This design comes from an exercise in tuning for small area on the open sky130 flow, not from production work. RTL that was checked went through simulation tests only; none was proved equivalent to the original. Not every run is shown, and edits may drop behaviour that the tests do not exercise. Only the layout flow was run in runs 2 to 8 and 11; the RTL was not checked for function there.

<file path="flow/run.sh">
#!/bin/bash
# synth_recipe.tcl (not shown) runs the flow's synth.tcl, then flattens the netlist and writes it again
# the make line also repeats each setting of config.mk as NAME=value (left out here)
make -C /OpenROAD-flow-scripts/flow DESIGN_CONFIG=/design/flow/config.mk WORK_HOME=/design/flow/orfs CLKGATE_MAP_FILE= SYNTH_SCRIPT=/design/flow/synth_recipe.tcl finish
</file>
<file path="flow/config.mk">
export PLATFORM = sky130hd
export DESIGN_NAME = digital_lock
export DESIGN_NICKNAME = digital_lock
export VERILOG_FILES = /design/flow/design.v
export SDC_FILE = /design/flow/constraint.sdc
export NUM_CORES = 4
export LEC_CHECK = 0
export CAP_MARGIN = 20
export CORE_MARGIN = 2
export CORE_UTILIZATION = 40
export SLEW_MARGIN = 20
</file>
<file path="flow/constraint.sdc">
create_clock -name core_clock -period 10.0 [get_ports {clk}]
set_input_delay 2.0000 -clock core_clock [delete_from_list [all_inputs] [get_ports {clk}]]
set_output_delay 2.0000 -clock core_clock [all_outputs]
set_load 0.01 [all_outputs]
</file>
<file path="flow/design.v">
module disp_7segment(
input [3:0] in,
output reg [6:0] segment);
always @(in)
casex (in)
	4'd0  : segment = 7'b1000000;
	4'd1  : segment = 7'b1111001;
	4'd2  : segment = 7'b0100100;
	4'd3  : segment = 7'b0110000;
	4'd4  : segment = 7'b0011001;
	4'd5  : segment = 7'b0010010;
	4'd6  : segment = 7'b0000010;
	4'd7  : segment = 7'b1111000;
	4'd8  : segment = 7'b0000000;
	4'd9  : segment = 7'b0010000;
	4'd10 : segment = 7'b0001000;
	4'd11 : segment = 7'b0000011;
	4'd12 : segment = 7'b1000110;
	4'd13 : segment = 7'b0100001;
	4'd14 : segment = 7'b0000110;
	4'd15 : segment = 7'b0001110;
	default : segment = 7'b1111111;
endcase
endmodule
module kypd(
input clk, rst, scan_en, sample_en, received,
input [3:0] row, 
output [3:0] col,
output reg new_cycle,
output reg [15:0] number
);
parameter [1:0] col0 = 2'd0, col1 = 2'd1, col2 = 2'd2, col3 = 2'd3;
reg [15:0] button;
reg [15:0] button_nxt;
reg [1:0] state;
reg [2:0] button_pressed_count;
reg [11:0] temp_number;
reg [3:0] temp;
reg [3:0] temp_nxt;
wire button_released;
assign button_released = sample_en & (|button) & ~(|button_nxt);
assign col[0] = (state == col0) ? 1'b0 : 1'b1; 
assign col[1] = (state == col1) ? 1'b0 : 1'b1;
assign col[2] = (state == col2) ? 1'b0 : 1'b1;
assign col[3] = (state == col3) ? 1'b0 : 1'b1;
always@(posedge clk) 
begin
	if(rst) 
		state <= col0;
	else if (scan_en)
		state <= state + 2'd1;
end
always@(*) 
begin
	button_nxt = button;
	case(state)
		col0: 
		begin
			button_nxt[1]  = ~row[0];  
			button_nxt[4]  = ~row[1];  
			button_nxt[7]  = ~row[2];  
			button_nxt[0]  = ~row[3];  
		end
		col1: 
		begin
			button_nxt[2]  = ~row[0];  
			button_nxt[5]  = ~row[1];  
			button_nxt[8]  = ~row[2];  
			button_nxt[15] = ~row[3];  
		end
		col2: 
		begin
			button_nxt[3]  = ~row[0];  
			button_nxt[6]  = ~row[1];  
			button_nxt[9]  = ~row[2];  
			button_nxt[14] = ~row[3];  
		end
		col3: 
		begin
			button_nxt[10] = ~row[0];  
			button_nxt[11] = ~row[1];  
			button_nxt[12] = ~row[2];  
			button_nxt[13] = ~row[3];  
		end
	endcase
end
always@(*) 
begin
	temp_nxt = temp;
	casez(button)
		16'b1???????????????: temp_nxt = 4'hf;
		16'b01??????????????: temp_nxt = 4'he;
		16'b001?????????????: temp_nxt = 4'hd;
		16'b0001????????????: temp_nxt = 4'hc;
		16'b00001???????????: temp_nxt = 4'hb;
		16'b000001??????????: temp_nxt = 4'ha;
		16'b0000001?????????: temp_nxt = 4'h9;
		16'b00000001????????: temp_nxt = 4'h8;
		16'b000000001???????: temp_nxt = 4'h7;
		16'b0000000001??????: temp_nxt = 4'h6;
		16'b00000000001?????: temp_nxt = 4'h5;
		16'b000000000001????: temp_nxt = 4'h4;
		16'b0000000000001???: temp_nxt = 4'h3;
		16'b00000000000001??: temp_nxt = 4'h2;
		16'b000000000000001?: temp_nxt = 4'h1;
		16'b0000000000000001: temp_nxt = 4'h0;
		default: temp_nxt = temp;
	endcase
end
always@(posedge clk) 
begin
	if (rst)
	begin
		button <= 16'd0;
		temp <= 4'd0;
	end
	else if (sample_en)
	begin
		button <= button_nxt;
		temp <= temp_nxt;
	end
end
always@(posedge clk)
begin
	if (rst)
	begin
		button_pressed_count <= 0;
		new_cycle <= 0;
		number <= 0;
		temp_number <= 0;
	end
	else if (button_released)
	begin
		if(received)
		begin
			button_pressed_count <= 0;
			new_cycle <= 0;
			number <= 0;
			temp_number <= 0;
		end
		else if(button_pressed_count == 3'd3)
		begin
			number <= {temp_number,temp_nxt};
			button_pressed_count <= button_pressed_count + 1;
			new_cycle <= 1'b1;
		end
		else if(button_pressed_count == 3'd2)
		begin
			temp_number[3:0] <= temp_nxt;
			button_pressed_count <= button_pressed_count + 1;
			new_cycle <= 1'b0;
		end
		else if(button_pressed_count == 3'd1)
		begin
			temp_number[7:4] <= temp_nxt;
			button_pressed_count <= button_pressed_count + 1;
			new_cycle <= 1'b0;
		end
		else if(button_pressed_count == 3'd0)
		begin
			temp_number[11:8] <= temp_nxt;
			button_pressed_count <= button_pressed_count + 1;
			new_cycle <= 1'b0;
		end
		else if(button_pressed_count == 3'd4)
		begin
			button_pressed_count <= 0;
			new_cycle <= 0;
			number <= 0;
			temp_number <= 0;
		end
	end
end
endmodule
module input_password(
input clk, rst, scan_en, sample_en,
input [3:0] row,
output [3:0] col,
output cycle_complete,
output [15:0] code
);
wire [15:0] number;
wire done;
wire received;
assign received = 1'b0;
kypd u1 (clk, rst, scan_en, sample_en, received, row, col, done, number);
assign cycle_complete = done;
assign code = number;
endmodule
module profiles(
input clk, rst, en, hold, write,
input [15:0] password,
input [3:0] selected_profile,
output valid
);
reg [15:0] profile [15:0];
reg [3:0] t_sel_prof;
reg [15:0] t_pass;
reg t_wr;
integer i;
assign valid = ~rst & ~hold & ~t_wr & (profile[t_sel_prof] == t_pass);
always@ (posedge clk)
begin
	if(rst)
	begin
		t_sel_prof  <= 4'd0;
		t_wr  <= 1'b0;
		t_pass <= 16'd0;
	end
	else if(en & ~hold)
	begin
		t_sel_prof  <= selected_profile;
		t_wr  <= write;
		t_pass <= password;
	end
end
always@ (posedge clk)
begin
	if(rst)
	begin
		for (i = 0; i < 16; i = i + 1)
			profile[i] <= 16'd0;
	end
	else if (en & ~hold & write)
		profile[selected_profile] <= password;
end
endmodule
module digital_lock(
input clk, rst, add_profile, d3_in,
input [3:0] profile_selected,
input [3:0] row,
output [3:0] col,
output [1:0] high, low,
output valid, 
output reg locked,
output [6:0] dis_code0, dis_code1, dis_code2, dis_code3
);
wire [15:0] code;
reg [15:0] pass_code;
wire input_done;
wire [3:0] t_prof_sel;
wire t_add_prof;
wire div_rise, div_fall;
reg [7:0] divcntr;
reg [15:0] d3_fix;
assign t_add_prof = add_profile;
assign t_prof_sel = profile_selected;
assign div_rise = (divcntr == 8'h7f);
assign div_fall = (divcntr == 8'hff);
assign high = 2'b11;
assign low = 2'b00;
input_password in_pass (clk, rst, div_rise, div_fall, row, col, input_done, code);
profiles prof (clk, rst, div_rise, ~input_done, t_add_prof, code, t_prof_sel, valid);
disp_7segment disp1 (pass_code[3:0]  , dis_code0);
disp_7segment disp2 (pass_code[7:4]  , dis_code1);
disp_7segment disp3 (pass_code[11:8] , dis_code2);
disp_7segment disp4 (pass_code[15:12], dis_code3);
always@ (posedge clk)
begin
	if (rst)
		pass_code <= 16'd0;
	else if (div_rise)
	begin
		if (input_done)
			pass_code <= code;
		else
			pass_code <= 16'd0;
	end
end
always@(posedge clk)
begin
	if (rst)
		divcntr <= 8'd0;
	else
		divcntr <= divcntr + 8'd1;
end
always@ (posedge clk)
begin
	if(rst)
	begin
		d3_fix <= {15'h7fff, 1'b0} | {15'd0, d3_in};
		locked <= 1'b0;
	end
	else if (div_rise)
	begin
		if (!locked)
			locked <= ~(&d3_fix);
		d3_fix <= {d3_fix[14:0], d3_in};
	end
end
endmodule
</file>
==> run_1/layer_met1.png <==
(2 px per micron) Supply wires on this layer in gray.
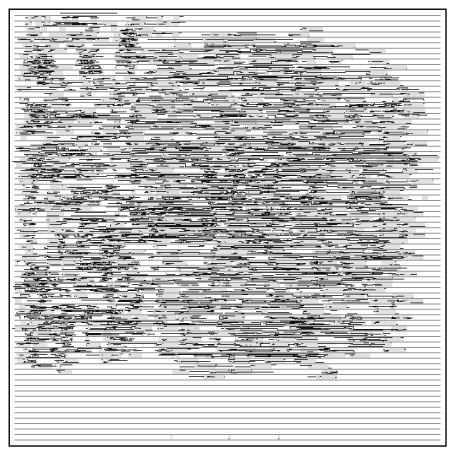
- wire length on this layer: 20.2 mm
- main direction: horizontal
- nets with wire on the layer: 1520
- share of all routed wire: 43%
- longest straight run: 70.4 microns
met1 Usage GRT: 27.17%
final WL: 47.29 mm
vias: 12005

==> run_1/routing.png <==
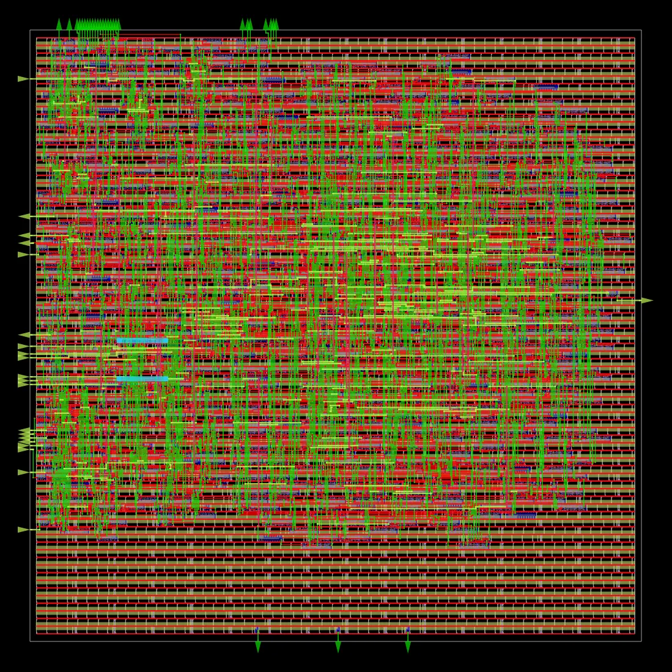
drt wl/cell: 21.59 microns
routed wl met3: 3.062 mm

==> metrics.yaml, run 1 <==
cts.clk_slew.worst_paths_ns: 0.06
seq_cell_count: 403
inv_count: 41
clock_skew_ns: 0.01222
htreeDepth: 2
numCtsBuffers: 42
reg2reg_setup_slack_ns: 6.93
grt_pass1_wl_mm: 72.35
r2r_cells: 7
area_delta_synth_final_pct: 13.80
grt_max_degree: 86
reg2reg_from: "divcntr[0]"
worstSetupStartpoint: "rst"
antenna_found_initial: 3
via_per_inst: 5.482
crit_end: "valid"
synth-xor-area-share_pct: 0.8633
cp.arrival_ns: 4.87
multi_input_area_sq_mm: 0.007053
hold_path.class: "register to register"
fin_tns_setup_ns: 0
bufAreaShareNonClock_pct: 3.950
status: "no timing/DRC/antenna violations"
clockNetworkAreaShare_pct: 6.503
cts_setup_buffers: 0
syn_inst: 1518
gr-total-overflow: 0
cp_data_required_time_ns: 8.00
biggestCellCategory: "registers"
place.gp.congestion: 0.8481
place_area_sq_mm: 0.01942
ys_types: 67
max_slew_margin_pct: 35.36
antennaDiodeCount: 1
layout-drive-gt1-share_pct: 11.83
synth_seq_area_share_pct: 58.27
==> run_1/metal_density.png <==
(1.5 px per micron) The die is cut into 22 by 22 equal tiles; dark blue is low, red is high, scaled to the fullest tile. Values are wire area over tile area, all layers added.
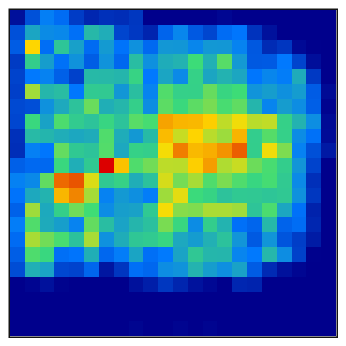
- mean over tiles: 0.16
- emptiest ninth of the die: south-east
- fullest tile: 0.56
- tiles over half the peak: 18%
GRT Resource Usage Total: 20.20%

==> run 1: Yosys cell counts, types with 7 or more instances <==
master	instances	area, sq um
nor2b_1	9	56.30
nand4_1	12	75.07
ha_1	32	400.4
a21oi_1	87	435.4
nor2_1	81	304.0
o22ai_1	13	81.33
o21ai_0	61	305.3
mux2i_1	46	460.4
a22o_1	16	140.1
inv_1	38	142.6
edfxtp_1	257	7717
nor3_1	17	85.08
nand3_1	45	225.2
buf_2	10	50.05
buf_4	7	52.55
xnor2_1	11	96.34
clkbuf_1	78	292.8
mux4_2	57	1284
a22oi_1	16	120.1
dfxtp_1	146	2923
xor2_1	7	61.31
and2_1	260	1627
nand2_1	101	379.1
==> run 1: metrics by stage <==
| stage | hold slack, ns | setup slack [ns] | std cells |
|---|---|---|---|
| final | 0.4387 | 3.125 | 2190 |
| after global routing | 0.4722 | 2.953 | 2189 |
| after CTS | 0.4524 | 3.193 | 2189 |
| after detailed placement | 0.4281 | 3.200 | 2111 |
| after global placement | 0.4141 | 3.159 | 2110 |
| after floorplan | 0.4021 | 4.740 | 1520 |
==> run 1: critical path, cell delays in order <==
cell,delay (ns)
buf_2,0.10
buf_4,0.37
nand2b_1,0.37
a211oi_1,0.25
o31ai_1,0.10
or4_1,0.53
nor4_2,0.49
clkdlybuf4s50_1,0.63
==> run 1: metal layers <==
metal	share of wire [%]	wire, microns	up-vias	GRT usage [%]
met5	0.070	33	-	0
met4	2.4	1127	4	5.183
met3	6.5	3062	78	3.766
met2	48	22850	358	33.66
met1	43	20210	5995	27.17
li1	-	-	5570	-
==> run 1: state kept, by name, indices dropped and copies added, names as in the netlist, named ones only <==
signal and cells:
dis_code1 7, in_pass.u1.temp 4, pass_code 16, dis_code2 7, dis_code0 7, in_pass.u1.temp_number 12, in_pass.u1.button_pressed_count 2, divcntr 8
prof.t_sel_prof 4, in_pass.u1.new_cycle 1, in_pass.u1.state 2, in_pass.u1.number 16, dis_code3 7, d3_fix 16, prof.t_pass 16, locked 1
prof.profile 256, in_pass.u1.button 16, prof.t_wr 1
--- run 2 (changed files replaced; the others as in run 1) ---
==> flow/design.v <==
module disp_7segment(
input [3:0] in,
output reg [6:0] segment);
always @(in)
casex (in)
	4'd0  : segment = 7'b1000000;
	4'd1  : segment = 7'b1111001;
	4'd2  : segment = 7'b0100100;
	4'd3  : segment = 7'b0110000;
	4'd4  : segment = 7'b0011001;
	4'd5  : segment = 7'b0010010;
	4'd6  : segment = 7'b0000010;
	4'd7  : segment = 7'b1111000;
	4'd8  : segment = 7'b0000000;
	4'd9  : segment = 7'b0010000;
	4'd10 : segment = 7'b0001000;
	4'd11 : segment = 7'b0000011;
	4'd12 : segment = 7'b1000110;
	4'd13 : segment = 7'b0100001;
	4'd14 : segment = 7'b0000110;
	4'd15 : segment = 7'b0001110;
	default : segment = 7'b1111111;
endcase
endmodule
module kypd(
input clk, rst, sample_en,
input [1:0] state,
input [3:0] row,
output [3:0] col,
output done,
output reg [15:0] number
);
reg [2:0] gap;       
reg [1:0] rank;      
reg [2:0] count;
reg [1:0] new_rank;
reg [3:0] key;
wire [3:0] pressed = ~row;
wire [3:0] order = (state == 2'd0) ? {pressed[2], pressed[1], pressed[0], pressed[3]} : pressed;
wire any_new = |pressed;
wire button_released = sample_en & ~any_new & (gap == 3'd3) ;
assign col[0] = (state == 2'd0) ? 1'b0 : 1'b1;
assign col[1] = (state == 2'd1) ? 1'b0 : 1'b1;
assign col[2] = (state == 2'd2) ? 1'b0 : 1'b1;
assign col[3] = (state == 2'd3) ? 1'b0 : 1'b1;
always @(*)
begin
	casez (order)
		4'b1???: new_rank = 2'd3;
		4'b01??: new_rank = 2'd2;
		4'b001?: new_rank = 2'd1;
		default: new_rank = 2'd0;
	endcase
end
always @(*)
begin
	case ({state, rank})
		4'h0: key = 4'h0;
		4'h1: key = 4'h1;
		4'h2: key = 4'h4;
		4'h3: key = 4'h7;
		4'h4: key = 4'h2;
		4'h5: key = 4'h5;
		4'h6: key = 4'h8;
		4'h7: key = 4'hf;
		4'h8: key = 4'h3;
		4'h9: key = 4'h6;
		4'ha: key = 4'h9;
		4'hb: key = 4'he;
		4'hc: key = 4'ha;
		4'hd: key = 4'hb;
		4'he: key = 4'hc;
		default: key = 4'hd;
	endcase
end
assign done = count[2];
always @(posedge clk)
begin
	if (rst)
		gap <= 3'd4;
	else if (sample_en)
	begin
		if (any_new)
			gap <= 3'd0;
		else if (~gap[2])
			gap <= gap + 3'd1;
	end
end
always @(posedge clk)
begin
	if (sample_en & any_new)
		rank <= new_rank;
end
always @(posedge clk)
begin
	if (rst)
		count <= 3'd0;
	else if (button_released)
		count <= done ? 3'd0 : count + 3'd1;
end
always @(posedge clk)
begin
	if (button_released & ~done)
		number <= {number[11:0], key};
end
endmodule
module input_password(
input clk, rst, sample_en,
input [1:0] state,
input [3:0] row,
output [3:0] col,
output cycle_complete,
output [15:0] code
);
kypd u1 (clk, rst, sample_en, state, row, col, cycle_complete, code);
endmodule
module profiles(
input clk, rst, en, done, write,
input [15:0] password,
input [3:0] selected_profile,
input [3:0] slot,
output valid
);
reg [255:0] ring;
reg [15:0] match;
reg ok;         
reg wpend;      
reg [3:0] wsel;
reg clr;        
wire wnow = wpend & (slot == wsel);
wire [15:0] head = clr ? 16'd0 : wnow ? password : ring[15:0];
wire [15:0] match_at_rise = {match[0], match[15:1]};
assign valid = ~rst & done & ok;
always @(posedge clk)
begin
	ring <= {head, ring[255:16]};
	match <= {head == password, match[15:1]};
end
always @(posedge clk)
begin
	if (rst)
		clr <= 1'b1;
	else if (&slot)
		clr <= 1'b0;
end
always @(posedge clk)
begin
	if (rst)
	begin
		ok <= 1'b1;
		wpend <= 1'b0;
	end
	else
	begin
		if (en & done)
			ok <= ~write & match_at_rise[selected_profile];
		if (en & done & write)
			wpend <= 1'b1;
		else if (wnow)
			wpend <= 1'b0;
	end
end
always @(posedge clk)
begin
	if (en & done & write)
		wsel <= selected_profile;
end
endmodule
module digital_lock(
input clk, rst, add_profile, d3_in,
input [3:0] profile_selected,
input [3:0] row,
output [3:0] col,
output [1:0] high, low,
output valid,
output reg locked,
output [6:0] dis_code0, dis_code1, dis_code2, dis_code3
);
reg [9:0] cnt;
wire div_rise = &cnt[7:0];
wire div_fall = ~cnt[7] & (&cnt[6:0]);
wire [15:0] code;
wire done;
reg disp_on;    
reg zero_seen;  
assign high = 2'b11;
assign low = 2'b00;
always @(posedge clk)
begin
	if (rst)
		cnt <= 10'h080;
	else
		cnt <= cnt + 10'd1;
end
input_password in_pass (clk, rst, div_fall, cnt[9:8], row, col, done, code);
profiles prof (clk, rst, div_rise, done, add_profile, code, profile_selected, cnt[3:0], valid);
wire [15:0] pass_code = disp_on ? code : 16'd0;
disp_7segment disp1 (pass_code[3:0]  , dis_code0);
disp_7segment disp2 (pass_code[7:4]  , dis_code1);
disp_7segment disp3 (pass_code[11:8] , dis_code2);
disp_7segment disp4 (pass_code[15:12], dis_code3);
always @(posedge clk)
begin
	if (rst)
		disp_on <= 1'b0;
	else if (div_rise)
		disp_on <= done;
end
always @(posedge clk)
begin
	if (rst)
	begin
		zero_seen <= ~d3_in;
		locked <= 1'b0;
	end
	else if (div_rise)
	begin
		zero_seen <= ~d3_in;
		locked <= locked | zero_seen;
	end
end
endmodule
==> flow/config.mk <==
export PLATFORM = sky130hd
export DESIGN_NAME = digital_lock
export DESIGN_NICKNAME = digital_lock
export VERILOG_FILES = /design/flow/design.v
export SDC_FILE = /design/flow/constraint.sdc
export NUM_CORES = 4
export LEC_CHECK = 0
export CAP_MARGIN = 20
export CORE_MARGIN = 2
export CORE_UTILIZATION = 40
export CTS_BUF_LIST = sky130_fd_sc_hd__clkbuf_2 sky130_fd_sc_hd__clkbuf_4 sky130_fd_sc_hd__clkbuf_8
export SLEW_MARGIN = 20
==> run_2/routing.png <==
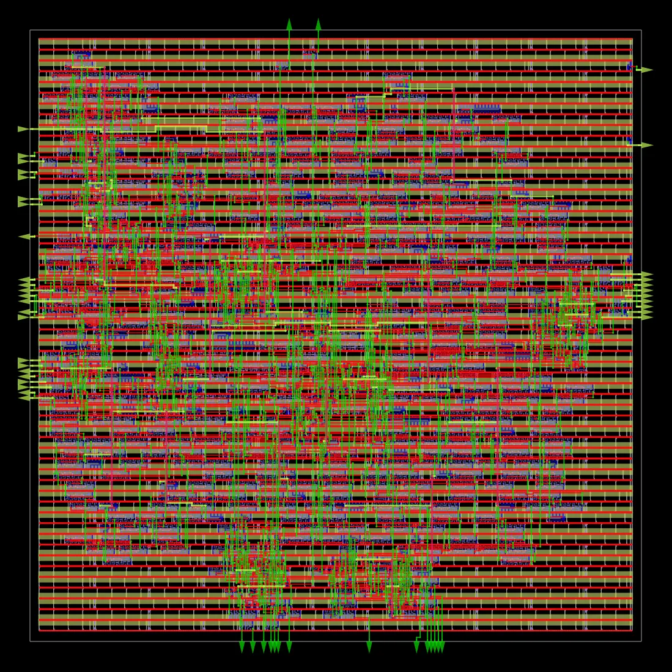
routed wl met3: 657 microns
highest routed layer: met4
final WL: 14.74 mm
drt wl/cell: 13.50 microns

==> run 2 against run 1 <==
Worst setup slack gained 1.3 ns. Design area shrank 48%. Fmax grew 23%. Non-clock buffer count shrank 47. Clock-buffer cell count shrank 3. Register-to-register slack gained 1.1 ns.
==> metrics.yaml, run 2 <==
status: "no timing/DRC/antenna violations"
drv_slew: 0
synth-xor-area-share_pct: 1.159  # +0.30 points
yosysMostFrequentCell: "dfxtp_1"
cp.buffers_inverters: 2  # -1
largest_reg_flops: 256  # unchanged
layout-drive-gt1-share_pct: 12.39  # +0.56 points
cts_setup_buffers: 0  # unchanged
cp_cell_sequence: "clkdlybuf4s50_1 -> nor2_1 -> clkdlybuf4s50_1"
dp_cells: 1010  # -52%
critPathSlowestCell: "clkdlybuf4s50_1"
dr_wl_met2_mm: 6.577  # -71%
grt.total_usage_pct: 12.70  # -7.5 points
fin_tns_setup_ns: 0  # unchanged
synth_seq_area_share_pct: 72.28  # +14 points
largestRegisters: "prof.ring x256, in_pass.u1.number x16, prof.match x16"
yosys.area.top_type_share_pct: 64.66  # +22 points
area_delta_synth_final_pct: 19.27
via_per_inst: 4.620  # -16%
antennaDiodeCount: 0  # -1
ys_types: 55  # -18%
grt_max_degree: 39  # -55%
layout.cells.non_filler: 1092  # -50%
antenna_found_initial: 0  # -3
gr-total-overflow: 0  # unchanged
regMostFlops: "prof.ring"
die_h_microns: 154.6
pre_cts_ws_ns: 4.391  # +1.191 ns
cts_resized: 0
crit_family: "buffers and inverters"
syn_inst: 704  # -54%
synthTopCellsByCount: "dfxtp_1, nor2_1, nand2_1"
max_slew_margin_pct: 47.36  # +12 points
cp.arrival_ns: 3.58  # -1.29 ns
fin_ws_ns: 4.415  # +1.290 ns
met1Wirelength_mm: 7.140  # -65%
cpMostUsedCell: "clkdlybuf4s50_1"
synth_flop_cell: "dfxtp_1"
place.gp.congestion: 0.7987  # -5.8%
place_area_sq_mm: 0.009782  # -50%
numCtsBuffers: 46  # +9.5%
hold_path.class: "register to register"
clock_skew_ns: 0.01478  # +0.002557 ns
cp_data_required_time_ns: 8.00  # about the same
yosys-top-cells-area: "dfxtp_1, edfxtp_1, ha_1"
synth_top_family_by_area: "simple AND/OR/NAND/NOR gates"
synth_largest_area_cell: "dfxtp_1"
max_stage_delay_ns: 0.79  # +0.16 ns
grt_pass1_wl_mm: 24.70  # -66%
vias: 5045  # -58%
==> run_2/flops_by_reg.png <==
(2 px per micron)
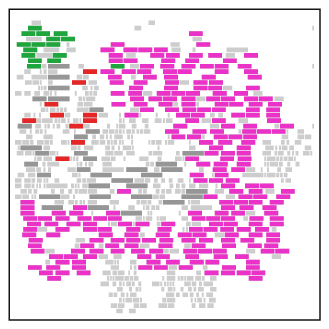
- `cnt`: red (placed flops 10)
- `prof.ring`: magenta (placed flops 256)
- `prof.match`: green (placed flops 16; where north-west)
- not colored: 34
sequential share of cell area: 60.60%

-- run 2: cell count changes after synthesis, moves of 15 or more --
cell and change:
nand3_1 -36, o21ai_0 -43, and2_1 -256, a22oi_1 -15, nor2_1 -32, clkbuf_1 -57
a21oi_1 -63, nand2_1 -63, mux2i_1 -21, edfxtp_1 -234, mux4_2 -53, dfxtp_1 +147
nand2b_1 +17
-- run 2: cell families after synthesis --
group	Yosys count
flip-flops	316
adder cells (fa/ha/maj)	29
other	2
XOR/XNOR	12
AO/OA/AOI/OAI	90
multiplexers	31
buffers and inverters	62
AND/OR/NAND/NOR	162
-- run 2: per-stage QoR --
step / hold slack [ns]
floorplan: 0.3096
global placement: 0.3110
detailed placement: 0.3121
CTS: 0.3218
global route: 0.3263
finish: 0.3165
-- run 2: area by class of cell --
class / count / area, sq um
Fill cell: 1982 / 11610
Sequential cell: 316 / 6556
Multi-Input combinational cell: 328 / 2272
Clock buffer: 67 / 822.0
Timing Repair Buffer: 48 / 473.0
Tap cell: 285 / 356.6
Clock inverter: 15 / 215.2
Inverter: 33 / 123.9
-- run 2: layer usage --
metal,GRT usage (%),vias to the layer above
met5,0,-
met4,4.982,0
met3,2.998,38
met2,20.15,122
met1,16.89,2384
li1,-,2501
-- run 2: path summary, 6_finish.rpt --
check | cells after the start | to | from | slack (ns)
worst min register to register | 0 | prof.ring[179] | prof.ring[195] | 0.32
worst max-delay path | 3 | valid | rst | 4.42
worst max register to register | 5 | prof.match[15] | in_pass.u1.number[11] | 8.00
worst min-delay path | 0 | prof.ring[179] | prof.ring[195] | 0.32
==> run 3, diff against run 2 <==
--- a/flow/design.v
+++ b/flow/design.v
@@ -2,23 +2,10 @@
 input [3:0] in,
-output reg [6:0] segment);
-always @(in)
-casex (in)
-	4'd0  : segment = 7'b1000000;
-	4'd1  : segment = 7'b1111001;
-	4'd2  : segment = 7'b0100100;
-	4'd3  : segment = 7'b0110000;
-	4'd4  : segment = 7'b0011001;
-	4'd5  : segment = 7'b0010010;
-	4'd6  : segment = 7'b0000010;
-	4'd7  : segment = 7'b1111000;
-	4'd8  : segment = 7'b0000000;
-	4'd9  : segment = 7'b0010000;
-	4'd10 : segment = 7'b0001000;
-	4'd11 : segment = 7'b0000011;
-	4'd12 : segment = 7'b1000110;
-	4'd13 : segment = 7'b0100001;
-	4'd14 : segment = 7'b0000110;
-	4'd15 : segment = 7'b0001110;
-	default : segment = 7'b1111111;
-endcase
+output [6:0] segment);
+assign segment[0] = (in[0] & ~in[1] & ~in[2] & ~in[3]) | (~in[0] & ~in[1] & in[2] & ~in[3]) | (in[0] & in[1] & ~in[2] & in[3]) | (in[0] & ~in[1] & in[2] & in[3]);
+assign segment[1] = (in[0] & ~in[1] & in[2] & ~in[3]) | (~in[0] & in[1] & in[2] & ~in[3]) | (in[0] & in[1] & ~in[2] & in[3]) | (~in[0] & ~in[1] & in[2] & in[3]) | (~in[0] & in[1] & in[2] & in[3]) | (in[0] & in[1] & in[2] & in[3]);
+assign segment[2] = (~in[0] & in[1] & ~in[2] & ~in[3]) | (~in[0] & ~in[1] & in[2] & in[3]) | (~in[0] & in[1] & in[2] & in[3]) | (in[0] & in[1] & in[2] & in[3]);
+assign segment[3] = (in[0] & ~in[1] & ~in[2] & ~in[3]) | (~in[0] & ~in[1] & in[2] & ~in[3]) | (in[0] & in[1] & in[2] & ~in[3]) | (~in[0] & in[1] & ~in[2] & in[3]) | (in[0] & in[1] & in[2] & in[3]);
+assign segment[4] = (in[0] & ~in[1] & ~in[2] & ~in[3]) | (in[0] & in[1] & ~in[2] & ~in[3]) | (~in[0] & ~in[1] & in[2] & ~in[3]) | (in[0] & ~in[1] & in[2] & ~in[3]) | (in[0] & in[1] & in[2] & ~in[3]) | (in[0] & ~in[1] & ~in[2] & in[3]);
+assign segment[5] = (in[0] & ~in[1] & ~in[2] & ~in[3]) | (~in[0] & in[1] & ~in[2] & ~in[3]) | (in[0] & in[1] & ~in[2] & ~in[3]) | (in[0] & in[1] & in[2] & ~in[3]) | (in[0] & ~in[1] & in[2] & in[3]);
+assign segment[6] = (~in[0] & ~in[1] & ~in[2] & ~in[3]) | (in[0] & ~in[1] & ~in[2] & ~in[3]) | (in[0] & in[1] & in[2] & ~in[3]) | (~in[0] & ~in[1] & in[2] & in[3]);
 endmodule
--- a/flow/config.mk
+++ b/flow/config.mk
@@ -9,4 +9,7 @@
 export CORE_MARGIN = 2
-export CORE_UTILIZATION = 40
-export CTS_BUF_LIST = sky130_fd_sc_hd__clkbuf_2 sky130_fd_sc_hd__clkbuf_4 sky130_fd_sc_hd__clkbuf_8
+export CORE_UTILIZATION = 60
+export CTS_BUF_LIST = sky130_fd_sc_hd__clkbuf_8
+export CTS_CLUSTER_DIAMETER = 50
+export CTS_CLUSTER_SIZE = 20
+export PLACE_DENSITY = 0.7
 export SLEW_MARGIN = 20
==> run_3/chip.png <==
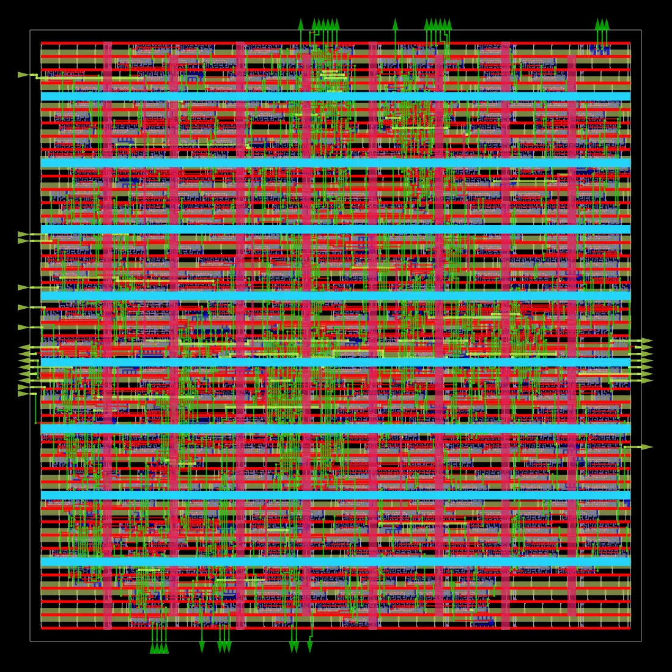
fin area: 0.009747 sq mm
Die Ht: 125.1 microns

==> run 3 against run 2 <==
Still clean. Area after synthesis decreased by 3.0%. Synthesized cell count decreased by 4.3%. Global-route usage increased by 4.2 points. Routed wire length decreased by 11%. Highest routed layer unchanged.
==> metrics.yaml, run 3 <==
hold_path.class: "register to register"
via_per_inst: 5.226  # +13%
dp_cells: 872  # -14%
ys_types: 59  # +7.3%
grt_pass1_wl_mm: 21.95  # -11%
area_delta_synth_final_pct: 10.76
layout-drive-gt1-share_pct: 6.371  # -6.0 points
grt_max_degree: 34  # -13%
critPathSlowestCell: "clkdlybuf4s50_1"
regMostFlops: "prof.ring"
min_from: "prof.ring[77]"
antenna_found_initial: 0  # unchanged
largestRegisters: "prof.ring x256, in_pass.u1.number x16, prof.match x16"
hold_depth: 0  # unchanged
cp_data_required_time_ns: 8.00  # about the same
syn_inst: 674  # -4.3%
gr-total-overflow: 0  # unchanged
cts_resized: 0  # unchanged
numCtsBuffers: 22  # -52%
yosys.area.top_type_share_pct: 66.66  # +2.0 points
r2r-end: "in_pass.u1.number[12]"
antennaDiodeCount: 0  # unchanged
drv_slew: 0  # unchanged
fin_tns_setup_ns: 0  # unchanged
fin_hold_ws_ns: 0.3219  # +0.005366 ns
cts_setup_buffers: 0  # unchanged
max_stage_delay_ns: 0.79  # about the same
status: "no timing/DRC/antenna violations"
yosysMostFrequentCell: "dfxtp_1"
synth_seq_area_share_pct: 74.51  # +2.2 points
synth_largest_area_cell: "dfxtp_1"
reg2reg_from: "cnt[0]"
==> run_3/metal_density.png <==
(3 px per micron) The die is cut into 25 by 25 equal tiles; dark blue is low, red is high, scaled to the fullest tile. Values are wire area over tile area, all layers added.
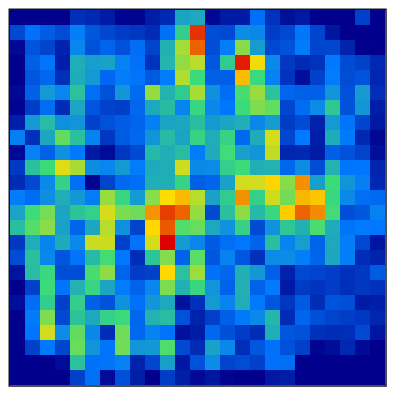
- emptiest ninth of the die: south-east
- nearly empty tiles: 8.5%
- tiles over half the peak: 13%
- densest ninth of the die: center
- fullest tile: 0.48
final WL: 13.05 mm
vias: 4735
GRT Resource Usage Total: 16.93%
drt wl/cell: 14.41 microns

-- run 3: cell count changes in the layout (fill, tap and decap cells not counted), moves of 11 or more --
| cell | delta |
|---|---|
| clkbuf_8 | -27 |
| ha_1 | -24 |
| nor2_1 | +17 |
| clkbuf_4 | -16 |
| inv_1 | -14 |
| nand2_1 | -13 |
| nand2b_1 | -12 |
| o21ai_0 | +11 |
-- run 3: kinds of logic after synthesis --
family,after synthesis,synth area share [%]
xor gates and xnor gates,18,1.792
DFF,316,74.51
and+or+nand+nor,154,9.029
AOI/OAI and AO/OA,98,7.124
other,2,0.08534
buffers and inverters,53,2.787
muxes,28,3.967
adders and majority gates,5,0.7109
-- run 3: worst max-delay path by stage --
stage,from,to
floorplan,rst,valid
global placement,rst,valid
detailed placement,rst,valid
CTS,rst,valid
global route,rst,valid
finish,rst,valid
-- run 3: worst max-delay path: cells and delay by family --
| kind | cells | cell delay [ns] |
|---|---|---|
| buffers and inverters | 2 | 1.35 |
| AND/OR/NAND/NOR | 1 | 0.23 |
-- run 3: layout make-up --
| type | instances | area, sq um | share of cell area [%] |
|---|---|---|---|
| Sequential cell | 316 | 6556 | 67.27 |
| Clock inverter | 10 | 82.58 | 0.8472 |
| Inverter | 18 | 67.56 | 0.6932 |
| Timing Repair Buffer | 47 | 465.4 | 4.775 |
| Tap cell | 184 | 230.2 | 2.362 |
| Multi-Input combinational cell | 307 | 2014 | 20.67 |
| Clock buffer | 24 | 330.3 | 3.389 |
-- run 3: per-stage QoR --
step	cell area (sq um)	setup slack, ns
after floorplan	8807	5.627
after global placement	9334	4.437
after detailed placement	9334	4.413
after CTS	9747	4.395
after global routing	9747	4.306
final	9747	4.424
-- run 3: per-layer routing --
metal | share of wire, % | up-vias | routed length [microns] | GRT usage (%)
met2 | 46 | 88 | 6020 | 26.98
met3 | 3.8 | 26 | 494 | 3.423
li1 | - | 2345 | - | -
met5 | 0 | - | 0 | 0
met1 | 48 | 2276 | 6234 | 23.80
met4 | 2.3 | 0 | 302 | 4.902
==> run 4, diff against run 3 <==
--- a/flow/config.mk
+++ b/flow/config.mk
@@ -7,2 +7,3 @@
 export LEC_CHECK = 0
+export ABC_AREA = 1
 export CAP_MARGIN = 20
==> run_4/routing.png <==
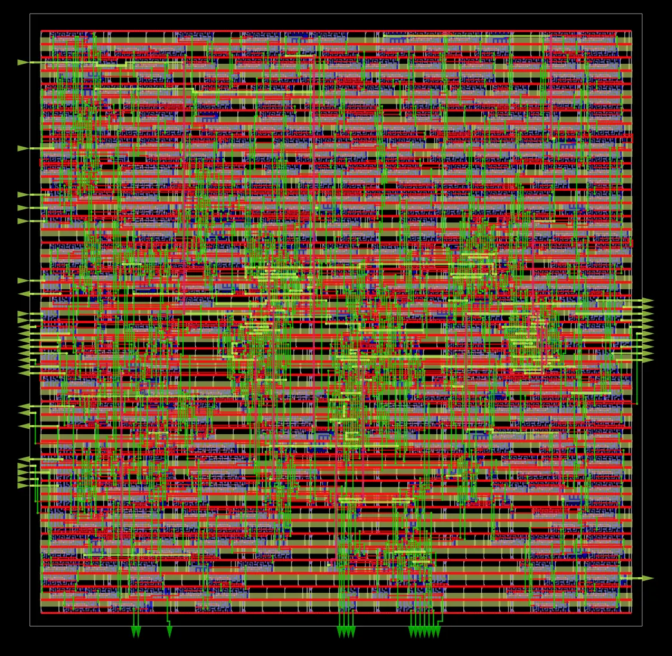
final WL: 15.07 mm
drt wl/cell: 14.47 microns
WL met1: 6.904 mm
vias: 5433
metal2 WL: 6.892 mm

==> run 4 against run 3 <==
Worst setup slack better by 0.16 ns. Routed wire length is 15% higher. Register-to-register slack worse by 0.33 ns. Synthesized cell count increased by 18%. Non-clock buffer count shrank 1. Critical path type unchanged. First-iteration DRC count increased by 40%. Design area rose by 1.2%.
==> metrics.yaml, run 4 <==
numCtsBuffers: 21  # -4.5%
die_h_microns: 126.0  # +0.68%
regMostFlops: "prof.ring"
via_per_inst: 5.219  # -0.14%
reg2reg_from: "prof.wsel[2]"
cts_resized: 0  # unchanged
cp.buffers_inverters: 2  # unchanged
critPathSlowestCell: "clkdlybuf4s50_1"
cp_data_required_time_ns: 8.00  # about the same
antenna_found_initial: 0  # unchanged
worstSetupStartpoint: "rst"
r2r-end: "prof.match[15]"
dp_cells: 1009  # +16%
antennaDiodeCount: 0  # unchanged
grt_max_degree: 33  # -2.9%
design_area_sq_mm: 0.009861  # +1.2%
place_area_sq_mm: 0.009495  # +1.7%
cp.depth: 3  # unchanged
grt.total_usage_pct: 19.01  # +2.1 points
synth_largest_area_cell: "dfxtp_1"
fin_tns_setup_ns: 0  # unchanged
crit_end: "valid"
area_delta_synth_final_pct: 10.50
yosys.area.top_type_share_pct: 65.73  # -0.93 points
layout-drive-gt1-share_pct: 6.651  # +0.28 points
busiest_layer: "met2"
yosysMostFrequentCell: "dfxtp_1"
hold_depth: 0  # unchanged
syn_inst: 797  # +18%
max_stage_delay_ns: 0.67  # -0.12 ns
hold_path.class: "register to register"
status: "no timing/DRC/antenna violations"
ys_types: 40  # -32%
grt_pass1_wl_mm: 24.90  # +13%
grtUsageMet3_pct: 3.483  # +0.060 points
crit_family: "buffers and inverters"
largestRegisters: "prof.ring x256, in_pass.u1.number x16, prof.match x16"
maxCapViolCount: 0
gr-total-overflow: 0  # unchanged
cts_setup_buffers: 0  # unchanged
drv_slew: 0  # unchanged
==> run_4/layer_met2.png <==
(4 px per micron)
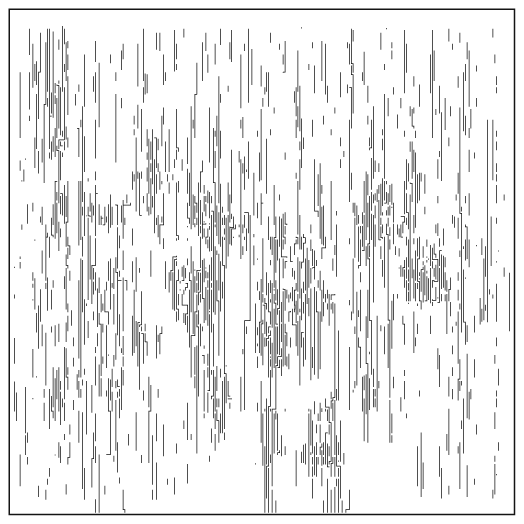
- longest straight run: 50.5 microns
- share of all routed wire: 46%
- wire length on this layer: 6890 microns
GRT met2 Usage: 31.34%

run 4: cell type report:
class / count / area [sq um] / area share (%)
clock buffer: 21 / 289.0 / 2.931
inverter: 96 / 360.3 / 3.654
clock inverter: 10 / 68.82 / 0.6979
sequential: 316 / 6556 / 66.49
timing repair buffer: 46 / 457.9 / 4.644
tap: 184 / 230.2 / 2.335
multi-input combinational: 368 / 1898 / 19.25
run 4: through the flow:
step           util [%]  hold slack (ns)  setup WS [ns]
2_1_floorplan         -           0.3096          5.626
3_3_place_gp      65.33           0.3113          4.592
3_5_place_dp      65.33           0.3121          4.600
4_1_cts           67.79           0.3285          4.582
5_1_grt           67.85           0.3297          4.473
6_report          67.85           0.3225          4.583
run 4: worst min-delay path by stage:
stage	endpoint	start	slack, ns
6_report	prof.ring[235]	prof.ring[251]	0.32
4_1_cts	prof.ring[64]	prof.ring[80]	0.33
3_5_place_dp	prof.ring[180]	prof.ring[196]	0.31
2_1_floorplan	prof.ring[0]	prof.ring[16]	0.31
3_3_place_gp	prof.ring[235]	prof.ring[251]	0.31
5_1_grt	prof.ring[118]	prof.ring[134]	0.33
run 4: layer usage:
metal	wire, microns	up-vias
met4	401	0
met5	0	-
met2	6892	190
met3	867	37
li1	-	2689
met1	6904	2517
run 4: kinds of logic after synthesis:
family / share of synthesized area [%]
other cells: 0.08416
simple gates: 15.03
compound gates: 4.599
xor+xnor: 0.1963
flops: 73.47
buf+inv: 5.342
fa+ha+maj: 0.7011
mux: 0.5749
==> run 5, diff against run 4 <==
--- a/flow/config.mk
+++ b/flow/config.mk
@@ -7,3 +7,2 @@
 export LEC_CHECK = 0
-export ABC_AREA = 1
 export CAP_MARGIN = 20
@@ -11,5 +10,5 @@
 export CORE_UTILIZATION = 60
-export CTS_BUF_LIST = sky130_fd_sc_hd__clkbuf_8
-export CTS_CLUSTER_DIAMETER = 50
-export CTS_CLUSTER_SIZE = 20
+export CTS_BUF_LIST = sky130_fd_sc_hd__clkbuf_4
+export CTS_CLUSTER_DIAMETER = 40
+export CTS_CLUSTER_SIZE = 10
 export PLACE_DENSITY = 0.7
==> run_5/routing.png <==
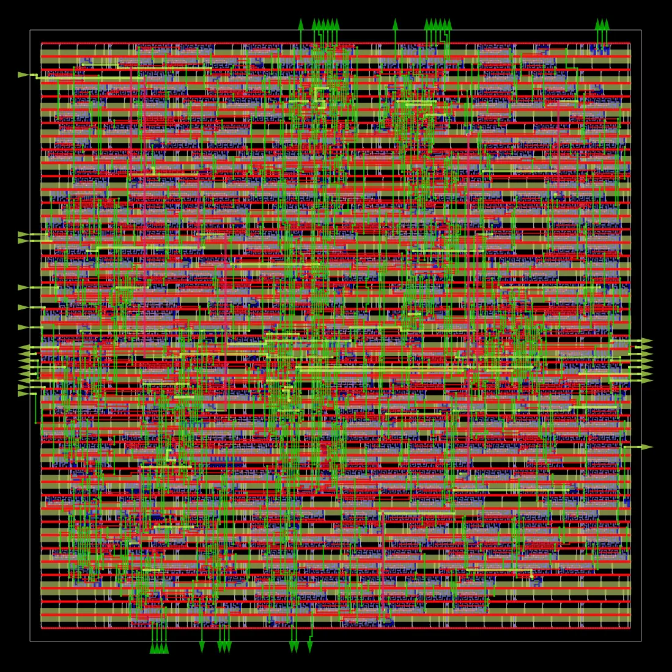
WL met1: 6.248 mm
GRT Resource Usage Total: 17.65%
final WL: 13.36 mm
drt wl/cell: 14.42 microns

==> run 5 against run 4 <==
Sequential share of layout area rose by 0.76 points. Critical path depth is the same. Final cell count decreased by 11%. Worst setup slack lost 0.17 ns. Clock-buffer cell count up 25. Sequential cell count did not move. Utilization shrank 0.25 points. Still clean on timing, DRC and antenna.
==> metrics.yaml, run 5 <==
status: "no timing/DRC/antenna violations"
min_period_ns: 5.588
critPathSlowestCell: "clkdlybuf4s50_1"
grt_max_degree: 34  # +3.0%
maxCapViolCount: 0  # unchanged
antenna_found_initial: 1  # +1
drv_slew: 0  # unchanged
grt_pass1_wl_mm: 22.51  # -9.6%
route.met3.wl_microns: 701  # -19%
reg2reg_from: "cnt[0]"
cp-start-kind: "primary input"
fin_tns_setup_ns: 0  # unchanged
htreeDepth: 2
r2r-end: "in_pass.u1.number[12]"
cts_sinks: 316
crit_family: "buffers and inverters"
yosysMostFrequentCell: "dfxtp_1"
gr-total-overflow: 0  # unchanged
worstSetupStartpoint: "rst"
largestRegisters: "prof.ring x256, in_pass.u1.number x16, prof.match x16"
area_delta_synth_final_pct: 10.79
fin_hold_ws_ns: 0.3172  # -0.005313 ns
hold_depth: 0  # unchanged
hold_path.class: "register to register"
synth_largest_area_cell: "dfxtp_1"
regMostFlops: "prof.ring"
cpMostUsedCell: "clkdlybuf4s50_1"
via_per_inst: 5.191  # -0.54%
die_h_microns: 125.1  # -0.67%
pin_count: 50
cp_data_required_time_ns: 8.00  # about the same
report.final.hold_viol_count: 0
top_layer: "met4"
syn_inst: 674  # -15%
fin_ws_ns: 4.412  # -0.1709 ns
pre_cts_ws_ns: 4.413  # -0.1868 ns
max_stage_delay_ns: 0.79  # +0.12 ns
crit_end: "valid"
cts_setup_buffers: 0  # unchanged
cp.buffers_inverters: 2  # unchanged
ys_types: 59  # +48%
layout-drive-gt1-share_pct: 9.164  # +2.5 points
yosys.area.top_type_share_pct: 66.66  # +0.93 points
dr_wl_met2_mm: 6.132  # -11%
==> run_5/layer_met2.png <==
(4 px per micron)
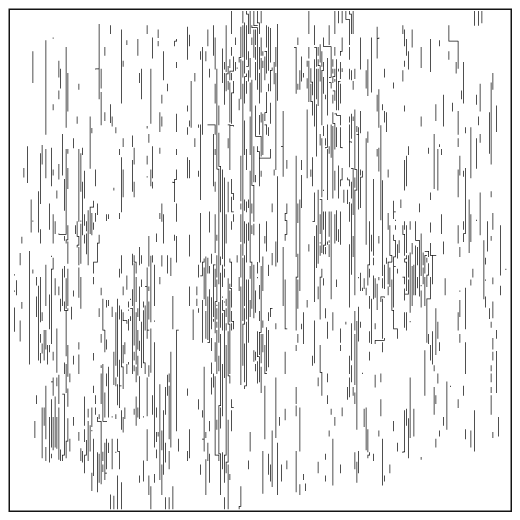
- longest straight run: 42.8 microns
- main direction: vertical
- nets with wire on the layer: 667
- wire length on this layer: 6130 microns
GRT met2 Usage: 27.14%
vias: 4812

run 5: cell count changes in the layout (fill, tap and decap cells not counted), moves of 10 or more:
| cell | delta |
|---|---|
| nand2b_1 | +10 |
| clkbuf_4 | +46 |
| nand2_1 | -90 |
| nand2_2 | -14 |
| clkbuf_8 | -21 |
| inv_1 | -78 |
| nor2_1 | +19 |
| xnor2_1 | +14 |
| nand4_1 | -37 |
| nor2b_1 | +12 |
| mux2i_1 | +17 |
| nand3_1 | -37 |
run 5: cell families (layout without fill, tap and decap cells):
family          Yosys count  after routing  synth area share (%)
buf+inv                  53            119                 2.787
simple gates            154            154                 9.029
compound gates           98             98                 7.124
mux                      28             28                 3.967
flops                   316            316                 74.51
xor+xnor                 18             18                 1.792
other cells               2              5               0.08534
fa+ha+maj                 5              5                0.7109
run 5: area by class of cell:
class	instances	area (sq um)
tap	184	230.2
clock inverter	8	67.56
timing repair buffer	47	465.4
fill	1056	4674
clock buffer	46	345.3
antenna	1	2.502
multi-input combinational	307	2014
inverter	18	67.56
sequential	316	6556
run 5: metal layers:
metal / track usage, % / vias to the layer above
met5: 0 / -
met4: 7.908 / 0
met3: 4.365 / 21
met2: 27.14 / 109
met1: 23.92 / 2293
li1: - / 2389
run 5: worst min path at each step:
stage,from,end
floorplan,prof.ring[16],prof.ring[0]
global placement,prof.ring[174],prof.ring[158]
detailed placement,prof.ring[143],prof.ring[127]
CTS,prof.ring[131],prof.ring[115]
global route,prof.ring[131],prof.ring[115]
finish,prof.ring[174],prof.ring[158]
run 5: metrics by stage:
step	utilization, %	area, sq um	instances
after global routing	67.59	9749	927
final	67.59	9749	927
after detailed placement	64.71	9334	872
after global placement	64.71	9334	872
after floorplan	-	8807	676
after CTS	67.57	9747	926
==> run 6, diff against run 5 <==
==> flow/flow/run.sh (new file) <==
#!/bin/bash
# The standard layout, with the port buffers made from the smallest buffer cell.
set -euo pipefail
bash standard.sh BUFFER_PORTS_ARGS="-buffer_cell sky130_fd_sc_hd__buf_1" finish > standard.log 2>&1
==> flow/standard.sh (new file) <==
#!/bin/bash
# synth_recipe.tcl (not shown) runs the flow's synth.tcl, then flattens the netlist and writes it again
# the make line also repeats each setting of config.mk as NAME=value (left out here)
make -C /OpenROAD-flow-scripts/flow DESIGN_CONFIG=/design/flow/config.mk WORK_HOME=/design/flow/orfs CLKGATE_MAP_FILE= SYNTH_SCRIPT=/design/flow/synth_recipe.tcl "${@:-finish}"
--- a/flow/config.mk
+++ b/flow/config.mk
@@ -10,5 +10,5 @@
 export CORE_UTILIZATION = 60
-export CTS_BUF_LIST = sky130_fd_sc_hd__clkbuf_4
-export CTS_CLUSTER_DIAMETER = 40
-export CTS_CLUSTER_SIZE = 10
+export CTS_BUF_LIST = sky130_fd_sc_hd__clkbuf_8
+export CTS_CLUSTER_DIAMETER = 50
+export CTS_CLUSTER_SIZE = 20
 export PLACE_DENSITY = 0.7
removed: flow/run.sh
==> run_6/routing.png <==
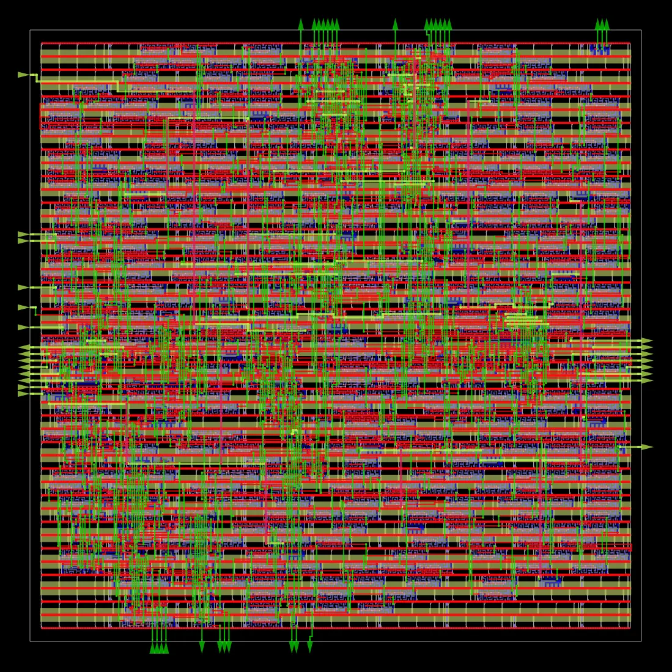
drt wl/cell: 14.43 microns
metal2 WL: 5.847 mm
GRT Resource Usage Total: 16.81%
WL met1: 6.267 mm
final WL: 13.04 mm

==> run 6 against run 5 <==
Via count decreased by 3.6%. Highest routed layer unchanged. Hold slack improved by 0.0083 ns. Largest cell class unchanged. Design area decreased by 3.1%.
==> metrics.yaml, run 6 <==
status: "no timing/DRC/antenna violations"
critPathSlowestCell: "buf_1"
report.final.hold_viol_count: 0  # unchanged
dieArea_sq_mm: 0.01565
largestRegisters: "prof.ring x256, in_pass.u1.number x16, prof.match x16"
yosysMostFrequentCell: "dfxtp_1"
grt_pass1_wl_mm: 21.76  # -3.4%
yosys.area.top_type_share_pct: 66.66  # unchanged
pin_count: 50  # unchanged
reg2reg_from: "cnt[0]"
max_stage_delay_ns: 0.68  # -0.11 ns
die_h_microns: 125.1  # unchanged
antennaDiodeCount: 0  # -1
ys_types: 59  # unchanged
cp_data_required_time_ns: 8.00  # about the same
cpMostUsedCell: "buf_1"
synth_largest_area_cell: "dfxtp_1"
cp-start-kind: "primary input"
cp.buffers_inverters: 2  # unchanged
worstSetupStartpoint: "rst"
grt_max_degree: 34  # unchanged
crit_family: "buffers and inverters"
hold_path.class: "register to register"
crit_end: "valid"
place_area_sq_mm: 0.009052  # -3.0%
min_period_ns: 4.948  # -0.6394 ns
layout-drive-gt1-share_pct: 5.833  # -3.3 points
antenna_found_initial: 0  # -1
drv_slew: 0  # unchanged
htreeDepth: 1  # -1
area_delta_synth_final_pct: 7.365
fin_tns_setup_ns: 0  # unchanged
reg2reg_setup_slack_ns: 7.72
==> run_6/layer_met1.png <==
(4 px per micron) Supply wires on this layer in gray.
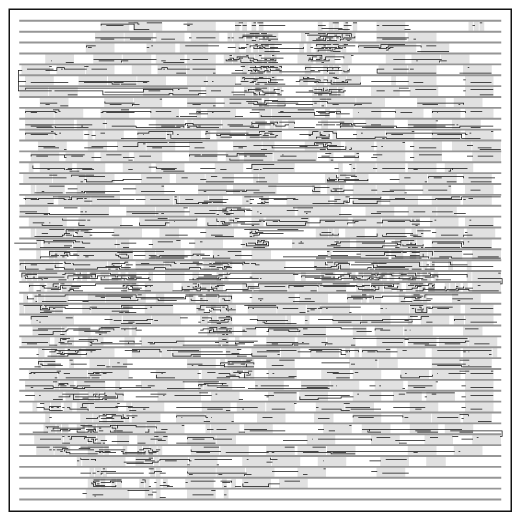
- wire length on this layer: 6270 microns
- longest straight run: 40.5 microns
- main direction: horizontal
- nets with wire on the layer: 680
met1 Usage GRT: 23.30%
vias: 4640

==> run 6: per-stage QoR <==
| stage | hold WS, ns | util, % | std cells | worst slack [ns] |
|---|---|---|---|---|
| floorplan | 0.3096 | - | 676 | 5.627 |
| global placement | 0.3107 | 62.76 | 872 | 5.104 |
| detailed placement | 0.3121 | 62.76 | 872 | 5.042 |
| CTS | 0.3260 | 65.50 | 904 | 5.047 |
| global route | 0.3316 | 65.50 | 904 | 4.947 |
| finish | 0.3254 | 65.50 | 904 | 5.052 |
==> run 6: worst reg2reg max path: cells and delay by family (launching register included) <==
kind          cells  cell delay, ns
flops             1            0.42
simple gates      3            1.20
fa+ha+maj         1            0.26
==> run 6: how the worst min path moves through the flow <==
stage                               from             end  cells after the start
after CTS                 prof.ring[172]  prof.ring[156]                      0
after detailed placement  prof.ring[179]  prof.ring[163]                      0
after floorplan            prof.ring[16]    prof.ring[0]                      0
after global routing      prof.ring[172]  prof.ring[156]                      0
after global placement    prof.ring[247]  prof.ring[231]                      0
final                     prof.ring[172]  prof.ring[156]                      0
==> run 6: cell type report <==
type,instances,area (sq um)
inverter,18,67.56
clock inverter,11,106.4
tap,184,230.2
clock buffer,21,289.0
fill,1078,4976
timing repair buffer,47,183.9
sequential,316,6556
multi-input combinational,307,2014
==> run 6: cells by family (layout without fill, tap and decap cells) <==
| family | Yosys count | in the layout | synth area share, % |
|---|---|---|---|
| simple gates | 154 | 154 | 9.029 |
| fa+ha+maj | 5 | 5 | 0.7109 |
| buf+inv | 53 | 97 | 2.787 |
| compound gates | 98 | 98 | 7.124 |
| flops | 316 | 316 | 74.51 |
| other cells | 2 | 4 | 0.08534 |
| xor+xnor | 18 | 18 | 1.792 |
| mux | 28 | 28 | 3.967 |
==> run 6: routing by layer <==
metal  GRT usage [%]  part of all wire [%]
met1           23.30                    48
met2           27.21                    45
met3           3.552                   4.8
met4           4.510                   2.3
met5               0                     0
==> run 7, diff against run 6 <==
--- a/flow/design.v
+++ b/flow/design.v
@@ -20,10 +20,7 @@
 reg [2:0] gap;       
-reg [1:0] rank;      
 reg [2:0] count;
-reg [1:0] new_rank;
 reg [3:0] key;
 wire [3:0] pressed = ~row;
-wire [3:0] order = (state == 2'd0) ? {pressed[2], pressed[1], pressed[0], pressed[3]} : pressed;
 wire any_new = |pressed;
-wire button_released = sample_en & ~any_new & (gap == 3'd3) ;
+wire button_released = sample_en & ~any_new & (gap == 3'd3);
 assign col[0] = (state == 2'd0) ? 1'b0 : 1'b1;
@@ -34,28 +31,7 @@
 begin
-	casez (order)
-		4'b1???: new_rank = 2'd3;
-		4'b01??: new_rank = 2'd2;
-		4'b001?: new_rank = 2'd1;
-		default: new_rank = 2'd0;
-	endcase
-end
-always @(*)
-begin
-	case ({state, rank})
-		4'h0: key = 4'h0;
-		4'h1: key = 4'h1;
-		4'h2: key = 4'h4;
-		4'h3: key = 4'h7;
-		4'h4: key = 4'h2;
-		4'h5: key = 4'h5;
-		4'h6: key = 4'h8;
-		4'h7: key = 4'hf;
-		4'h8: key = 4'h3;
-		4'h9: key = 4'h6;
-		4'ha: key = 4'h9;
-		4'hb: key = 4'he;
-		4'hc: key = 4'ha;
-		4'hd: key = 4'hb;
-		4'he: key = 4'hc;
-		default: key = 4'hd;
+	case (state)
+		2'd0: key = pressed[2] ? 4'h7 : pressed[1] ? 4'h4 : pressed[0] ? 4'h1 : 4'h0;
+		2'd1: key = pressed[3] ? 4'hf : pressed[2] ? 4'h8 : pressed[1] ? 4'h5 : 4'h2;
+		2'd2: key = pressed[3] ? 4'he : pressed[2] ? 4'h9 : pressed[1] ? 4'h6 : 4'h3;
+		default: key = pressed[3] ? 4'hd : pressed[2] ? 4'hc : pressed[1] ? 4'hb : 4'ha;
 	endcase
@@ -77,7 +53,2 @@
 begin
-	if (sample_en & any_new)
-		rank <= new_rank;
-end
-always @(posedge clk)
-begin
 	if (rst)
@@ -89,4 +60,9 @@
 begin
-	if (button_released & ~done)
-		number <= {number[11:0], key};
+	if (sample_en & any_new & ~done)
+		number[3:0] <= key;
+end
+always @(posedge clk)
+begin
+	if (button_released & ~done & ~(count[1] & count[0]))
+		number[15:4] <= number[11:0];
 end
==> run_7/layer_met2.png <==
(4 px per micron)
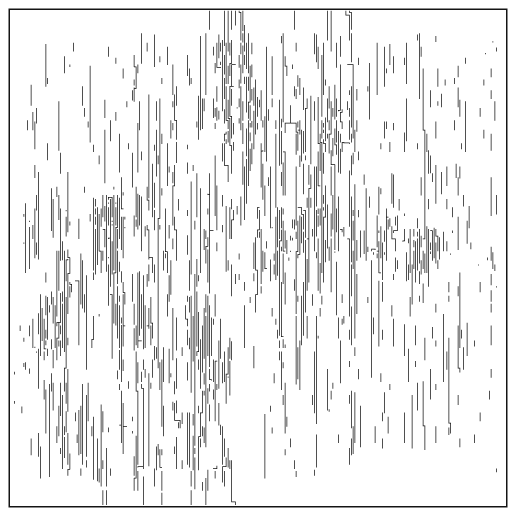
- longest straight run: 42.8 microns
- main direction: vertical
- wire length on this layer: 5990 microns
GRT met2 Usage: 28.09%
final WL: 13.37 mm

==> run 7 against run 6 <==
Sequential cell count shrank 2. Final cell count up 0.44%. Utilization increased by 1.6 points. Critical path depth unchanged. Area after synthesis is 1.8% lower. First-iteration DRC count is 13% lower. Non-clock buffer count unchanged. Highest routed layer unchanged.
==> metrics.yaml, run 7 <==
htreeDepth: 1  # unchanged
worst_hold_path.endpoint: "prof.ring[235]"
ys_types: 54  # -8.5%
min_period_ns: 4.948  # -0.0001900 ns
place_area_sq_mm: 0.008917  # -1.5%
cpMostUsedCell: "buf_1"
drt-wirelength-per-cell_microns: 14.72  # +2.0%
antennaDiodeCount: 0  # unchanged
antenna_found_initial: 0  # unchanged
worstSetupStartpoint: "rst"
pin_count: 50  # unchanged
dieArea_sq_mm: 0.01538  # -1.7%
yosys.area.top_type_share_pct: 67.87  # +1.2 points
finish.utilization_pct: 67.11  # +1.6 points
yosysMostFrequentCell: "dfxtp_1"
grt_max_degree: 24  # -29%
status: "no timing/DRC/antenna violations"
largestRegisters: "prof.ring x256, in_pass.u1.number x16, prof.match x16"
die_h_microns: 124.0  # -0.87%
layout-drive-gt1-share_pct: 7.005  # +1.2 points
critPathSlowestCell: "buf_1"
cp_data_required_time_ns: 8.00  # about the same
fin_tns_setup_ns: 0  # unchanged
cp-start-kind: "primary input"
hold_depth: 0  # unchanged
max_stage_delay_ns: 0.68  # about the same
min_from: "prof.ring[251]"
hold_path.class: "register to register"
reg2reg_setup_slack_ns: 7.88  # +0.16 ns
reg2reg_from: "cnt[0]"
vias: 4637  # -0.065%
synth_largest_area_cell: "dfxtp_1"
dp_cells: 872  # unchanged
grt_pass1_wl_mm: 21.72  # -0.16%
area_delta_synth_final_pct: 8.629
==> run_7/routing.png <==
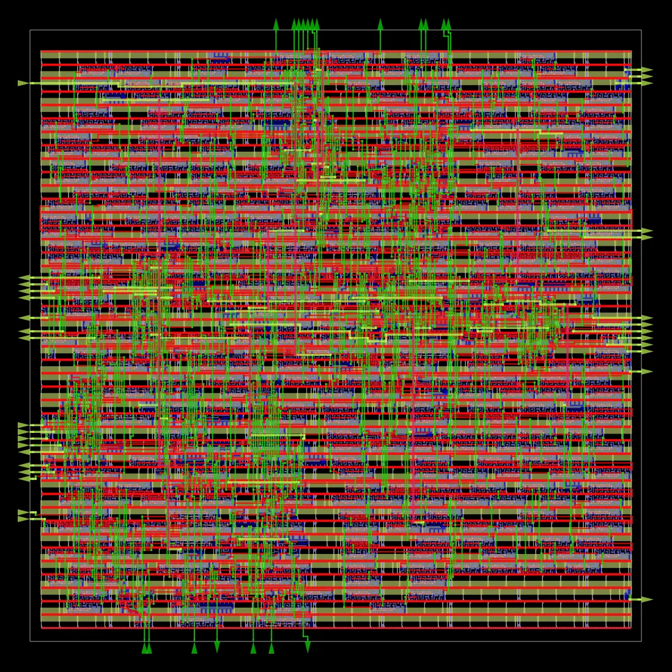
metal2 WL: 5.989 mm
GRT Resource Usage Total: 17.96%
routed wl met3: 595 microns
WL met1: 6.467 mm

run 7: final cells by class:
cell class	count	area, sq um
Sequential cell	314	6496
Fill cell	1052	4601
Multi-Input combinational cell	307	1922
Clock buffer	24	330.3
Tap cell	180	225.2
Timing Repair Buffer	47	183.9
Clock inverter	12	140.1
Inverter	24	90.09
run 7: how the worst max path moves through the flow:
stage / to / cells after the start / slack [ns]
after detailed placement: valid / 3 / 5.05
final: valid / 3 / 5.05
after global routing: valid / 3 / 4.97
after global placement: valid / 3 / 5.11
after floorplan: valid / 2 / 5.63
after CTS: valid / 3 / 5.03
run 7: kinds of logic after synthesis:
kind of cell	synth area share [%]
adder cells (fa/ha/maj)	0.5502
buffers and inverters	2.751
AND/OR/NAND/NOR	9.527
multiplexers	3.373
other	0.08690
XOR/XNOR	1.318
flip-flops	75.17
AO/OA/AOI/OAI	7.225
run 7: critical path: cells and delay by family:
kind / cells / cell delay (ns)
and+or+nand+nor: 1 / 0.11
buffers and inverters: 2 / 0.84
run 7: routing by layer:
layer	up-vias	global-route usage [%]	part of all wire [%]
met5	-	0	0
met4	0	6.250	2.3
met3	23	3.251	4.5
met2	100	28.09	45
met1	2176	25.35	48
li1	2338	-	-
run 7: metrics by stage:
stage	hold WS, ns	setup WS, ns
global placement	0.3101	5.108
CTS	0.3182	5.031
global route	0.3190	4.968
detailed placement	0.3121	5.045
finish	0.3169	5.052
floorplan	0.3096	5.627
==> run 8, diff against run 7 <==
--- a/flow/config.mk
+++ b/flow/config.mk
@@ -9,7 +9,7 @@
 export CORE_MARGIN = 2
-export CORE_UTILIZATION = 60
-export CTS_BUF_LIST = sky130_fd_sc_hd__clkbuf_8
-export CTS_CLUSTER_DIAMETER = 50
-export CTS_CLUSTER_SIZE = 20
-export PLACE_DENSITY = 0.7
+export CORE_UTILIZATION = 80
+export CTS_BUF_LIST = sky130_fd_sc_hd__clkbuf_16
+export CTS_CLUSTER_DIAMETER = 60
+export CTS_CLUSTER_SIZE = 32
+export PLACE_DENSITY = 0.9
 export SLEW_MARGIN = 20
==> run_8/routing.png <==
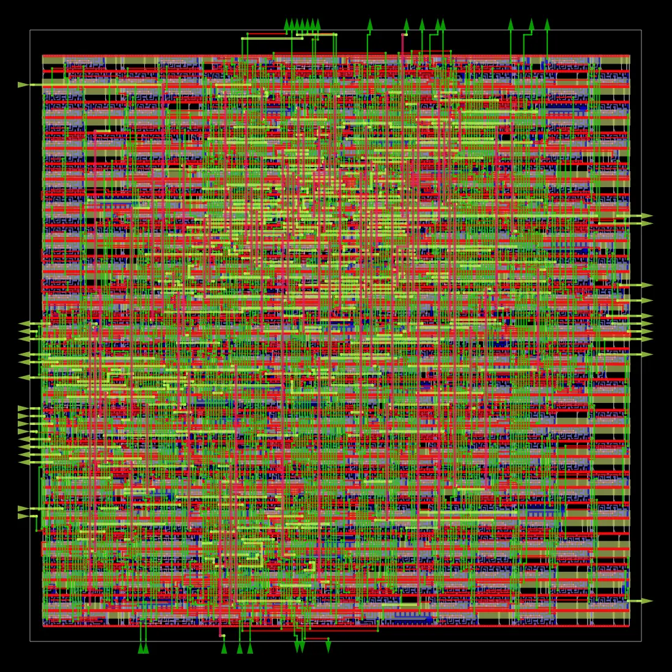
GRT Resource Usage Total: 38.45%
final WL: 21.61 mm

==> run 8 against run 7 <==
Final cell count is 6.4% lower. Sequential share of layout area up 0.43 points. Clock skew shrank 0.0094 ns. Critical path type unchanged. Die area fell by 24%. Critical endpoint unchanged. Design area down 0.61%. Still clean. Sequential cell count unchanged. Utilization grew 22 points. Register-to-register slack lost 0.25 ns.
==> metrics.yaml, run 8 <==
status: "no timing/DRC/antenna violations"
fillers: 312  # -70%
min_period_ns: 4.996  # +0.04818 ns
pre_cts_ws_ns: 5.089  # +0.04377 ns
largestRegisters: "prof.ring x256, in_pass.u1.number x16, prof.match x16"
yosys.area.top_type_share_pct: 67.87  # unchanged
cp_data_required_time_ns: 8.00  # about the same
min_from: "prof.ring[65]"
cts-root-buf: "clkbuf_16"
fin_ws_ns: 5.004  # -0.04818 ns
antenna_found_initial: 0  # unchanged
yosysMostFrequentCell: "dfxtp_1"
synth-simple-area-share_pct: 9.527  # unchanged
grt_max_degree: 34  # +42%
grt_pass1_wl_mm: 33.03  # +52%
area_delta_synth_final_pct: 7.963
synth.mux.area_fraction_pct: 3.373  # unchanged
hold_path.class: "register to register"
ys_types: 54  # unchanged
hold_depth: 0  # unchanged
yosys.area_share.adder_pct: 0.5502  # unchanged
clk_path_buf_depth: 3
pin_count: 50  # unchanged
reg2reg_from: "in_pass.u1.number[11]"
synth_compound_area_share_pct: 7.225  # unchanged
syn_inst: 676
die_h_microns: 107.9  # -13%
htreeDepth: 1  # unchanged
synth_top_family_by_area: "simple AND/OR/NAND/NOR gates"
antennaDiodeCount: 0  # unchanged
rows: 37
finish.utilization_pct: 89.57  # +22 points
synthTopCellsByCount: "dfxtp_1, nor2_1, nand2_1"
dieArea_sq_mm: 0.01165  # -24%
synth_largest_area_cell: "dfxtp_1"
synth-xor-area-share_pct: 1.318  # unchanged
layout-drive-gt1-share_pct: 5.042  # -2.0 points
reg2reg_setup_slack_ns: 7.63  # -0.25 ns
==> run_8/metal_density.png <==
(3 px per micron) The die is cut into 22 by 22 equal tiles; dark blue is low, red is high, scaled to the fullest tile. Values are wire area over tile area, all layers added.
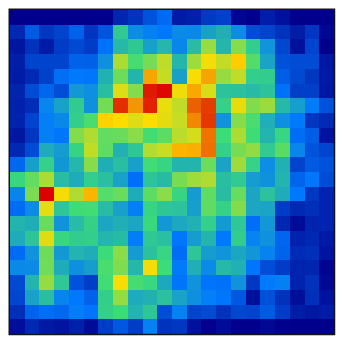
- fullest tile: 0.94
- nearly empty tiles: 5.0%
- emptiest ninth of the die: south-east
- tiles over half the peak: 22%
drt wl/cell: 25.43 microns
vias: 5583

run 8: cell counts after synthesis:
Identical to the previous run, type by type.
run 8: logic make-up (layout without fill, tap and decap cells):
logic type	Yosys count	after routing
flip-flops	314	314
AND/OR/NAND/NOR	167	167
AO/OA/AOI/OAI	95	95
buffers and inverters	57	93
multiplexers	24	24
XOR/XNOR	13	13
adder cells (fa/ha/maj)	4	4
other	2	4
run 8: cell type report:
cell class / count / area (sq um) / area share [%]
flip-flops and latches: 314 / 6496 / 69.63
multi-input cells: 307 / 1922 / 20.60
clock buffers: 17 / 425.4 / 4.559
repair buffers: 47 / 183.9 / 1.971
well taps: 136 / 170.2 / 1.824
inverters: 24 / 90.09 / 0.9655
clock inverters: 5 / 42.54 / 0.4559
run 8: worst max-delay path by stage:
stage	endpoint	start	slack, ns
after floorplan	valid	rst	5.63
after global placement	valid	rst	5.14
after detailed placement	valid	rst	5.09
after CTS	valid	rst	5.07
after global routing	valid	rst	4.96
final	valid	rst	5.00
run 8: through the flow:
stage	area, sq um	std cells	hold WS, ns
2_1_floorplan	8650	678	0.3096
3_3_place_gp	8862	828	0.3101
3_5_place_dp	8862	828	0.3121
4_1_cts	9330	850	0.3247
5_1_grt	9330	850	0.3248
6_report	9330	850	0.3186
run 8: routing by layer:
metal | GRT usage (%) | up-vias | share of wire [%] | wire length (microns)
met5 | 0 | - | 0 | 0
met4 | 21.79 | 0 | 7.4 | 1589
met3 | 6.751 | 147 | 8.8 | 1904
met2 | 65.27 | 458 | 49 | 10670
met1 | 46.63 | 2658 | 34 | 7451
li1 | - | 2320 | - | -
run 8: critical path, cell delays in order:
cell    delay, ns
buf_1        0.69
nor2_1       0.13
buf_1        0.17
==> run 9: a larger rewrite; changed files in full <==
removed: flow/flow/run.sh
removed: flow/standard.sh
==> flow/design.v <==
module disp_7segment(
input [3:0] in,
output reg [6:0] segment);
always @(in)
casex (in)
	4'd0  : segment = 7'b1000000;
	4'd1  : segment = 7'b1111001;
	4'd2  : segment = 7'b0100100;
	4'd3  : segment = 7'b0110000;
	4'd4  : segment = 7'b0011001;
	4'd5  : segment = 7'b0010010;
	4'd6  : segment = 7'b0000010;
	4'd7  : segment = 7'b1111000;
	4'd8  : segment = 7'b0000000;
	4'd9  : segment = 7'b0010000;
	4'd10 : segment = 7'b0001000;
	4'd11 : segment = 7'b0000011;
	4'd12 : segment = 7'b1000110;
	4'd13 : segment = 7'b0100001;
	4'd14 : segment = 7'b0000110;
	4'd15 : segment = 7'b0001110;
	default : segment = 7'b1111111;
endcase
endmodule
module kypd(
input clk, rst, sample_en,
input [1:0] state,
input [3:0] row,
output [3:0] col,
output done,
output reg [15:0] number
);
reg [15:0] button;
reg [15:0] button_nxt;
reg [2:0] count;
reg [3:0] key;
wire button_released;
assign col[0] = (state == 2'd0) ? 1'b0 : 1'b1;
assign col[1] = (state == 2'd1) ? 1'b0 : 1'b1;
assign col[2] = (state == 2'd2) ? 1'b0 : 1'b1;
assign col[3] = (state == 2'd3) ? 1'b0 : 1'b1;
always @(*)
begin
	button_nxt = button;
	case (state)
		2'd0: begin
			button_nxt[1]  = ~row[0];
			button_nxt[4]  = ~row[1];
			button_nxt[7]  = ~row[2];
			button_nxt[0]  = ~row[3];
		end
		2'd1: begin
			button_nxt[2]  = ~row[0];
			button_nxt[5]  = ~row[1];
			button_nxt[8]  = ~row[2];
			button_nxt[15] = ~row[3];
		end
		2'd2: begin
			button_nxt[3]  = ~row[0];
			button_nxt[6]  = ~row[1];
			button_nxt[9]  = ~row[2];
			button_nxt[14] = ~row[3];
		end
		2'd3: begin
			button_nxt[10] = ~row[0];
			button_nxt[11] = ~row[1];
			button_nxt[12] = ~row[2];
			button_nxt[13] = ~row[3];
		end
	endcase
end
integer k;
always @(*)
begin
	key = 4'd0;
	for (k = 0; k < 16; k = k + 1)
		if (button[k])
			key = k;
end
assign button_released = sample_en & (|button) & ~(|button_nxt);
assign done = count[2];
always @(posedge clk)
begin
	if (rst)
		button <= 16'd0;
	else if (sample_en)
		button <= button_nxt;
end
always @(posedge clk)
begin
	if (rst)
		count <= 3'd0;
	else if (button_released)
		count <= done ? 3'd0 : count + 3'd1;
end
always @(posedge clk)
begin
	if (button_released & ~done)
		number <= {number[11:0], key};
end
endmodule
module input_password(
input clk, rst, sample_en,
input [1:0] state,
input [3:0] row,
output [3:0] col,
output cycle_complete,
output [15:0] code
);
kypd u1 (clk, rst, sample_en, state, row, col, cycle_complete, code);
endmodule
module profiles(
input clk, rst, en, done, write,
input [15:0] password,
input [3:0] selected_profile,
input [3:0] slot,
output valid
);
reg [255:0] ring;
reg [15:0] match;
reg ok;         
reg wpend;      
reg [3:0] wsel;
reg clr;        
wire wnow = wpend & (slot == wsel);
wire [15:0] head = clr ? 16'd0 : wnow ? password : ring[15:0];
wire [15:0] match_at_rise = {match[0], match[15:1]};
assign valid = ~rst & done & ok;
always @(posedge clk)
begin
	ring <= {head, ring[255:16]};
	match <= {head == password, match[15:1]};
end
always @(posedge clk)
begin
	if (rst)
		clr <= 1'b1;
	else if (&slot)
		clr <= 1'b0;
end
always @(posedge clk)
begin
	if (rst)
	begin
		ok <= 1'b1;
		wpend <= 1'b0;
	end
	else
	begin
		if (en & done)
			ok <= ~write & match_at_rise[selected_profile];
		if (en & done & write)
			wpend <= 1'b1;
		else if (wnow)
			wpend <= 1'b0;
	end
end
always @(posedge clk)
begin
	if (en & done & write)
		wsel <= selected_profile;
end
endmodule
module digital_lock(
input clk, rst, add_profile, d3_in,
input [3:0] profile_selected,
input [3:0] row,
output [3:0] col,
output [1:0] high, low,
output valid,
output reg locked,
output [6:0] dis_code0, dis_code1, dis_code2, dis_code3
);
reg [9:0] cnt;
wire div_rise = &cnt[7:0];
wire div_fall = ~cnt[7] & (&cnt[6:0]);
wire [15:0] code;
wire done;
reg disp_on;    
reg zero_seen;  
assign high = 2'b11;
assign low = 2'b00;
always @(posedge clk)
begin
	if (rst)
		cnt <= 10'h080;
	else
		cnt <= cnt + 10'd1;
end
input_password in_pass (clk, rst, div_fall, cnt[9:8], row, col, done, code);
profiles prof (clk, rst, div_rise, done, add_profile, code, profile_selected, cnt[3:0], valid);
wire [15:0] pass_code = disp_on ? code : 16'd0;
disp_7segment disp1 (pass_code[3:0]  , dis_code0);
disp_7segment disp2 (pass_code[7:4]  , dis_code1);
disp_7segment disp3 (pass_code[11:8] , dis_code2);
disp_7segment disp4 (pass_code[15:12], dis_code3);
always @(posedge clk)
begin
	if (rst)
		disp_on <= 1'b0;
	else if (div_rise)
		disp_on <= done;
end
always @(posedge clk)
begin
	if (rst)
	begin
		zero_seen <= ~d3_in;
		locked <= 1'b0;
	end
	else if (div_rise)
	begin
		zero_seen <= ~d3_in;
		locked <= locked | zero_seen;
	end
end
endmodule
==> flow/run.sh <==
#!/bin/bash
# synth_recipe.tcl (not shown) runs the flow's synth.tcl, then flattens the netlist and writes it again
# the make line also repeats each setting of config.mk as NAME=value (left out here)
make -C /OpenROAD-flow-scripts/flow DESIGN_CONFIG=/design/flow/config.mk WORK_HOME=/design/flow/orfs CLKGATE_MAP_FILE= SYNTH_SCRIPT=/design/flow/synth_recipe.tcl finish
==> flow/config.mk <==
export PLATFORM = sky130hd
export DESIGN_NAME = digital_lock
export DESIGN_NICKNAME = digital_lock
export VERILOG_FILES = /design/flow/design.v
export SDC_FILE = /design/flow/constraint.sdc
export NUM_CORES = 4
export LEC_CHECK = 0
export CAP_MARGIN = 20
export CORE_MARGIN = 2
export CORE_UTILIZATION = 40
export SLEW_MARGIN = 20
==> run_9/flops_by_reg.png <==
(2 px per micron)
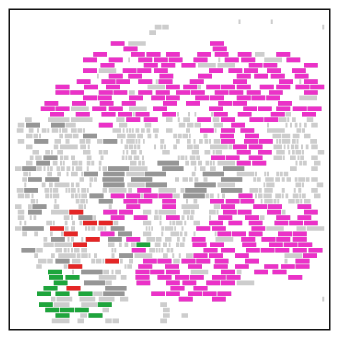
- `prof.ring`: magenta (placed flops 256)
- `cnt`: red (placed flops 10)
- `prof.match`: green (placed flops 16; where south-west)
- not colored: 45
Core Util, Final: 48.53%
sequential share of cell area: 58.96%

==> run 9 against run 8 <==
Sequential cell count rose by 13. Non-clock buffer count rose by 2.
==> metrics.yaml, run 9 <==
synth_largest_area_cell: "dfxtp_1"
layout-drive-gt1-share_pct: 8.962  # +3.9 points
min_from: "prof.ring[162]"
antenna_found_initial: 0  # unchanged
htreeDepth: 1  # unchanged
cp_cell_sequence: "clkdlybuf4s50_1 -> nor2_1 -> clkdlybuf4s50_1"
cts-root-buf: "clkbuf_16"
min_period_ns: 5.057  # +0.06099 ns
synthTopCellsByCount: "dfxtp_1, nor2_1, nand2_1"
crit_family: "buffers and inverters"
grt_max_degree: 39  # +15%
cpMostUsedCell: "clkdlybuf4s50_1"
vias: 5409  # -3.1%
antennaDiodeCount: 0  # unchanged
busiest_layer: "met2"
worstSetupStartpoint: "rst"
use_met1_pct: 18.34  # -28 points
cts_resized: 0
grt.total_usage_pct: 12.68  # -26 points
max_stage_delay_ns: 0.54  # -0.15 ns
drt-wirelength-per-cell_microns: 13.89  # -45%
pin_count: 50  # unchanged
critPathSlowestCell: "clkdlybuf4s50_1"
clk_path_buf_depth: 3  # unchanged
reg2reg_from: "cnt[8]"
cp.buffers_inverters: 2  # unchanged
rows: 56  # +51%
fillers: 2096  # +570%
grtUsageMet3_pct: 2.996  # -3.8 points
rsz0062_at_grt: "no"
yosys.area.top_type_share_pct: 63.30  # -4.6 points
yosysMostFrequentCell: "dfxtp_1"
status: "no timing/DRC/antenna violations"
==> run_9/chip.png <==
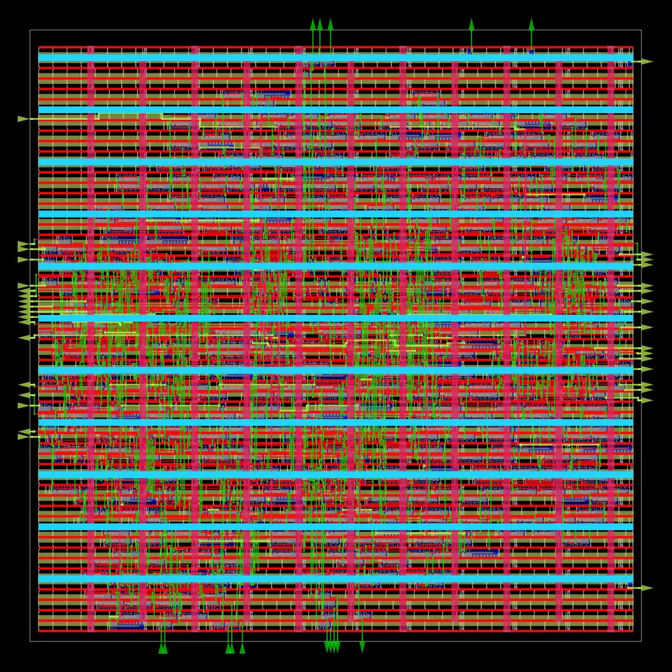
Die Ht: 159.5 microns
die width: 159.5 microns
die area: 0.02545 sq mm
final WL: 16.21 mm

-- run 9: cell types whose count changed after synthesis, sizes merged, moves of 6 or more --
cell / change
dfxtp: +13
ha: +23
mux2i: +7
inv: +8
a22o: +6
a211oi: +16
-- run 9: metal layers --
| metal | share of wire [%] | vias up |
|---|---|---|
| met4 | 2.8 | 0 |
| met1 | 51 | 2547 |
| li1 | - | 2737 |
| met2 | 42 | 93 |
| met5 | 0 | - |
| met3 | 4.6 | 32 |
-- run 9: final timing paths --
| check | endpoint | slack, ns | cells past startpoint |
|---|---|---|---|
| max | valid | 4.94 | 3 |
| min | prof.ring[146] | 0.32 | 0 |
| max reg2reg | in_pass.u1.number[13] | 7.39 | 6 |
| min reg2reg | prof.ring[146] | 0.32 | 0 |
-- run 9: kinds of logic after synthesis --
family,Yosys count,share of synthesized area (%)
flops,327,69.81
other cells,2,0.07760
buf+inv,68,3.012
compound gates,109,7.667
xor+xnor,10,0.9049
fa+ha+maj,26,3.361
mux,34,4.240
simple gates,200,10.92
-- run 9: metrics by stage --
step	std cells	area (sq um)	hold WS (ns)	setup slack, ns
finish	1167	11460	0.3202	4.943
global route	1167	11460	0.3224	4.875
CTS	1167	11460	0.3215	4.934
detailed placement	1110	10400	0.3121	4.934
global placement	1110	10400	0.3096	4.937
floorplan	778	9686	0.3096	5.369
-- run 9: cell type report --
cell class | instances | area, sq um | share of cell area (%)
flip-flops and latches | 327 | 6756 | 58.96
well taps | 319 | 399.1 | 3.483
clock inverters | 12 | 126.4 | 1.103
inverters | 32 | 120.1 | 1.048
multi-input cells | 383 | 2644 | 23.07
clock buffers | 45 | 932.1 | 8.135
repair buffers | 49 | 480.5 | 4.193
--- run 10 (changed files replaced; the others as in run 9) ---
removed: flow/run.sh
==> flow/design.v <==
module disp_7segment(
input [3:0] in,
output [6:0] segment);
assign segment[0] = (~in[0] & ~in[1] & ~in[2] & ~in[3]) | (in[0] & ~in[1] & ~in[2] & ~in[3]) | (in[0] & in[1] & ~in[2] & in[3]) | (in[0] & in[1] & in[2] & in[3]);
assign segment[1] = (in[0] & ~in[1] & ~in[2] & ~in[3]) | (~in[0] & ~in[1] & in[2] & ~in[3]) | (in[0] & ~in[1] & in[2] & ~in[3]) | (~in[0] & ~in[1] & ~in[2] & in[3]) | (in[0] & ~in[1] & ~in[2] & in[3]) | (~in[0] & ~in[1] & in[2] & in[3]);
assign segment[2] = (~in[0] & ~in[1] & in[2] & ~in[3]) | (in[0] & ~in[1] & in[2] & ~in[3]) | (~in[0] & ~in[1] & in[2] & in[3]) | (in[0] & ~in[1] & in[2] & in[3]);
assign segment[3] = (~in[0] & ~in[1] & ~in[2] & ~in[3]) | (in[0] & ~in[1] & in[2] & ~in[3]) | (in[0] & in[1] & in[2] & ~in[3]) | (~in[0] & in[1] & in[2] & in[3]) | (in[0] & in[1] & in[2] & in[3]);
assign segment[4] = (~in[0] & ~in[1] & ~in[2] & ~in[3]) | (~in[0] & in[1] & ~in[2] & ~in[3]) | (~in[0] & ~in[1] & ~in[2] & in[3]) | (~in[0] & in[1] & ~in[2] & in[3]) | (~in[0] & in[1] & in[2] & in[3]) | (in[0] & in[1] & in[2] & in[3]);
assign segment[5] = (~in[0] & in[1] & ~in[2] & in[3]) | (in[0] & in[1] & ~in[2] & in[3]) | (in[0] & ~in[1] & in[2] & in[3]) | (~in[0] & in[1] & in[2] & in[3]) | (in[0] & in[1] & in[2] & in[3]);
assign segment[6] = (~in[0] & ~in[1] & in[2] & ~in[3]) | (~in[0] & in[1] & in[2] & ~in[3]) | (~in[0] & in[1] & in[2] & in[3]) | (in[0] & in[1] & in[2] & in[3]);
endmodule
module kypd(
input clk, rst, sample_en,
input [1:0] state,
input [3:0] row,
output [3:0] col,
output done,
output reg [15:0] number
);
reg [2:0] gap;       
reg [2:0] count;
reg [3:0] key;
wire [3:0] pressed = ~row;
wire any_new = |pressed;
wire button_released = sample_en & ~any_new & (gap == 3'd3);
assign col[0] = (state == 2'd0) ? 1'b0 : 1'b1;
assign col[1] = (state == 2'd1) ? 1'b0 : 1'b1;
assign col[2] = (state == 2'd2) ? 1'b0 : 1'b1;
assign col[3] = (state == 2'd3) ? 1'b0 : 1'b1;
always @(*)
begin
	case (state)
		2'd0: key = pressed[2] ? 4'he : pressed[1] ? 4'h0 : pressed[0] ? 4'hf : 4'h6;
		2'd1: key = pressed[3] ? 4'h5 : pressed[2] ? 4'h3 : pressed[1] ? 4'h8 : 4'hd;
		2'd2: key = pressed[3] ? 4'hc : pressed[2] ? 4'h2 : pressed[1] ? 4'h9 : 4'ha;
		default: key = pressed[3] ? 4'hb : pressed[2] ? 4'h4 : pressed[1] ? 4'h1 : 4'h7;
	endcase
end
assign done = count[2];
always @(posedge clk)
begin
	if (rst)
		gap <= 3'd4;
	else if (sample_en)
	begin
		if (any_new)
			gap <= 3'd0;
		else if (~gap[2])
			gap <= gap + 3'd1;
	end
end
always @(posedge clk)
begin
	if (rst)
		count <= 3'd0;
	else if (button_released)
		count <= done ? 3'd0 : count + 3'd1;
end
always @(posedge clk)
begin
	if (sample_en & any_new & ~done)
		number[3:0] <= key;
end
always @(posedge clk)
begin
	if (button_released & ~done & ~(count[1] & count[0]))
		number[15:4] <= number[11:0];
end
endmodule
module input_password(
input clk, rst, sample_en,
input [1:0] state,
input [3:0] row,
output [3:0] col,
output cycle_complete,
output [15:0] code
);
kypd u1 (clk, rst, sample_en, state, row, col, cycle_complete, code);
endmodule
module profiles(
input clk, rst, en, done, write,
input [15:0] password,
input [3:0] selected_profile,
input [3:0] slot,
output valid
);
reg [255:0] ring;
reg [15:0] match;
reg ok;         
reg wpend;      
reg [3:0] wsel;
reg clr;        
localparam [15:0] ZERO = 16'h6666;
wire wnow = wpend & (slot == wsel);
wire [15:0] head = clr ? ZERO : wnow ? password : ring[15:0];
wire [15:0] match_at_rise = {match[0], match[15:1]};
assign valid = ~rst & done & ok;
always @(posedge clk)
begin
	ring <= {head, ring[255:16]};
	match <= {head == password, match[15:1]};
end
always @(posedge clk)
begin
	if (rst)
		clr <= 1'b1;
	else if (&slot)
		clr <= 1'b0;
end
always @(posedge clk)
begin
	if (rst)
	begin
		ok <= 1'b1;
		wpend <= 1'b0;
	end
	else
	begin
		if (en & done)
			ok <= ~write & match_at_rise[selected_profile];
		if (en & done & write)
			wpend <= 1'b1;
		else if (wnow)
			wpend <= 1'b0;
	end
end
always @(posedge clk)
begin
	if (en & done & write)
		wsel <= selected_profile;
end
endmodule
module digital_lock(
input clk, rst, add_profile, d3_in,
input [3:0] profile_selected,
input [3:0] row,
output [3:0] col,
output [1:0] high, low,
output valid,
output reg locked,
output [6:0] dis_code0, dis_code1, dis_code2, dis_code3
);
reg [9:0] cnt;
wire div_rise = &cnt[7:0];
wire div_fall = ~cnt[7] & (&cnt[6:0]);
wire [15:0] code;
wire done;
reg disp_on;    
reg zero_seen;  
assign high = 2'b11;
assign low = 2'b00;
always @(posedge clk)
begin
	if (rst)
		cnt <= 10'h080;
	else
		cnt <= cnt + 10'd1;
end
input_password in_pass (clk, rst, div_fall, cnt[9:8], row, col, done, code);
profiles prof (clk, rst, div_rise, done, add_profile, code, profile_selected, cnt[3:0], valid);
localparam [15:0] ZERO = 16'h6666;
wire [15:0] pass_code = disp_on ? code : ZERO;
disp_7segment disp1 (pass_code[3:0]  , dis_code0);
disp_7segment disp2 (pass_code[7:4]  , dis_code1);
disp_7segment disp3 (pass_code[11:8] , dis_code2);
disp_7segment disp4 (pass_code[15:12], dis_code3);
always @(posedge clk)
begin
	if (rst)
		disp_on <= 1'b0;
	else if (div_rise)
		disp_on <= done;
end
always @(posedge clk)
begin
	if (rst)
	begin
		zero_seen <= ~d3_in;
		locked <= 1'b0;
	end
	else if (div_rise)
	begin
		zero_seen <= ~d3_in;
		locked <= locked | zero_seen;
	end
end
endmodule
==> flow/flow/run.sh <==
#!/bin/bash
# The standard layout, with the port buffers made from the smallest buffer cell.
set -euo pipefail
bash standard.sh BUFFER_PORTS_ARGS="-buffer_cell sky130_fd_sc_hd__buf_1" finish > standard.log 2>&1
==> flow/standard.sh <==
#!/bin/bash
# synth_recipe.tcl (not shown) runs the flow's synth.tcl, then flattens the netlist and writes it again
# the make line also repeats each setting of config.mk as NAME=value (left out here)
make -C /OpenROAD-flow-scripts/flow DESIGN_CONFIG=/design/flow/config.mk WORK_HOME=/design/flow/orfs CLKGATE_MAP_FILE= SYNTH_SCRIPT=/design/flow/synth_recipe.tcl "${@:-finish}"
==> flow/config.mk <==
export PLATFORM = sky130hd
export DESIGN_NAME = digital_lock
export DESIGN_NICKNAME = digital_lock
export VERILOG_FILES = /design/flow/design.v
export SDC_FILE = /design/flow/constraint.sdc
export NUM_CORES = 4
export LEC_CHECK = 0
export CAP_MARGIN = 20
export CORE_MARGIN = 2
export CORE_UTILIZATION = 75
export CTS_BUF_LIST = sky130_fd_sc_hd__clkbuf_8
export CTS_CLUSTER_DIAMETER = 50
export CTS_CLUSTER_SIZE = 20
export PLACE_DENSITY = 0.85
export SLEW_MARGIN = 20
==> run_10/flops_by_reg.png <==
(3 px per micron)
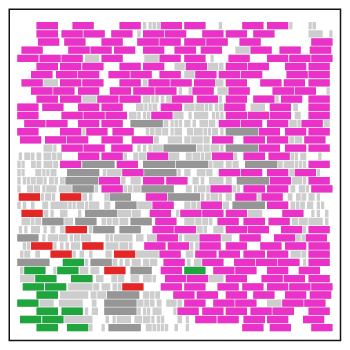
- `prof.match`: green (placed flops 16; where south-west)
- `cnt`: red (placed flops 10)
- `prof.ring`: magenta (placed flops 256; where spread over the die)
- not colored: 32
Core Util, Final: 82.26%
register area: 0.006496 sq mm
sequential share of cell area: 72.53%

==> run 10 against run 9 <==
Non-clock buffer count shrank 2. Utilization up 34 points. Largest cell class unchanged. Global-route usage grew 11 points. Area after synthesis down 13%.
==> metrics.yaml, run 10 <==
status: "no timing/DRC/antenna violations"
largest_reg_flops: 256
antennaDiodeCount: 0  # unchanged
grt.total_usage_pct: 24.06  # +11 points
crit_family: "buffers and inverters"
clkLatencyLatePin_ns: 0.53
htreeDepth: 1  # unchanged
yosys.area.top_type_share_pct: 69.67  # +6.4 points
grt_max_degree: 30  # -23%
synthTopCellsByCount: "dfxtp_1, nand2_1, nor2_1"
fillers: 583  # -72%
dieArea_sq_mm: 0.01209  # -53%
antenna_found_initial: 0  # unchanged
clk_path_buf_depth: 3  # unchanged
rows: 38  # -32%
timing.final.crit_share_pct: 49.63
cpMostUsedCell: "buf_1"
yosysMostFrequentCell: "dfxtp_1"
cp.buffers_inverters: 2  # unchanged
cp_cell_sequence: "buf_1 -> nor2_1 -> buf_1"
min_period_ns: 4.963  # -0.09388 ns
start_util_pct: 77.33
layout-drive-gt1-share_pct: 4.839  # -4.1 points
cts_resized: 0  # unchanged
cts-root-buf: "clkbuf_8"
max_stage_delay_ns: 0.67  # +0.13 ns
pin_count: 50  # unchanged
multi_input_area_sq_mm: 0.001697  # -36%
synth_largest_area_cell: "dfxtp_1"
die_h_microns: 110.0  # -31%
critPathSlowestCell: "buf_1"
==> run_10/routing.png <==
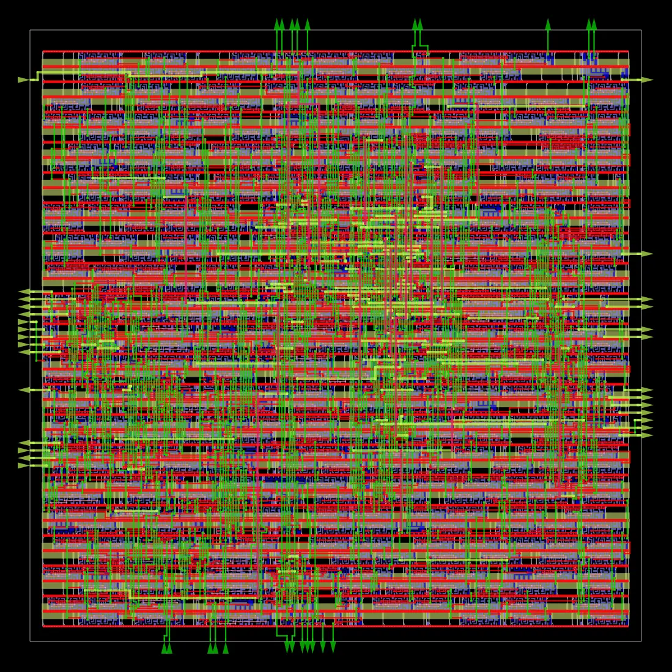
drt wl/cell: 17.00 microns
final WL: 13.97 mm
vias: 4572

[run 10: changes by cell type after synthesis, moves of 6 or more]
cell      before  now
nor2_1        62   37
ha_1          26    3
a211oi_1      19    0
dfxtp_1      306  293
mux2i_1       26   13
inv_1         32   23
nand2_1       36   44
nand2b_1      24   18
o21ai_0       17   11
[run 10: logic make-up after synthesis]
group                    synth area share, %
buffers and inverters                  2.779
other                                0.08920
adder cells (fa/ha/maj)               0.4459
multiplexers                           2.705
AO/OA/AOI/OAI                          5.380
AND/OR/NAND/NOR                        10.30
flip-flops                             77.16
XOR/XNOR                               1.144
[run 10: path summary, 6_finish.rpt]
| path | from | to | slack, ns | depth (start not counted) |
|---|---|---|---|---|
| max reg2reg | in_pass.u1.number[10] | prof.match[15] | 7.97 | 5 |
| min | prof.ring[216] | prof.ring[200] | 0.33 | 0 |
| max | rst | valid | 5.04 | 3 |
| min reg2reg | prof.ring[216] | prof.ring[200] | 0.33 | 0 |
[run 10: stage by stage]
step,worst slack (ns),area (sq um),hold WS (ns),cells
6_report,5.037,8956,0.3263,822
4_1_cts,5.044,8956,0.3282,822
2_1_floorplan,5.627,8427,0.3096,639
3_5_place_dp,5.031,8642,0.3121,793
3_3_place_gp,5.121,8642,0.3114,793
5_1_grt,4.924,8956,0.3190,822
[run 10: area by class of cell]
type | instances | share of cell area [%]
Inverter | 24 | 1.006
Tap cell | 140 | 1.956
Clock inverter | 9 | 0.4331
Clock buffer | 20 | 3.073
Timing Repair Buffer | 47 | 2.054
Multi-Input combinational cell | 268 | 18.94
Sequential cell | 314 | 72.53
[run 10: per-layer routing]
| layer | track usage (%) | vias to the layer above | share of wire [%] |
|---|---|---|---|
| li1 | - | 2181 | - |
| met1 | 31.52 | 2144 | 43 |
| met2 | 40.58 | 202 | 48 |
| met3 | 4.090 | 45 | 6.0 |
| met4 | 8.499 | 0 | 3.1 |
| met5 | 0 | - | 0 |
## Run 11: files that changed since run 10, shown whole
==> flow/design.v <==
module disp_7segment(
input [3:0] in,
output [6:0] segment);
assign segment[0] = (in[0] & ~in[1] & ~in[2] & ~in[3]) | (~in[0] & in[1] & in[2] & ~in[3]) | (in[0] & ~in[1] & ~in[2] & in[3]) | (in[0] & in[1] & in[2] & in[3]);
assign segment[1] = (~in[0] & ~in[1] & in[2] & ~in[3]) | (in[0] & ~in[1] & in[2] & ~in[3]) | (in[0] & ~in[1] & ~in[2] & in[3]) | (~in[0] & in[1] & ~in[2] & in[3]) | (in[0] & in[1] & ~in[2] & in[3]) | (in[0] & ~in[1] & in[2] & in[3]);
assign segment[2] = (~in[0] & ~in[1] & in[2] & ~in[3]) | (in[0] & ~in[1] & in[2] & ~in[3]) | (~in[0] & ~in[1] & in[2] & in[3]) | (in[0] & ~in[1] & in[2] & in[3]);
assign segment[3] = (in[0] & ~in[1] & ~in[2] & ~in[3]) | (~in[0] & in[1] & ~in[2] & ~in[3]) | (in[0] & ~in[1] & in[2] & in[3]) | (~in[0] & in[1] & in[2] & in[3]) | (in[0] & in[1] & in[2] & in[3]);
assign segment[4] = (in[0] & ~in[1] & ~in[2] & ~in[3]) | (in[0] & in[1] & ~in[2] & ~in[3]) | (in[0] & in[1] & in[2] & ~in[3]) | (in[0] & in[1] & ~in[2] & in[3]) | (~in[0] & in[1] & in[2] & in[3]) | (in[0] & in[1] & in[2] & in[3]);
assign segment[5] = (~in[0] & in[1] & in[2] & ~in[3]) | (in[0] & in[1] & in[2] & ~in[3]) | (~in[0] & ~in[1] & in[2] & in[3]) | (~in[0] & in[1] & in[2] & in[3]) | (in[0] & in[1] & in[2] & in[3]);
assign segment[6] = (~in[0] & ~in[1] & ~in[2] & ~in[3]) | (~in[0] & ~in[1] & in[2] & ~in[3]) | (~in[0] & in[1] & in[2] & in[3]) | (in[0] & in[1] & in[2] & in[3]);
endmodule
module kypd(
input clk, rst, sample_en,
input [1:0] state,
input [3:0] row,
output [3:0] col,
output done,
output reg [15:0] number
);
reg [2:0] gap;       
reg [2:0] count;
reg [3:0] key;
wire [3:0] pressed = ~row;
wire any_new = |pressed;
wire button_released = sample_en & ~any_new & (gap == 3'd3);
assign col[0] = (state == 2'd0) ? 1'b0 : 1'b1;
assign col[1] = (state == 2'd1) ? 1'b0 : 1'b1;
assign col[2] = (state == 2'd2) ? 1'b0 : 1'b1;
assign col[3] = (state == 2'd3) ? 1'b0 : 1'b1;
always @(*)
begin
	case (state)
		2'd0: key = pressed[2] ? 4'he : pressed[1] ? 4'h1 : pressed[0] ? 4'hf : 4'h0;
		2'd1: key = pressed[3] ? 4'hd : pressed[2] ? 4'h8 : pressed[1] ? 4'hb : 4'hc;
		2'd2: key = pressed[3] ? 4'h5 : pressed[2] ? 4'h3 : pressed[1] ? 4'ha : 4'h7;
		default: key = pressed[3] ? 4'h6 : pressed[2] ? 4'h4 : pressed[1] ? 4'h9 : 4'h2;
	endcase
end
assign done = count[2];
always @(posedge clk)
begin
	if (rst)
		gap <= 3'd4;
	else if (sample_en)
	begin
		if (any_new)
			gap <= 3'd0;
		else if (~gap[2])
			gap <= gap + 3'd1;
	end
end
always @(posedge clk)
begin
	if (rst)
		count <= 3'd0;
	else if (button_released)
		count <= done ? 3'd0 : count + 3'd1;
end
always @(posedge clk)
begin
	if (sample_en & any_new & ~done)
		number[3:0] <= key;
end
always @(posedge clk)
begin
	if (button_released & ~done & ~(count[1] & count[0]))
		number[15:4] <= number[11:0];
end
endmodule
module input_password(
input clk, rst, sample_en,
input [1:0] state,
input [3:0] row,
output [3:0] col,
output cycle_complete,
output [15:0] code
);
kypd u1 (clk, rst, sample_en, state, row, col, cycle_complete, code);
endmodule
module profiles(
input clk, rst, en, done, write,
input [15:0] password,
input [3:0] selected_profile,
input [3:0] slot,
output valid
);
reg [255:0] ring;
reg [15:0] match;
reg ok;         
reg wpend;      
reg [3:0] wsel;
reg clr;        
localparam [15:0] ZERO = 16'h0000;
wire wnow = wpend & (slot == wsel);
wire [15:0] head = clr ? ZERO : wnow ? password : ring[15:0];
wire [15:0] match_at_rise = {match[0], match[15:1]};
assign valid = ~rst & done & ok;
always @(posedge clk)
begin
	ring <= {head, ring[255:16]};
	match <= {head == password, match[15:1]};
end
always @(posedge clk)
begin
	if (rst)
		clr <= 1'b1;
	else if (&slot)
		clr <= 1'b0;
end
always @(posedge clk)
begin
	if (rst)
	begin
		ok <= 1'b1;
		wpend <= 1'b0;
	end
	else
	begin
		if (en & done)
			ok <= ~write & match_at_rise[selected_profile];
		if (en & done & write)
			wpend <= 1'b1;
		else if (wnow)
			wpend <= 1'b0;
	end
end
always @(posedge clk)
begin
	if (en & done & write)
		wsel <= selected_profile;
end
endmodule
module digital_lock(
input clk, rst, add_profile, d3_in,
input [3:0] profile_selected,
input [3:0] row,
output [3:0] col,
output [1:0] high, low,
output valid,
output reg locked,
output [6:0] dis_code0, dis_code1, dis_code2, dis_code3
);
reg [9:0] cnt;
wire div_rise = &cnt[7:0];
wire div_fall = ~cnt[7] & (&cnt[6:0]);
wire [15:0] code;
wire done;
reg disp_on;    
reg zero_seen;  
assign high = 2'b11;
assign low = 2'b00;
always @(posedge clk)
begin
	if (rst)
		cnt <= 10'h080;
	else
		cnt <= cnt + 10'd1;
end
input_password in_pass (clk, rst, div_fall, cnt[9:8], row, col, done, code);
profiles prof (clk, rst, div_rise, done, add_profile, code, profile_selected, cnt[3:0], valid);
localparam [15:0] ZERO = 16'h0000;
wire [15:0] pass_code = disp_on ? code : ZERO;
disp_7segment disp1 (pass_code[3:0]  , dis_code0);
disp_7segment disp2 (pass_code[7:4]  , dis_code1);
disp_7segment disp3 (pass_code[11:8] , dis_code2);
disp_7segment disp4 (pass_code[15:12], dis_code3);
always @(posedge clk)
begin
	if (rst)
		disp_on <= 1'b0;
	else if (div_rise)
		disp_on <= done;
end
always @(posedge clk)
begin
	if (rst)
	begin
		zero_seen <= ~d3_in;
		locked <= 1'b0;
	end
	else if (div_rise)
	begin
		zero_seen <= ~d3_in;
		locked <= locked | zero_seen;
	end
end
endmodule
==> flow/flow/run.sh <==
#!/bin/bash
# The standard layout, with the port buffers made from the smallest buffer cell
# and a clock tree without dummy loads.
set -euo pipefail
bash standard.sh \
  BUFFER_PORTS_ARGS="-buffer_cell sky130_fd_sc_hd__buf_1" \
  CTS_ARGS="-sink_clustering_enable -repair_clock_nets -dont_use_dummy_load -buf_list sky130_fd_sc_hd__clkbuf_8 -sink_clustering_size 20 -sink_clustering_max_diameter 50" \
  finish > standard.log 2>&1
==> run_11/layer_met2.png <==
(4 px per micron)
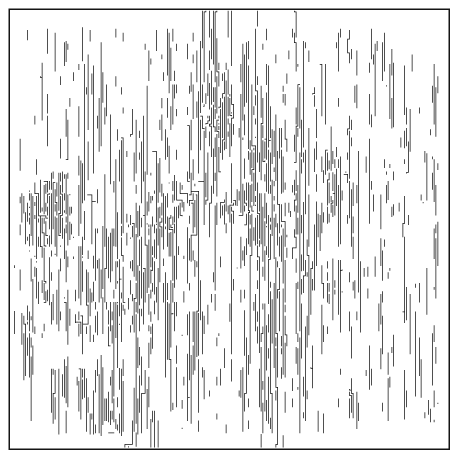
- share of all routed wire: 48%
- longest straight run: 44.5 microns
- nets with wire on the layer: 627
GRT met2 Usage: 39.24%
vias: 4496
final WL: 13.62 mm

==> run 11 against run 10 <==
Still clean. Utilization fell by 0.54 points. Final cell count fell by 1.7%. Sequential share of layout area rose by 0.80 points. Hold slack got worse by 0.020 ns. Critical path type unchanged.
==> metrics.yaml, run 11 <==
fin_hold_ws_ns: 0.3066  # -0.01965 ns
synth-simple-area-share_pct: 8.820  # -1.5 points
fin_ws_ns: 5.063  # +0.02633 ns
cp.buffers_inverters: 2  # unchanged
start_util_pct: 77.20  # -0.12 points
yosys.area.top_type_share_pct: 70.09  # +0.42 points
dieArea_sq_mm: 0.01202  # -0.57%
cts_resized: 0  # unchanged
rows: 38  # unchanged
layout-drive-gt1-share_pct: 4.940  # +0.10 points
synthTopCellsByCount: "dfxtp_1, nor2_1, nand2_1"
pre_cts_ws_ns: 5.091  # +0.05963 ns
max_stage_delay_ns: 0.67  # about the same
cp.depth: 3  # unchanged
status: "no timing/DRC/antenna violations"
clk_path_buf_depth: 3  # unchanged
min_period_ns: 4.937  # -0.02633 ns
synth_top_family_by_area: "simple AND/OR/NAND/NOR gates"
r2r_cells: 5  # unchanged
critPathSlowestCell: "buf_1"
yosys.area_share.adder_pct: 0.4485  # +0.0027 points
finish.utilization_pct: 81.72  # -0.54 points
timing.final.crit_share_pct: 49.37  # -0.26 points
pin_count: 50  # unchanged
antennaDiodeCount: 0  # unchanged
largest_reg_flops: 256  # unchanged
cpMostUsedCell: "buf_1"
cts-root-buf: "clkbuf_8"
yosysMostFrequentCell: "dfxtp_1"
synth.mux.area_fraction_pct: 3.110  # +0.40 points
htreeDepth: 1  # unchanged
die_h_microns: 109.6  # -0.29%
synth-xor-area-share_pct: 1.256  # +0.11 points
crit_family: "buffers and inverters"
antenna_found_initial: 0  # unchanged
grt_max_degree: 26  # -13%
synth_largest_area_cell: "dfxtp_1"
==> run_11/metal_density.png <==
(3 px per micron) The die is cut into 22 by 22 equal tiles; dark blue is low, red is high, scaled to the fullest tile. Values are wire area over tile area, all layers added.
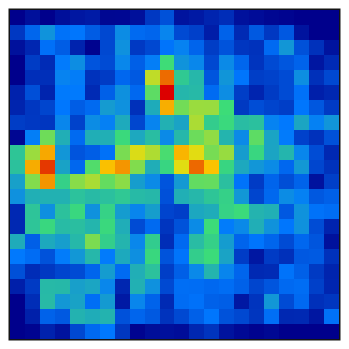
- nearly empty tiles: 5.6%
- fullest tile: 0.70
- mean over tiles: 0.18
- tiles over half the peak: 8.7%
GRT Resource Usage Total: 23.13%
drt wl/cell: 16.86 microns

[run 11: changes by cell type after synthesis, sizes merged, moves of 6 or more]
cell,previous run,this run
o21ai,11,17
nor3,15,9
nor2,37,54
nand2,44,30
a21oi,18,24
o21a,6,0
[run 11: stage by stage]
step,area [sq um],cells
final,8859,808
after CTS,8859,808
after floorplan,8377,633
after global routing,8859,808
after detailed placement,8597,789
after global placement,8597,789
[run 11: cell families after synthesis]
family | after synthesis
DFF | 314
and+or+nand+nor | 148
AOI/OAI and AO/OA | 78
buffers and inverters | 53
muxes | 21
xor gates and xnor gates | 12
adders and majority gates | 3
other | 2
[run 11: cell type report]
cell class | count | area (sq um)
fill | 603 | 1982
sequential | 314 | 6496
clock buffer | 19 | 261.5
multi-input combinational | 266 | 1659
inverter | 22 | 82.58
timing repair buffer | 47 | 183.9
tap | 140 | 175.2
[run 11: layer usage]
metal  vias to the layer above  GRT usage (%)  part of all wire (%)
li1                       2151              -                     -
met1                      2128          30.68                    43
met2                       183          39.24                    48
met3                        34          4.149                   6.4
met4                         0          6.691                   2.3
met5                         -              0                     0
[run 11: path summary, 6_finish.rpt]
kind                                     from            end  slack [ns]
worst max register to register         cnt[0]   prof.wsel[3]        7.89
worst min register to register  prof.ring[50]  prof.ring[34]        0.31
worst max-delay path                      rst          valid        5.06
worst min-delay path            prof.ring[50]  prof.ring[34]        0.31
==> run 12, diff against run 11 <==
--- a/flow/design.v
+++ b/flow/design.v
@@ -94,3 +94,4 @@
 wire wnow = wpend & (slot == wsel);
-wire [15:0] head = clr ? ZERO : wnow ? password : ring[15:0];
+wire keep = ~wnow & ~clr;
+wire [15:0] head = ({16{wnow}} & password) | ({16{keep}} & ring[15:0]);
 wire [15:0] match_at_rise = {match[0], match[15:1]};
==> run_12/routing.png <==
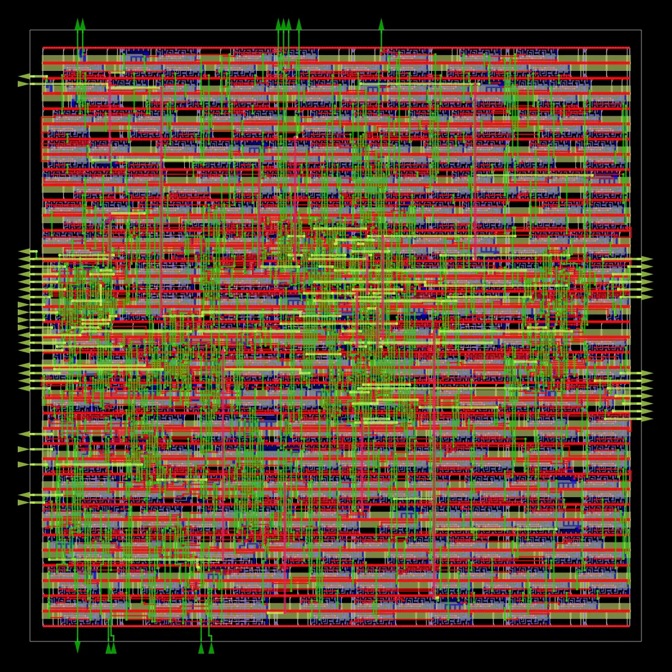
drt wl/cell: 16.10 microns
final WL: 12.93 mm
metal2 WL: 5.908 mm

==> run 12 against run 11 <==
Still clean on timing, DRC and antenna. Final cell count shrank 0.62%. Register-to-register slack lost 0.09 ns. Utilization shrank 0.39 points. Critical path depth is the same. Non-clock buffer count is the same. Sequential share of layout area grew 0.35 points. Clock-buffer cell count is the same. Critical endpoint unchanged.
==> metrics.yaml, run 12 <==
rows: 38  # unchanged
crit_path_end_kind: "primary output"
cts_resized: 0  # unchanged
r2r_cells: 5  # unchanged
die_h_microns: 109.3  # -0.34%
dieArea_sq_mm: 0.01194  # -0.67%
crit_end: "valid"
ys_ff_latch: 314
design_area_sq_mm: 0.008816  # -0.48%
reg2reg_from: "cnt[0]"
cp.depth: 3  # unchanged
antenna_found_initial: 0  # unchanged
maxCapViolCount: 0
grt_max_degree: 29  # +12%
max_stage_delay_ns: 0.68  # about the same
via_per_inst: 5.574
antennaDiodeCount: 0  # unchanged
cts-root-buf: "clkbuf_8"
reg2reg_setup_slack_ns: 7.80  # -0.09 ns
cp.buffers_inverters: 2  # unchanged
pin_count: 50  # unchanged
yosysMostFrequentCell: "dfxtp_1"
grt.total_usage_pct: 22.26  # -0.86 points
synth_largest_area_cell: "dfxtp_1"
status: "no timing/DRC/antenna violations"
synth_top_family_by_area: "simple AND/OR/NAND/NOR gates"
layout-drive-gt1-share_pct: 6.033  # +1.1 points
crit_family: "buffers and inverters"
cpMostUsedCell: "buf_1"
critPathSlowestCell: "buf_1"
start_util_pct: 76.66  # -0.54 points
worstSetupStartpoint: "rst"
min_period_ns: 4.946  # +0.008550 ns
htreeDepth: 1  # unchanged
timing.final.crit_share_pct: 49.46  # +0.086 points
yosys.area.top_type_share_pct: 70.58  # +0.50 points
synth-xor-area-share_pct: 1.054  # -0.20 points
final_common_cell: "dfxtp_1"
synth-simple-area-share_pct: 8.205  # -0.62 points
synthTopCellsByCount: "dfxtp_1, nor2_1, nand2_1"
largest_reg_flops: 256  # unchanged
place_area_sq_mm: 0.008554  # -0.49%
clk_path_buf_depth: 3  # unchanged
synth.mux.area_fraction_pct: 1.460  # -1.6 points
fillers: 612  # +1.5%
==> run_12/layer_met2.png <==
(4 px per micron)
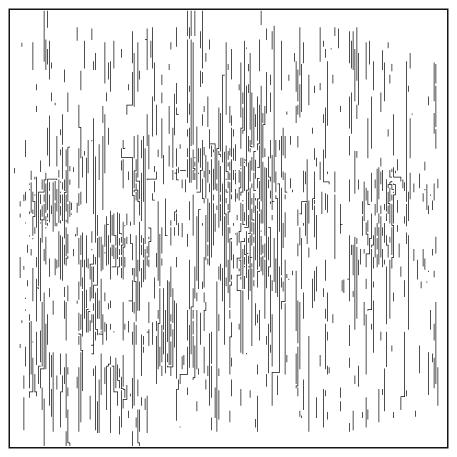
- longest straight run: 39.1 microns
- nets with wire on the layer: 604
- share of all routed wire: 46%
- wire length on this layer: 5910 microns
GRT met2 Usage: 35.76%
vias: 4476

[run 12: changes by cell type after synthesis, sizes merged, moves of 6 or more]
cell,change
nor2,-14
o31ai,+10
nand2b,-8
mux2i,-15
o21ai,+8
or3b,+6
[run 12: cell type report]
type | count | area (sq um) | area share (%)
inverters | 27 | 101.3 | 1.150
well taps | 140 | 175.2 | 1.987
multi-input cells | 256 | 1598 | 18.12
flip-flops and latches | 314 | 6496 | 73.69
clock buffers | 19 | 261.5 | 2.966
repair buffers | 47 | 183.9 | 2.086
[run 12: worst min path at each step]
| stage | startpoint | end | slack, ns | cells past startpoint |
|---|---|---|---|---|
| after global placement | prof.ring[125] | prof.ring[109] | 0.31 | 0 |
| final | prof.ring[112] | prof.ring[96] | 0.32 | 0 |
| after floorplan | prof.ring[16] | prof.ring[0] | 0.31 | 0 |
| after CTS | prof.ring[112] | prof.ring[96] | 0.33 | 0 |
| after detailed placement | prof.ring[129] | prof.ring[113] | 0.31 | 0 |
| after global routing | prof.ring[243] | prof.ring[227] | 0.33 | 0 |
[run 12: metal layers]
| metal | vias up | global-route usage, % | wire length [microns] |
|---|---|---|---|
| met4 | 0 | 6.329 | 302 |
| met1 | 2120 | 31.79 | 5760 |
| met2 | 176 | 35.76 | 5908 |
| met3 | 32 | 3.527 | 960 |
| li1 | 2148 | - | - |
| met5 | - | 0 | 0 |
[run 12: per-stage QoR]
| step | util [%] | worst slack, ns | std cells | hold WS (ns) |
|---|---|---|---|---|
| 4_1_cts | 81.33 | 5.054 | 803 | 0.3283 |
| 6_report | 81.33 | 5.054 | 803 | 0.3239 |
| 3_5_place_dp | 78.91 | 5.052 | 784 | 0.3121 |
| 5_1_grt | 81.33 | 4.960 | 803 | 0.3305 |
| 2_1_floorplan | - | 5.627 | 625 | 0.3096 |
| 3_3_place_gp | 78.91 | 5.098 | 784 | 0.3108 |
==> run 13, diff against run 12 <==
==> flow/flow/run.sh (replaced) <==
#!/bin/bash
# The standard layout, with the port buffers made from the smallest buffer cell
# and a clock tree without dummy loads.
set -euo pipefail
bash standard.sh \
  BUFFER_PORTS_ARGS="-buffer_cell sky130_fd_sc_hd__buf_1" \
  CTS_ARGS="-sink_clustering_enable -repair_clock_nets -dont_use_dummy_load -buf_list sky130_fd_sc_hd__clkbuf_4 -sink_clustering_size 11 -sink_clustering_max_diameter 40" \
  finish > standard.log 2>&1
==> run_13/flops_by_reg.png <==
(3 px per micron)
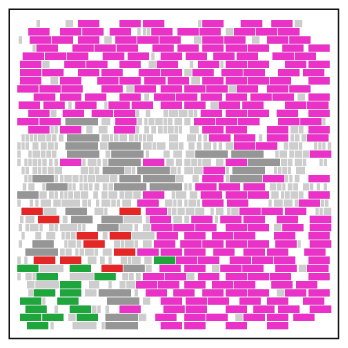
- `prof.ring`: magenta (placed flops 256; where spread over the die)
- `prof.match`: green (placed flops 16; where south-west)
- `cnt`: red (placed flops 10)
- not colored: 32
sequential share of cell area: 73.68%
Core Util, Final: 81.34%

==> run 13 against run 12 <==
Fmax is essentially flat. First-iteration DRC count shrank 3.7%. Area after synthesis is the same. Global-route usage grew 0.94 points. Routed wire length grew 1.2%. Sequential share of layout area is essentially flat. Clock-buffer cell count grew 16. Largest cell class unchanged. Critical endpoint unchanged. Sequential cell count is the same. Design area is essentially flat. Critical path depth is the same. Hold slack lost 0.015 ns. Non-clock buffer count is the same.
==> metrics.yaml, run 13 <==
status: "no timing/DRC/antenna violations"
layout-drive-gt1-share_pct: 8.247  # +2.2 points
cts-root-buf: "clkbuf_4"
clkLatencyLatePin_ns: 0.58
fillers: 624  # +2.0%
cts.clk_slew.worst_paths_ns: 0.10
dr_wl_met2_mm: 6.029  # +2.0%
final_cell_mix: "dfxtp_1, buf_1, nor2_1"
top_layer: "met4"
route.met3.wl_microns: 931  # -3.0%
antenna_found_initial: 0  # unchanged
maxCapViolCount: 0  # unchanged
place_area_sq_mm: 0.008554  # unchanged
antennaDiodeCount: 0  # unchanged
ys_ff_latch: 314  # unchanged
clk_path_buf_depth: 3  # unchanged
met1Wirelength_mm: 5.822  # +1.1%
die_h_microns: 109.3  # unchanged
crit_path_end_kind: "primary output"
grt.total_usage_pct: 23.20  # +0.94 points
grt_max_degree: 29  # unchanged
yosysMostFrequentCell: "dfxtp_1"
hold_depth: 0  # unchanged
htreeDepth: 2  # +1
drt-wirelength-per-cell_microns: 15.98  # -0.80%
fin_hold_ws_ns: 0.3093  # -0.01451 ns
final_common_cell: "dfxtp_1"
drt_iter0_drc: 361
timing.final.crit_share_pct: 49.49  # about the same
cts_tree: "yes"
cts_resized: 0  # unchanged
r2r_cells: 5  # unchanged
synth_edf_count: 21
synthTopCellsByCount: "dfxtp_1, nor2_1, nand2_1"
rows: 38  # unchanged
dieArea_sq_mm: 0.01194  # unchanged
pin_count: 50  # unchanged
start_util_pct: 76.66  # unchanged
==> run_13/layer_met2.png <==
(4 px per micron)
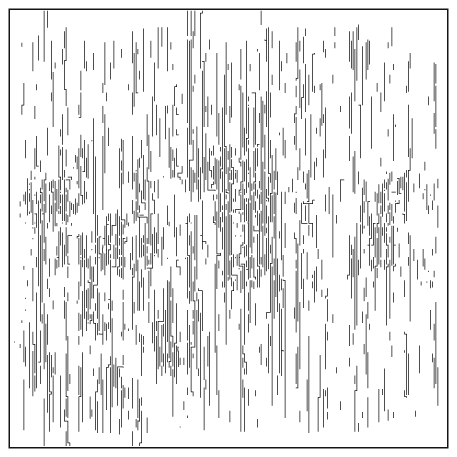
- share of all routed wire: 46%
- nets with wire on the layer: 624
- longest straight run: 36.5 microns
GRT met2 Usage: 36.73%
final WL: 13.08 mm
vias: 4575

==> run 13: final timing paths <==
kind,startpoint,to,slack (ns)
setup / recovery,rst,valid,5.05
hold / removal,prof.ring[214],prof.ring[198],0.31
setup reg to reg,cnt[0],prof.wsel[2],7.82
hold reg to reg,prof.ring[214],prof.ring[198],0.31
==> run 13: kinds of logic (layout without fill, tap and decap cells) <==
| logic type | count (synthesis) | after routing | synth area share [%] |
|---|---|---|---|
| flip-flops | 314 | 314 | 78.17 |
| AND/OR/NAND/NOR | 129 | 129 | 8.205 |
| AO/OA/AOI/OAI | 103 | 103 | 7.875 |
| buffers and inverters | 55 | 109 | 2.695 |
| XOR/XNOR | 10 | 10 | 1.054 |
| multiplexers | 7 | 7 | 1.460 |
| adder cells (fa/ha/maj) | 3 | 3 | 0.4517 |
| other | 2 | 4 | 0.09037 |
==> run 13: cell type report <==
type                            count  area (sq um)  share of cell area (%)
Sequential cell                   314          6496                   73.68
Multi-Input combinational cell    256          1598                   18.12
Clock buffer                       35         262.8                   2.980
Timing Repair Buffer               47         183.9                   2.086
Tap cell                          140         175.2                   1.987
Inverter                           27         101.3                   1.149
==> run 13: metrics by stage <==
step / std cells / utilization, % / setup WS, ns
after global routing: 819 / 81.34 / 4.960
after detailed placement: 784 / 78.91 / 5.052
after CTS: 819 / 81.34 / 5.054
after floorplan: 625 / - / 5.627
final: 819 / 81.34 / 5.051
after global placement: 784 / 78.91 / 5.098
==> run 13: layer usage <==
metal  up-vias  global-route usage (%)
met1      2157                   32.17
met3        38                   4.722
met2       185                   36.73
met5         -                       0
li1       2195                       -
met4         0                   8.228
==> run 13: worst max-delay path, cell delays in order <==
cell	delay (ns)
buf_1	0.68
nor2_1	0.11
buf_1	0.16

==> notes/layouts.md <==
Pictures saved along the way, in no particular order.

Signal metal coverage by tile.
shot_01.png
(2 px per micron) The die is cut into 31 by 31 equal tiles; dark blue is low, red is high, scaled to the fullest tile. Values are wire area over tile area, all layers added.
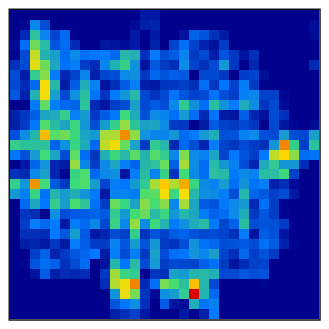
shot_02.png
(3 px per micron) The die is cut into 22 by 22 equal tiles; dark blue is low, red is high, scaled to the fullest tile. Values are wire area over tile area, all layers added.
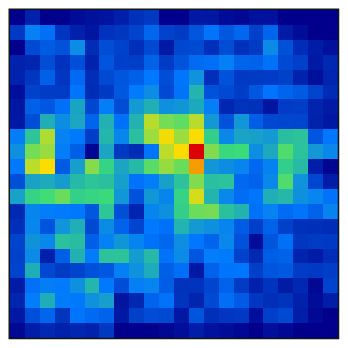
shot_03.png
(3 px per micron) The die is cut into 25 by 25 equal tiles; dark blue is low, red is high, scaled to the fullest tile. Values are wire area over tile area, all layers added.
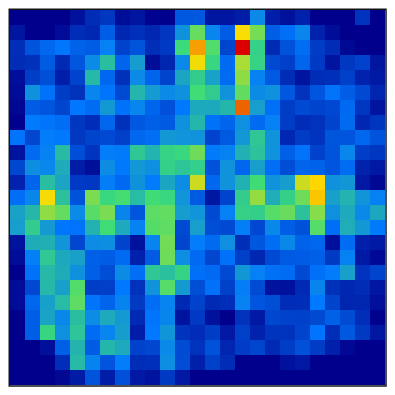
shot_04.png
(3 px per micron) The die is cut into 25 by 25 equal tiles; dark blue is low, red is high, scaled to the fullest tile. Values are wire area over tile area, all layers added.
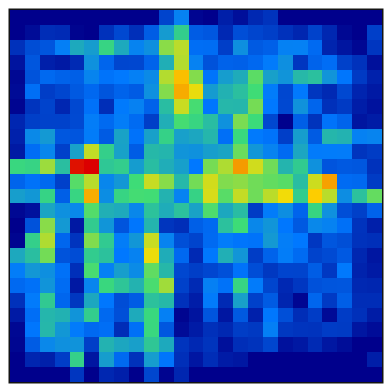
shot_05.png
(3 px per micron) The die is cut into 25 by 25 equal tiles; dark blue is low, red is high, scaled to the fullest tile. Values are wire area over tile area, all layers added.
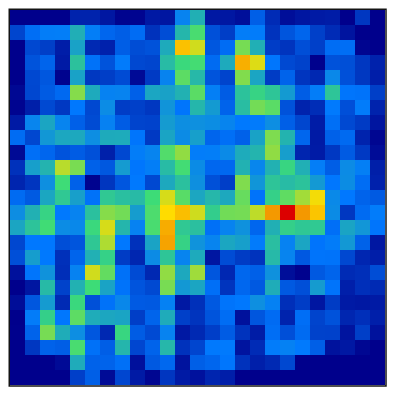
shot_06.png
(3 px per micron) The die is cut into 25 by 25 equal tiles; dark blue is low, red is high, scaled to the fullest tile. Values are wire area over tile area, all layers added.
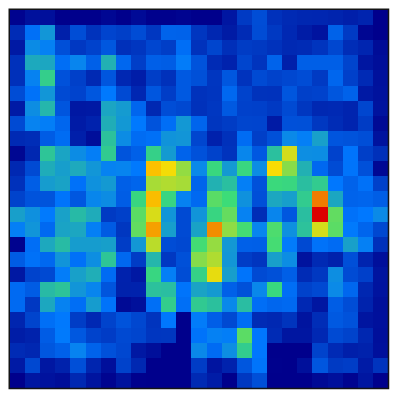
The one with the largest die is shot_01.png.
- run 2 = shot_01.png
- run 6 = shot_03.png
- run 12 = shot_02.png
- run 7 = shot_04.png
- run 5 = shot_05.png
- run 4 = shot_06.png

Key to shot_03.png:
- mean over tiles: 0.13
- emptiest ninth of the die: south-east
- tiles over half the peak: 6.7%
- nearly empty tiles: 9.6%


## Gallery

Metal 1.
(a)
(4 px per micron) Supply wires on this layer in gray.
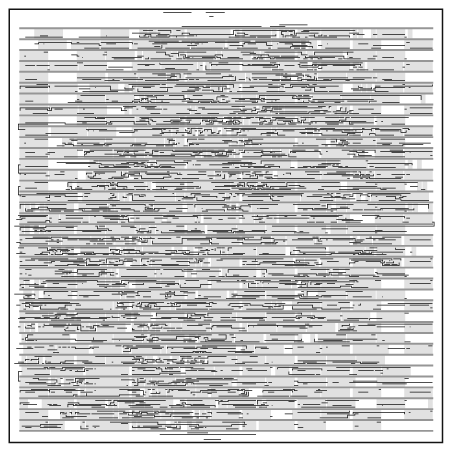
(b)
(4 px per micron) Supply wires on this layer in gray.
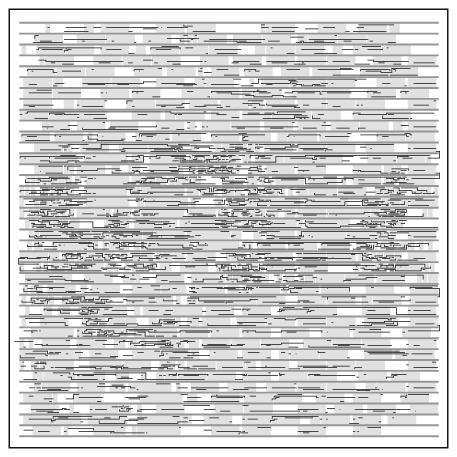
(c)
(4 px per micron) Supply wires on this layer in gray.
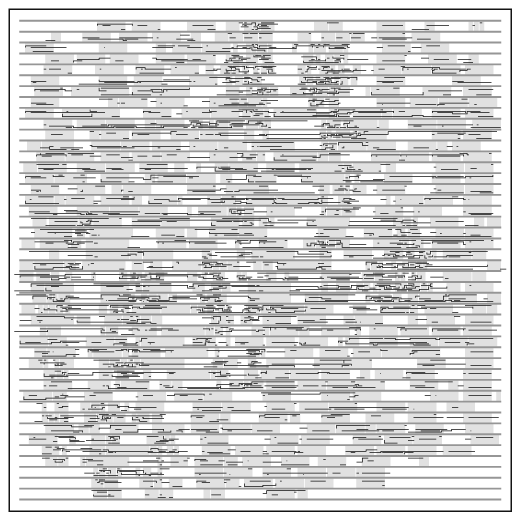
(d)
(3 px per micron) Supply wires on this layer in gray.
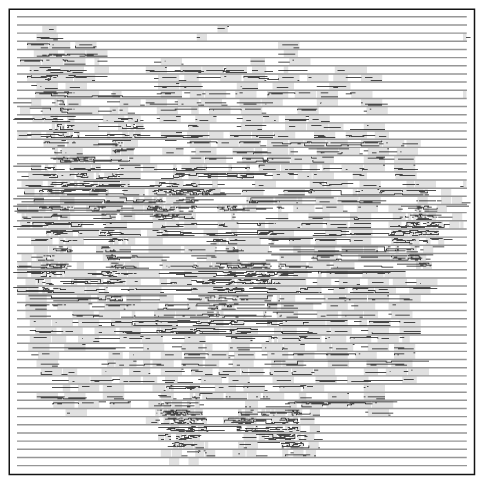
(c) is run 5.
(b) is run 13.
(a) is run 8.
(d) is run 2.
The one with the largest die is (d).

separate check: timing with driven ports:
How much do the figures lean on ideal ports? The routed layouts below were timed once more, with nothing changed but the port constraints.
Step 1, drivers: a clkbuf_16 drives clk and a buf_2 each remaining input, both assumed.
Step 2 also shifts input and output timing later by t, the mid clock arrival at the registers, as if the neighbouring blocks saw the same clock.
Three values: ideal, step 1, step 2; two values: the first two.
run | t (ns) | slack for setup (ns) | latest minus earliest clock arrival (ns) | worst register clock-pin slew, ns
run 1 | 0.605 | 3.125 / 3.106 / 3.106 | 0.019 / 0.019 | 0.06 / 0.06
run 2 | 0.568 | 4.415 / 4.395 / 4.395 | 0.018 / 0.018 | 0.07 / 0.07
run 3 | 0.556 | 4.424 / 4.397 / 4.397 | 0.022 / 0.023 | 0.11 / 0.11
run 4 | 0.557 | 4.583 / 4.563 / 4.563 | 0.032 / 0.032 | 0.11 / 0.11
run 5 | 0.641 | 4.412 / 4.386 / 4.386 | 0.041 / 0.041 | 0.11 / 0.11
run 6 | 0.547 | 5.052 / 5.026 / 5.026 | 0.020 / 0.020 | 0.11 / 0.11
run 7 | 0.572 | 5.052 / 5.026 / 5.026 | 0.038 / 0.038 | 0.11 / 0.11
run 8 | 0.534 | 5.004 / 4.946 / 4.946 | 0.023 / 0.023 | 0.12 / 0.12
run 9 | 0.583 | 4.943 / 4.922 / 4.922 | 0.017 / 0.017 | 0.07 / 0.07
run 10 | 0.550 | 5.037 / 5.006 / 5.006 | 0.020 / 0.020 | 0.12 / 0.12
run 11 | 0.542 | 5.063 / 5.035 / 5.035 | 0.039 / 0.040 | 0.12 / 0.12
run 12 | 0.528 | 5.054 / 5.029 / 5.029 | 0.022 / 0.023 | 0.11 / 0.11
run 13 | 0.587 | 5.051 / 5.026 / 5.026 | 0.048 / 0.047 | 0.11 / 0.11
After both steps setup and hold are still met in every run listed. The setup slack of run 8, which loses most, moves by -0.058 ns with the drivers and by -0.058 ns with both steps.
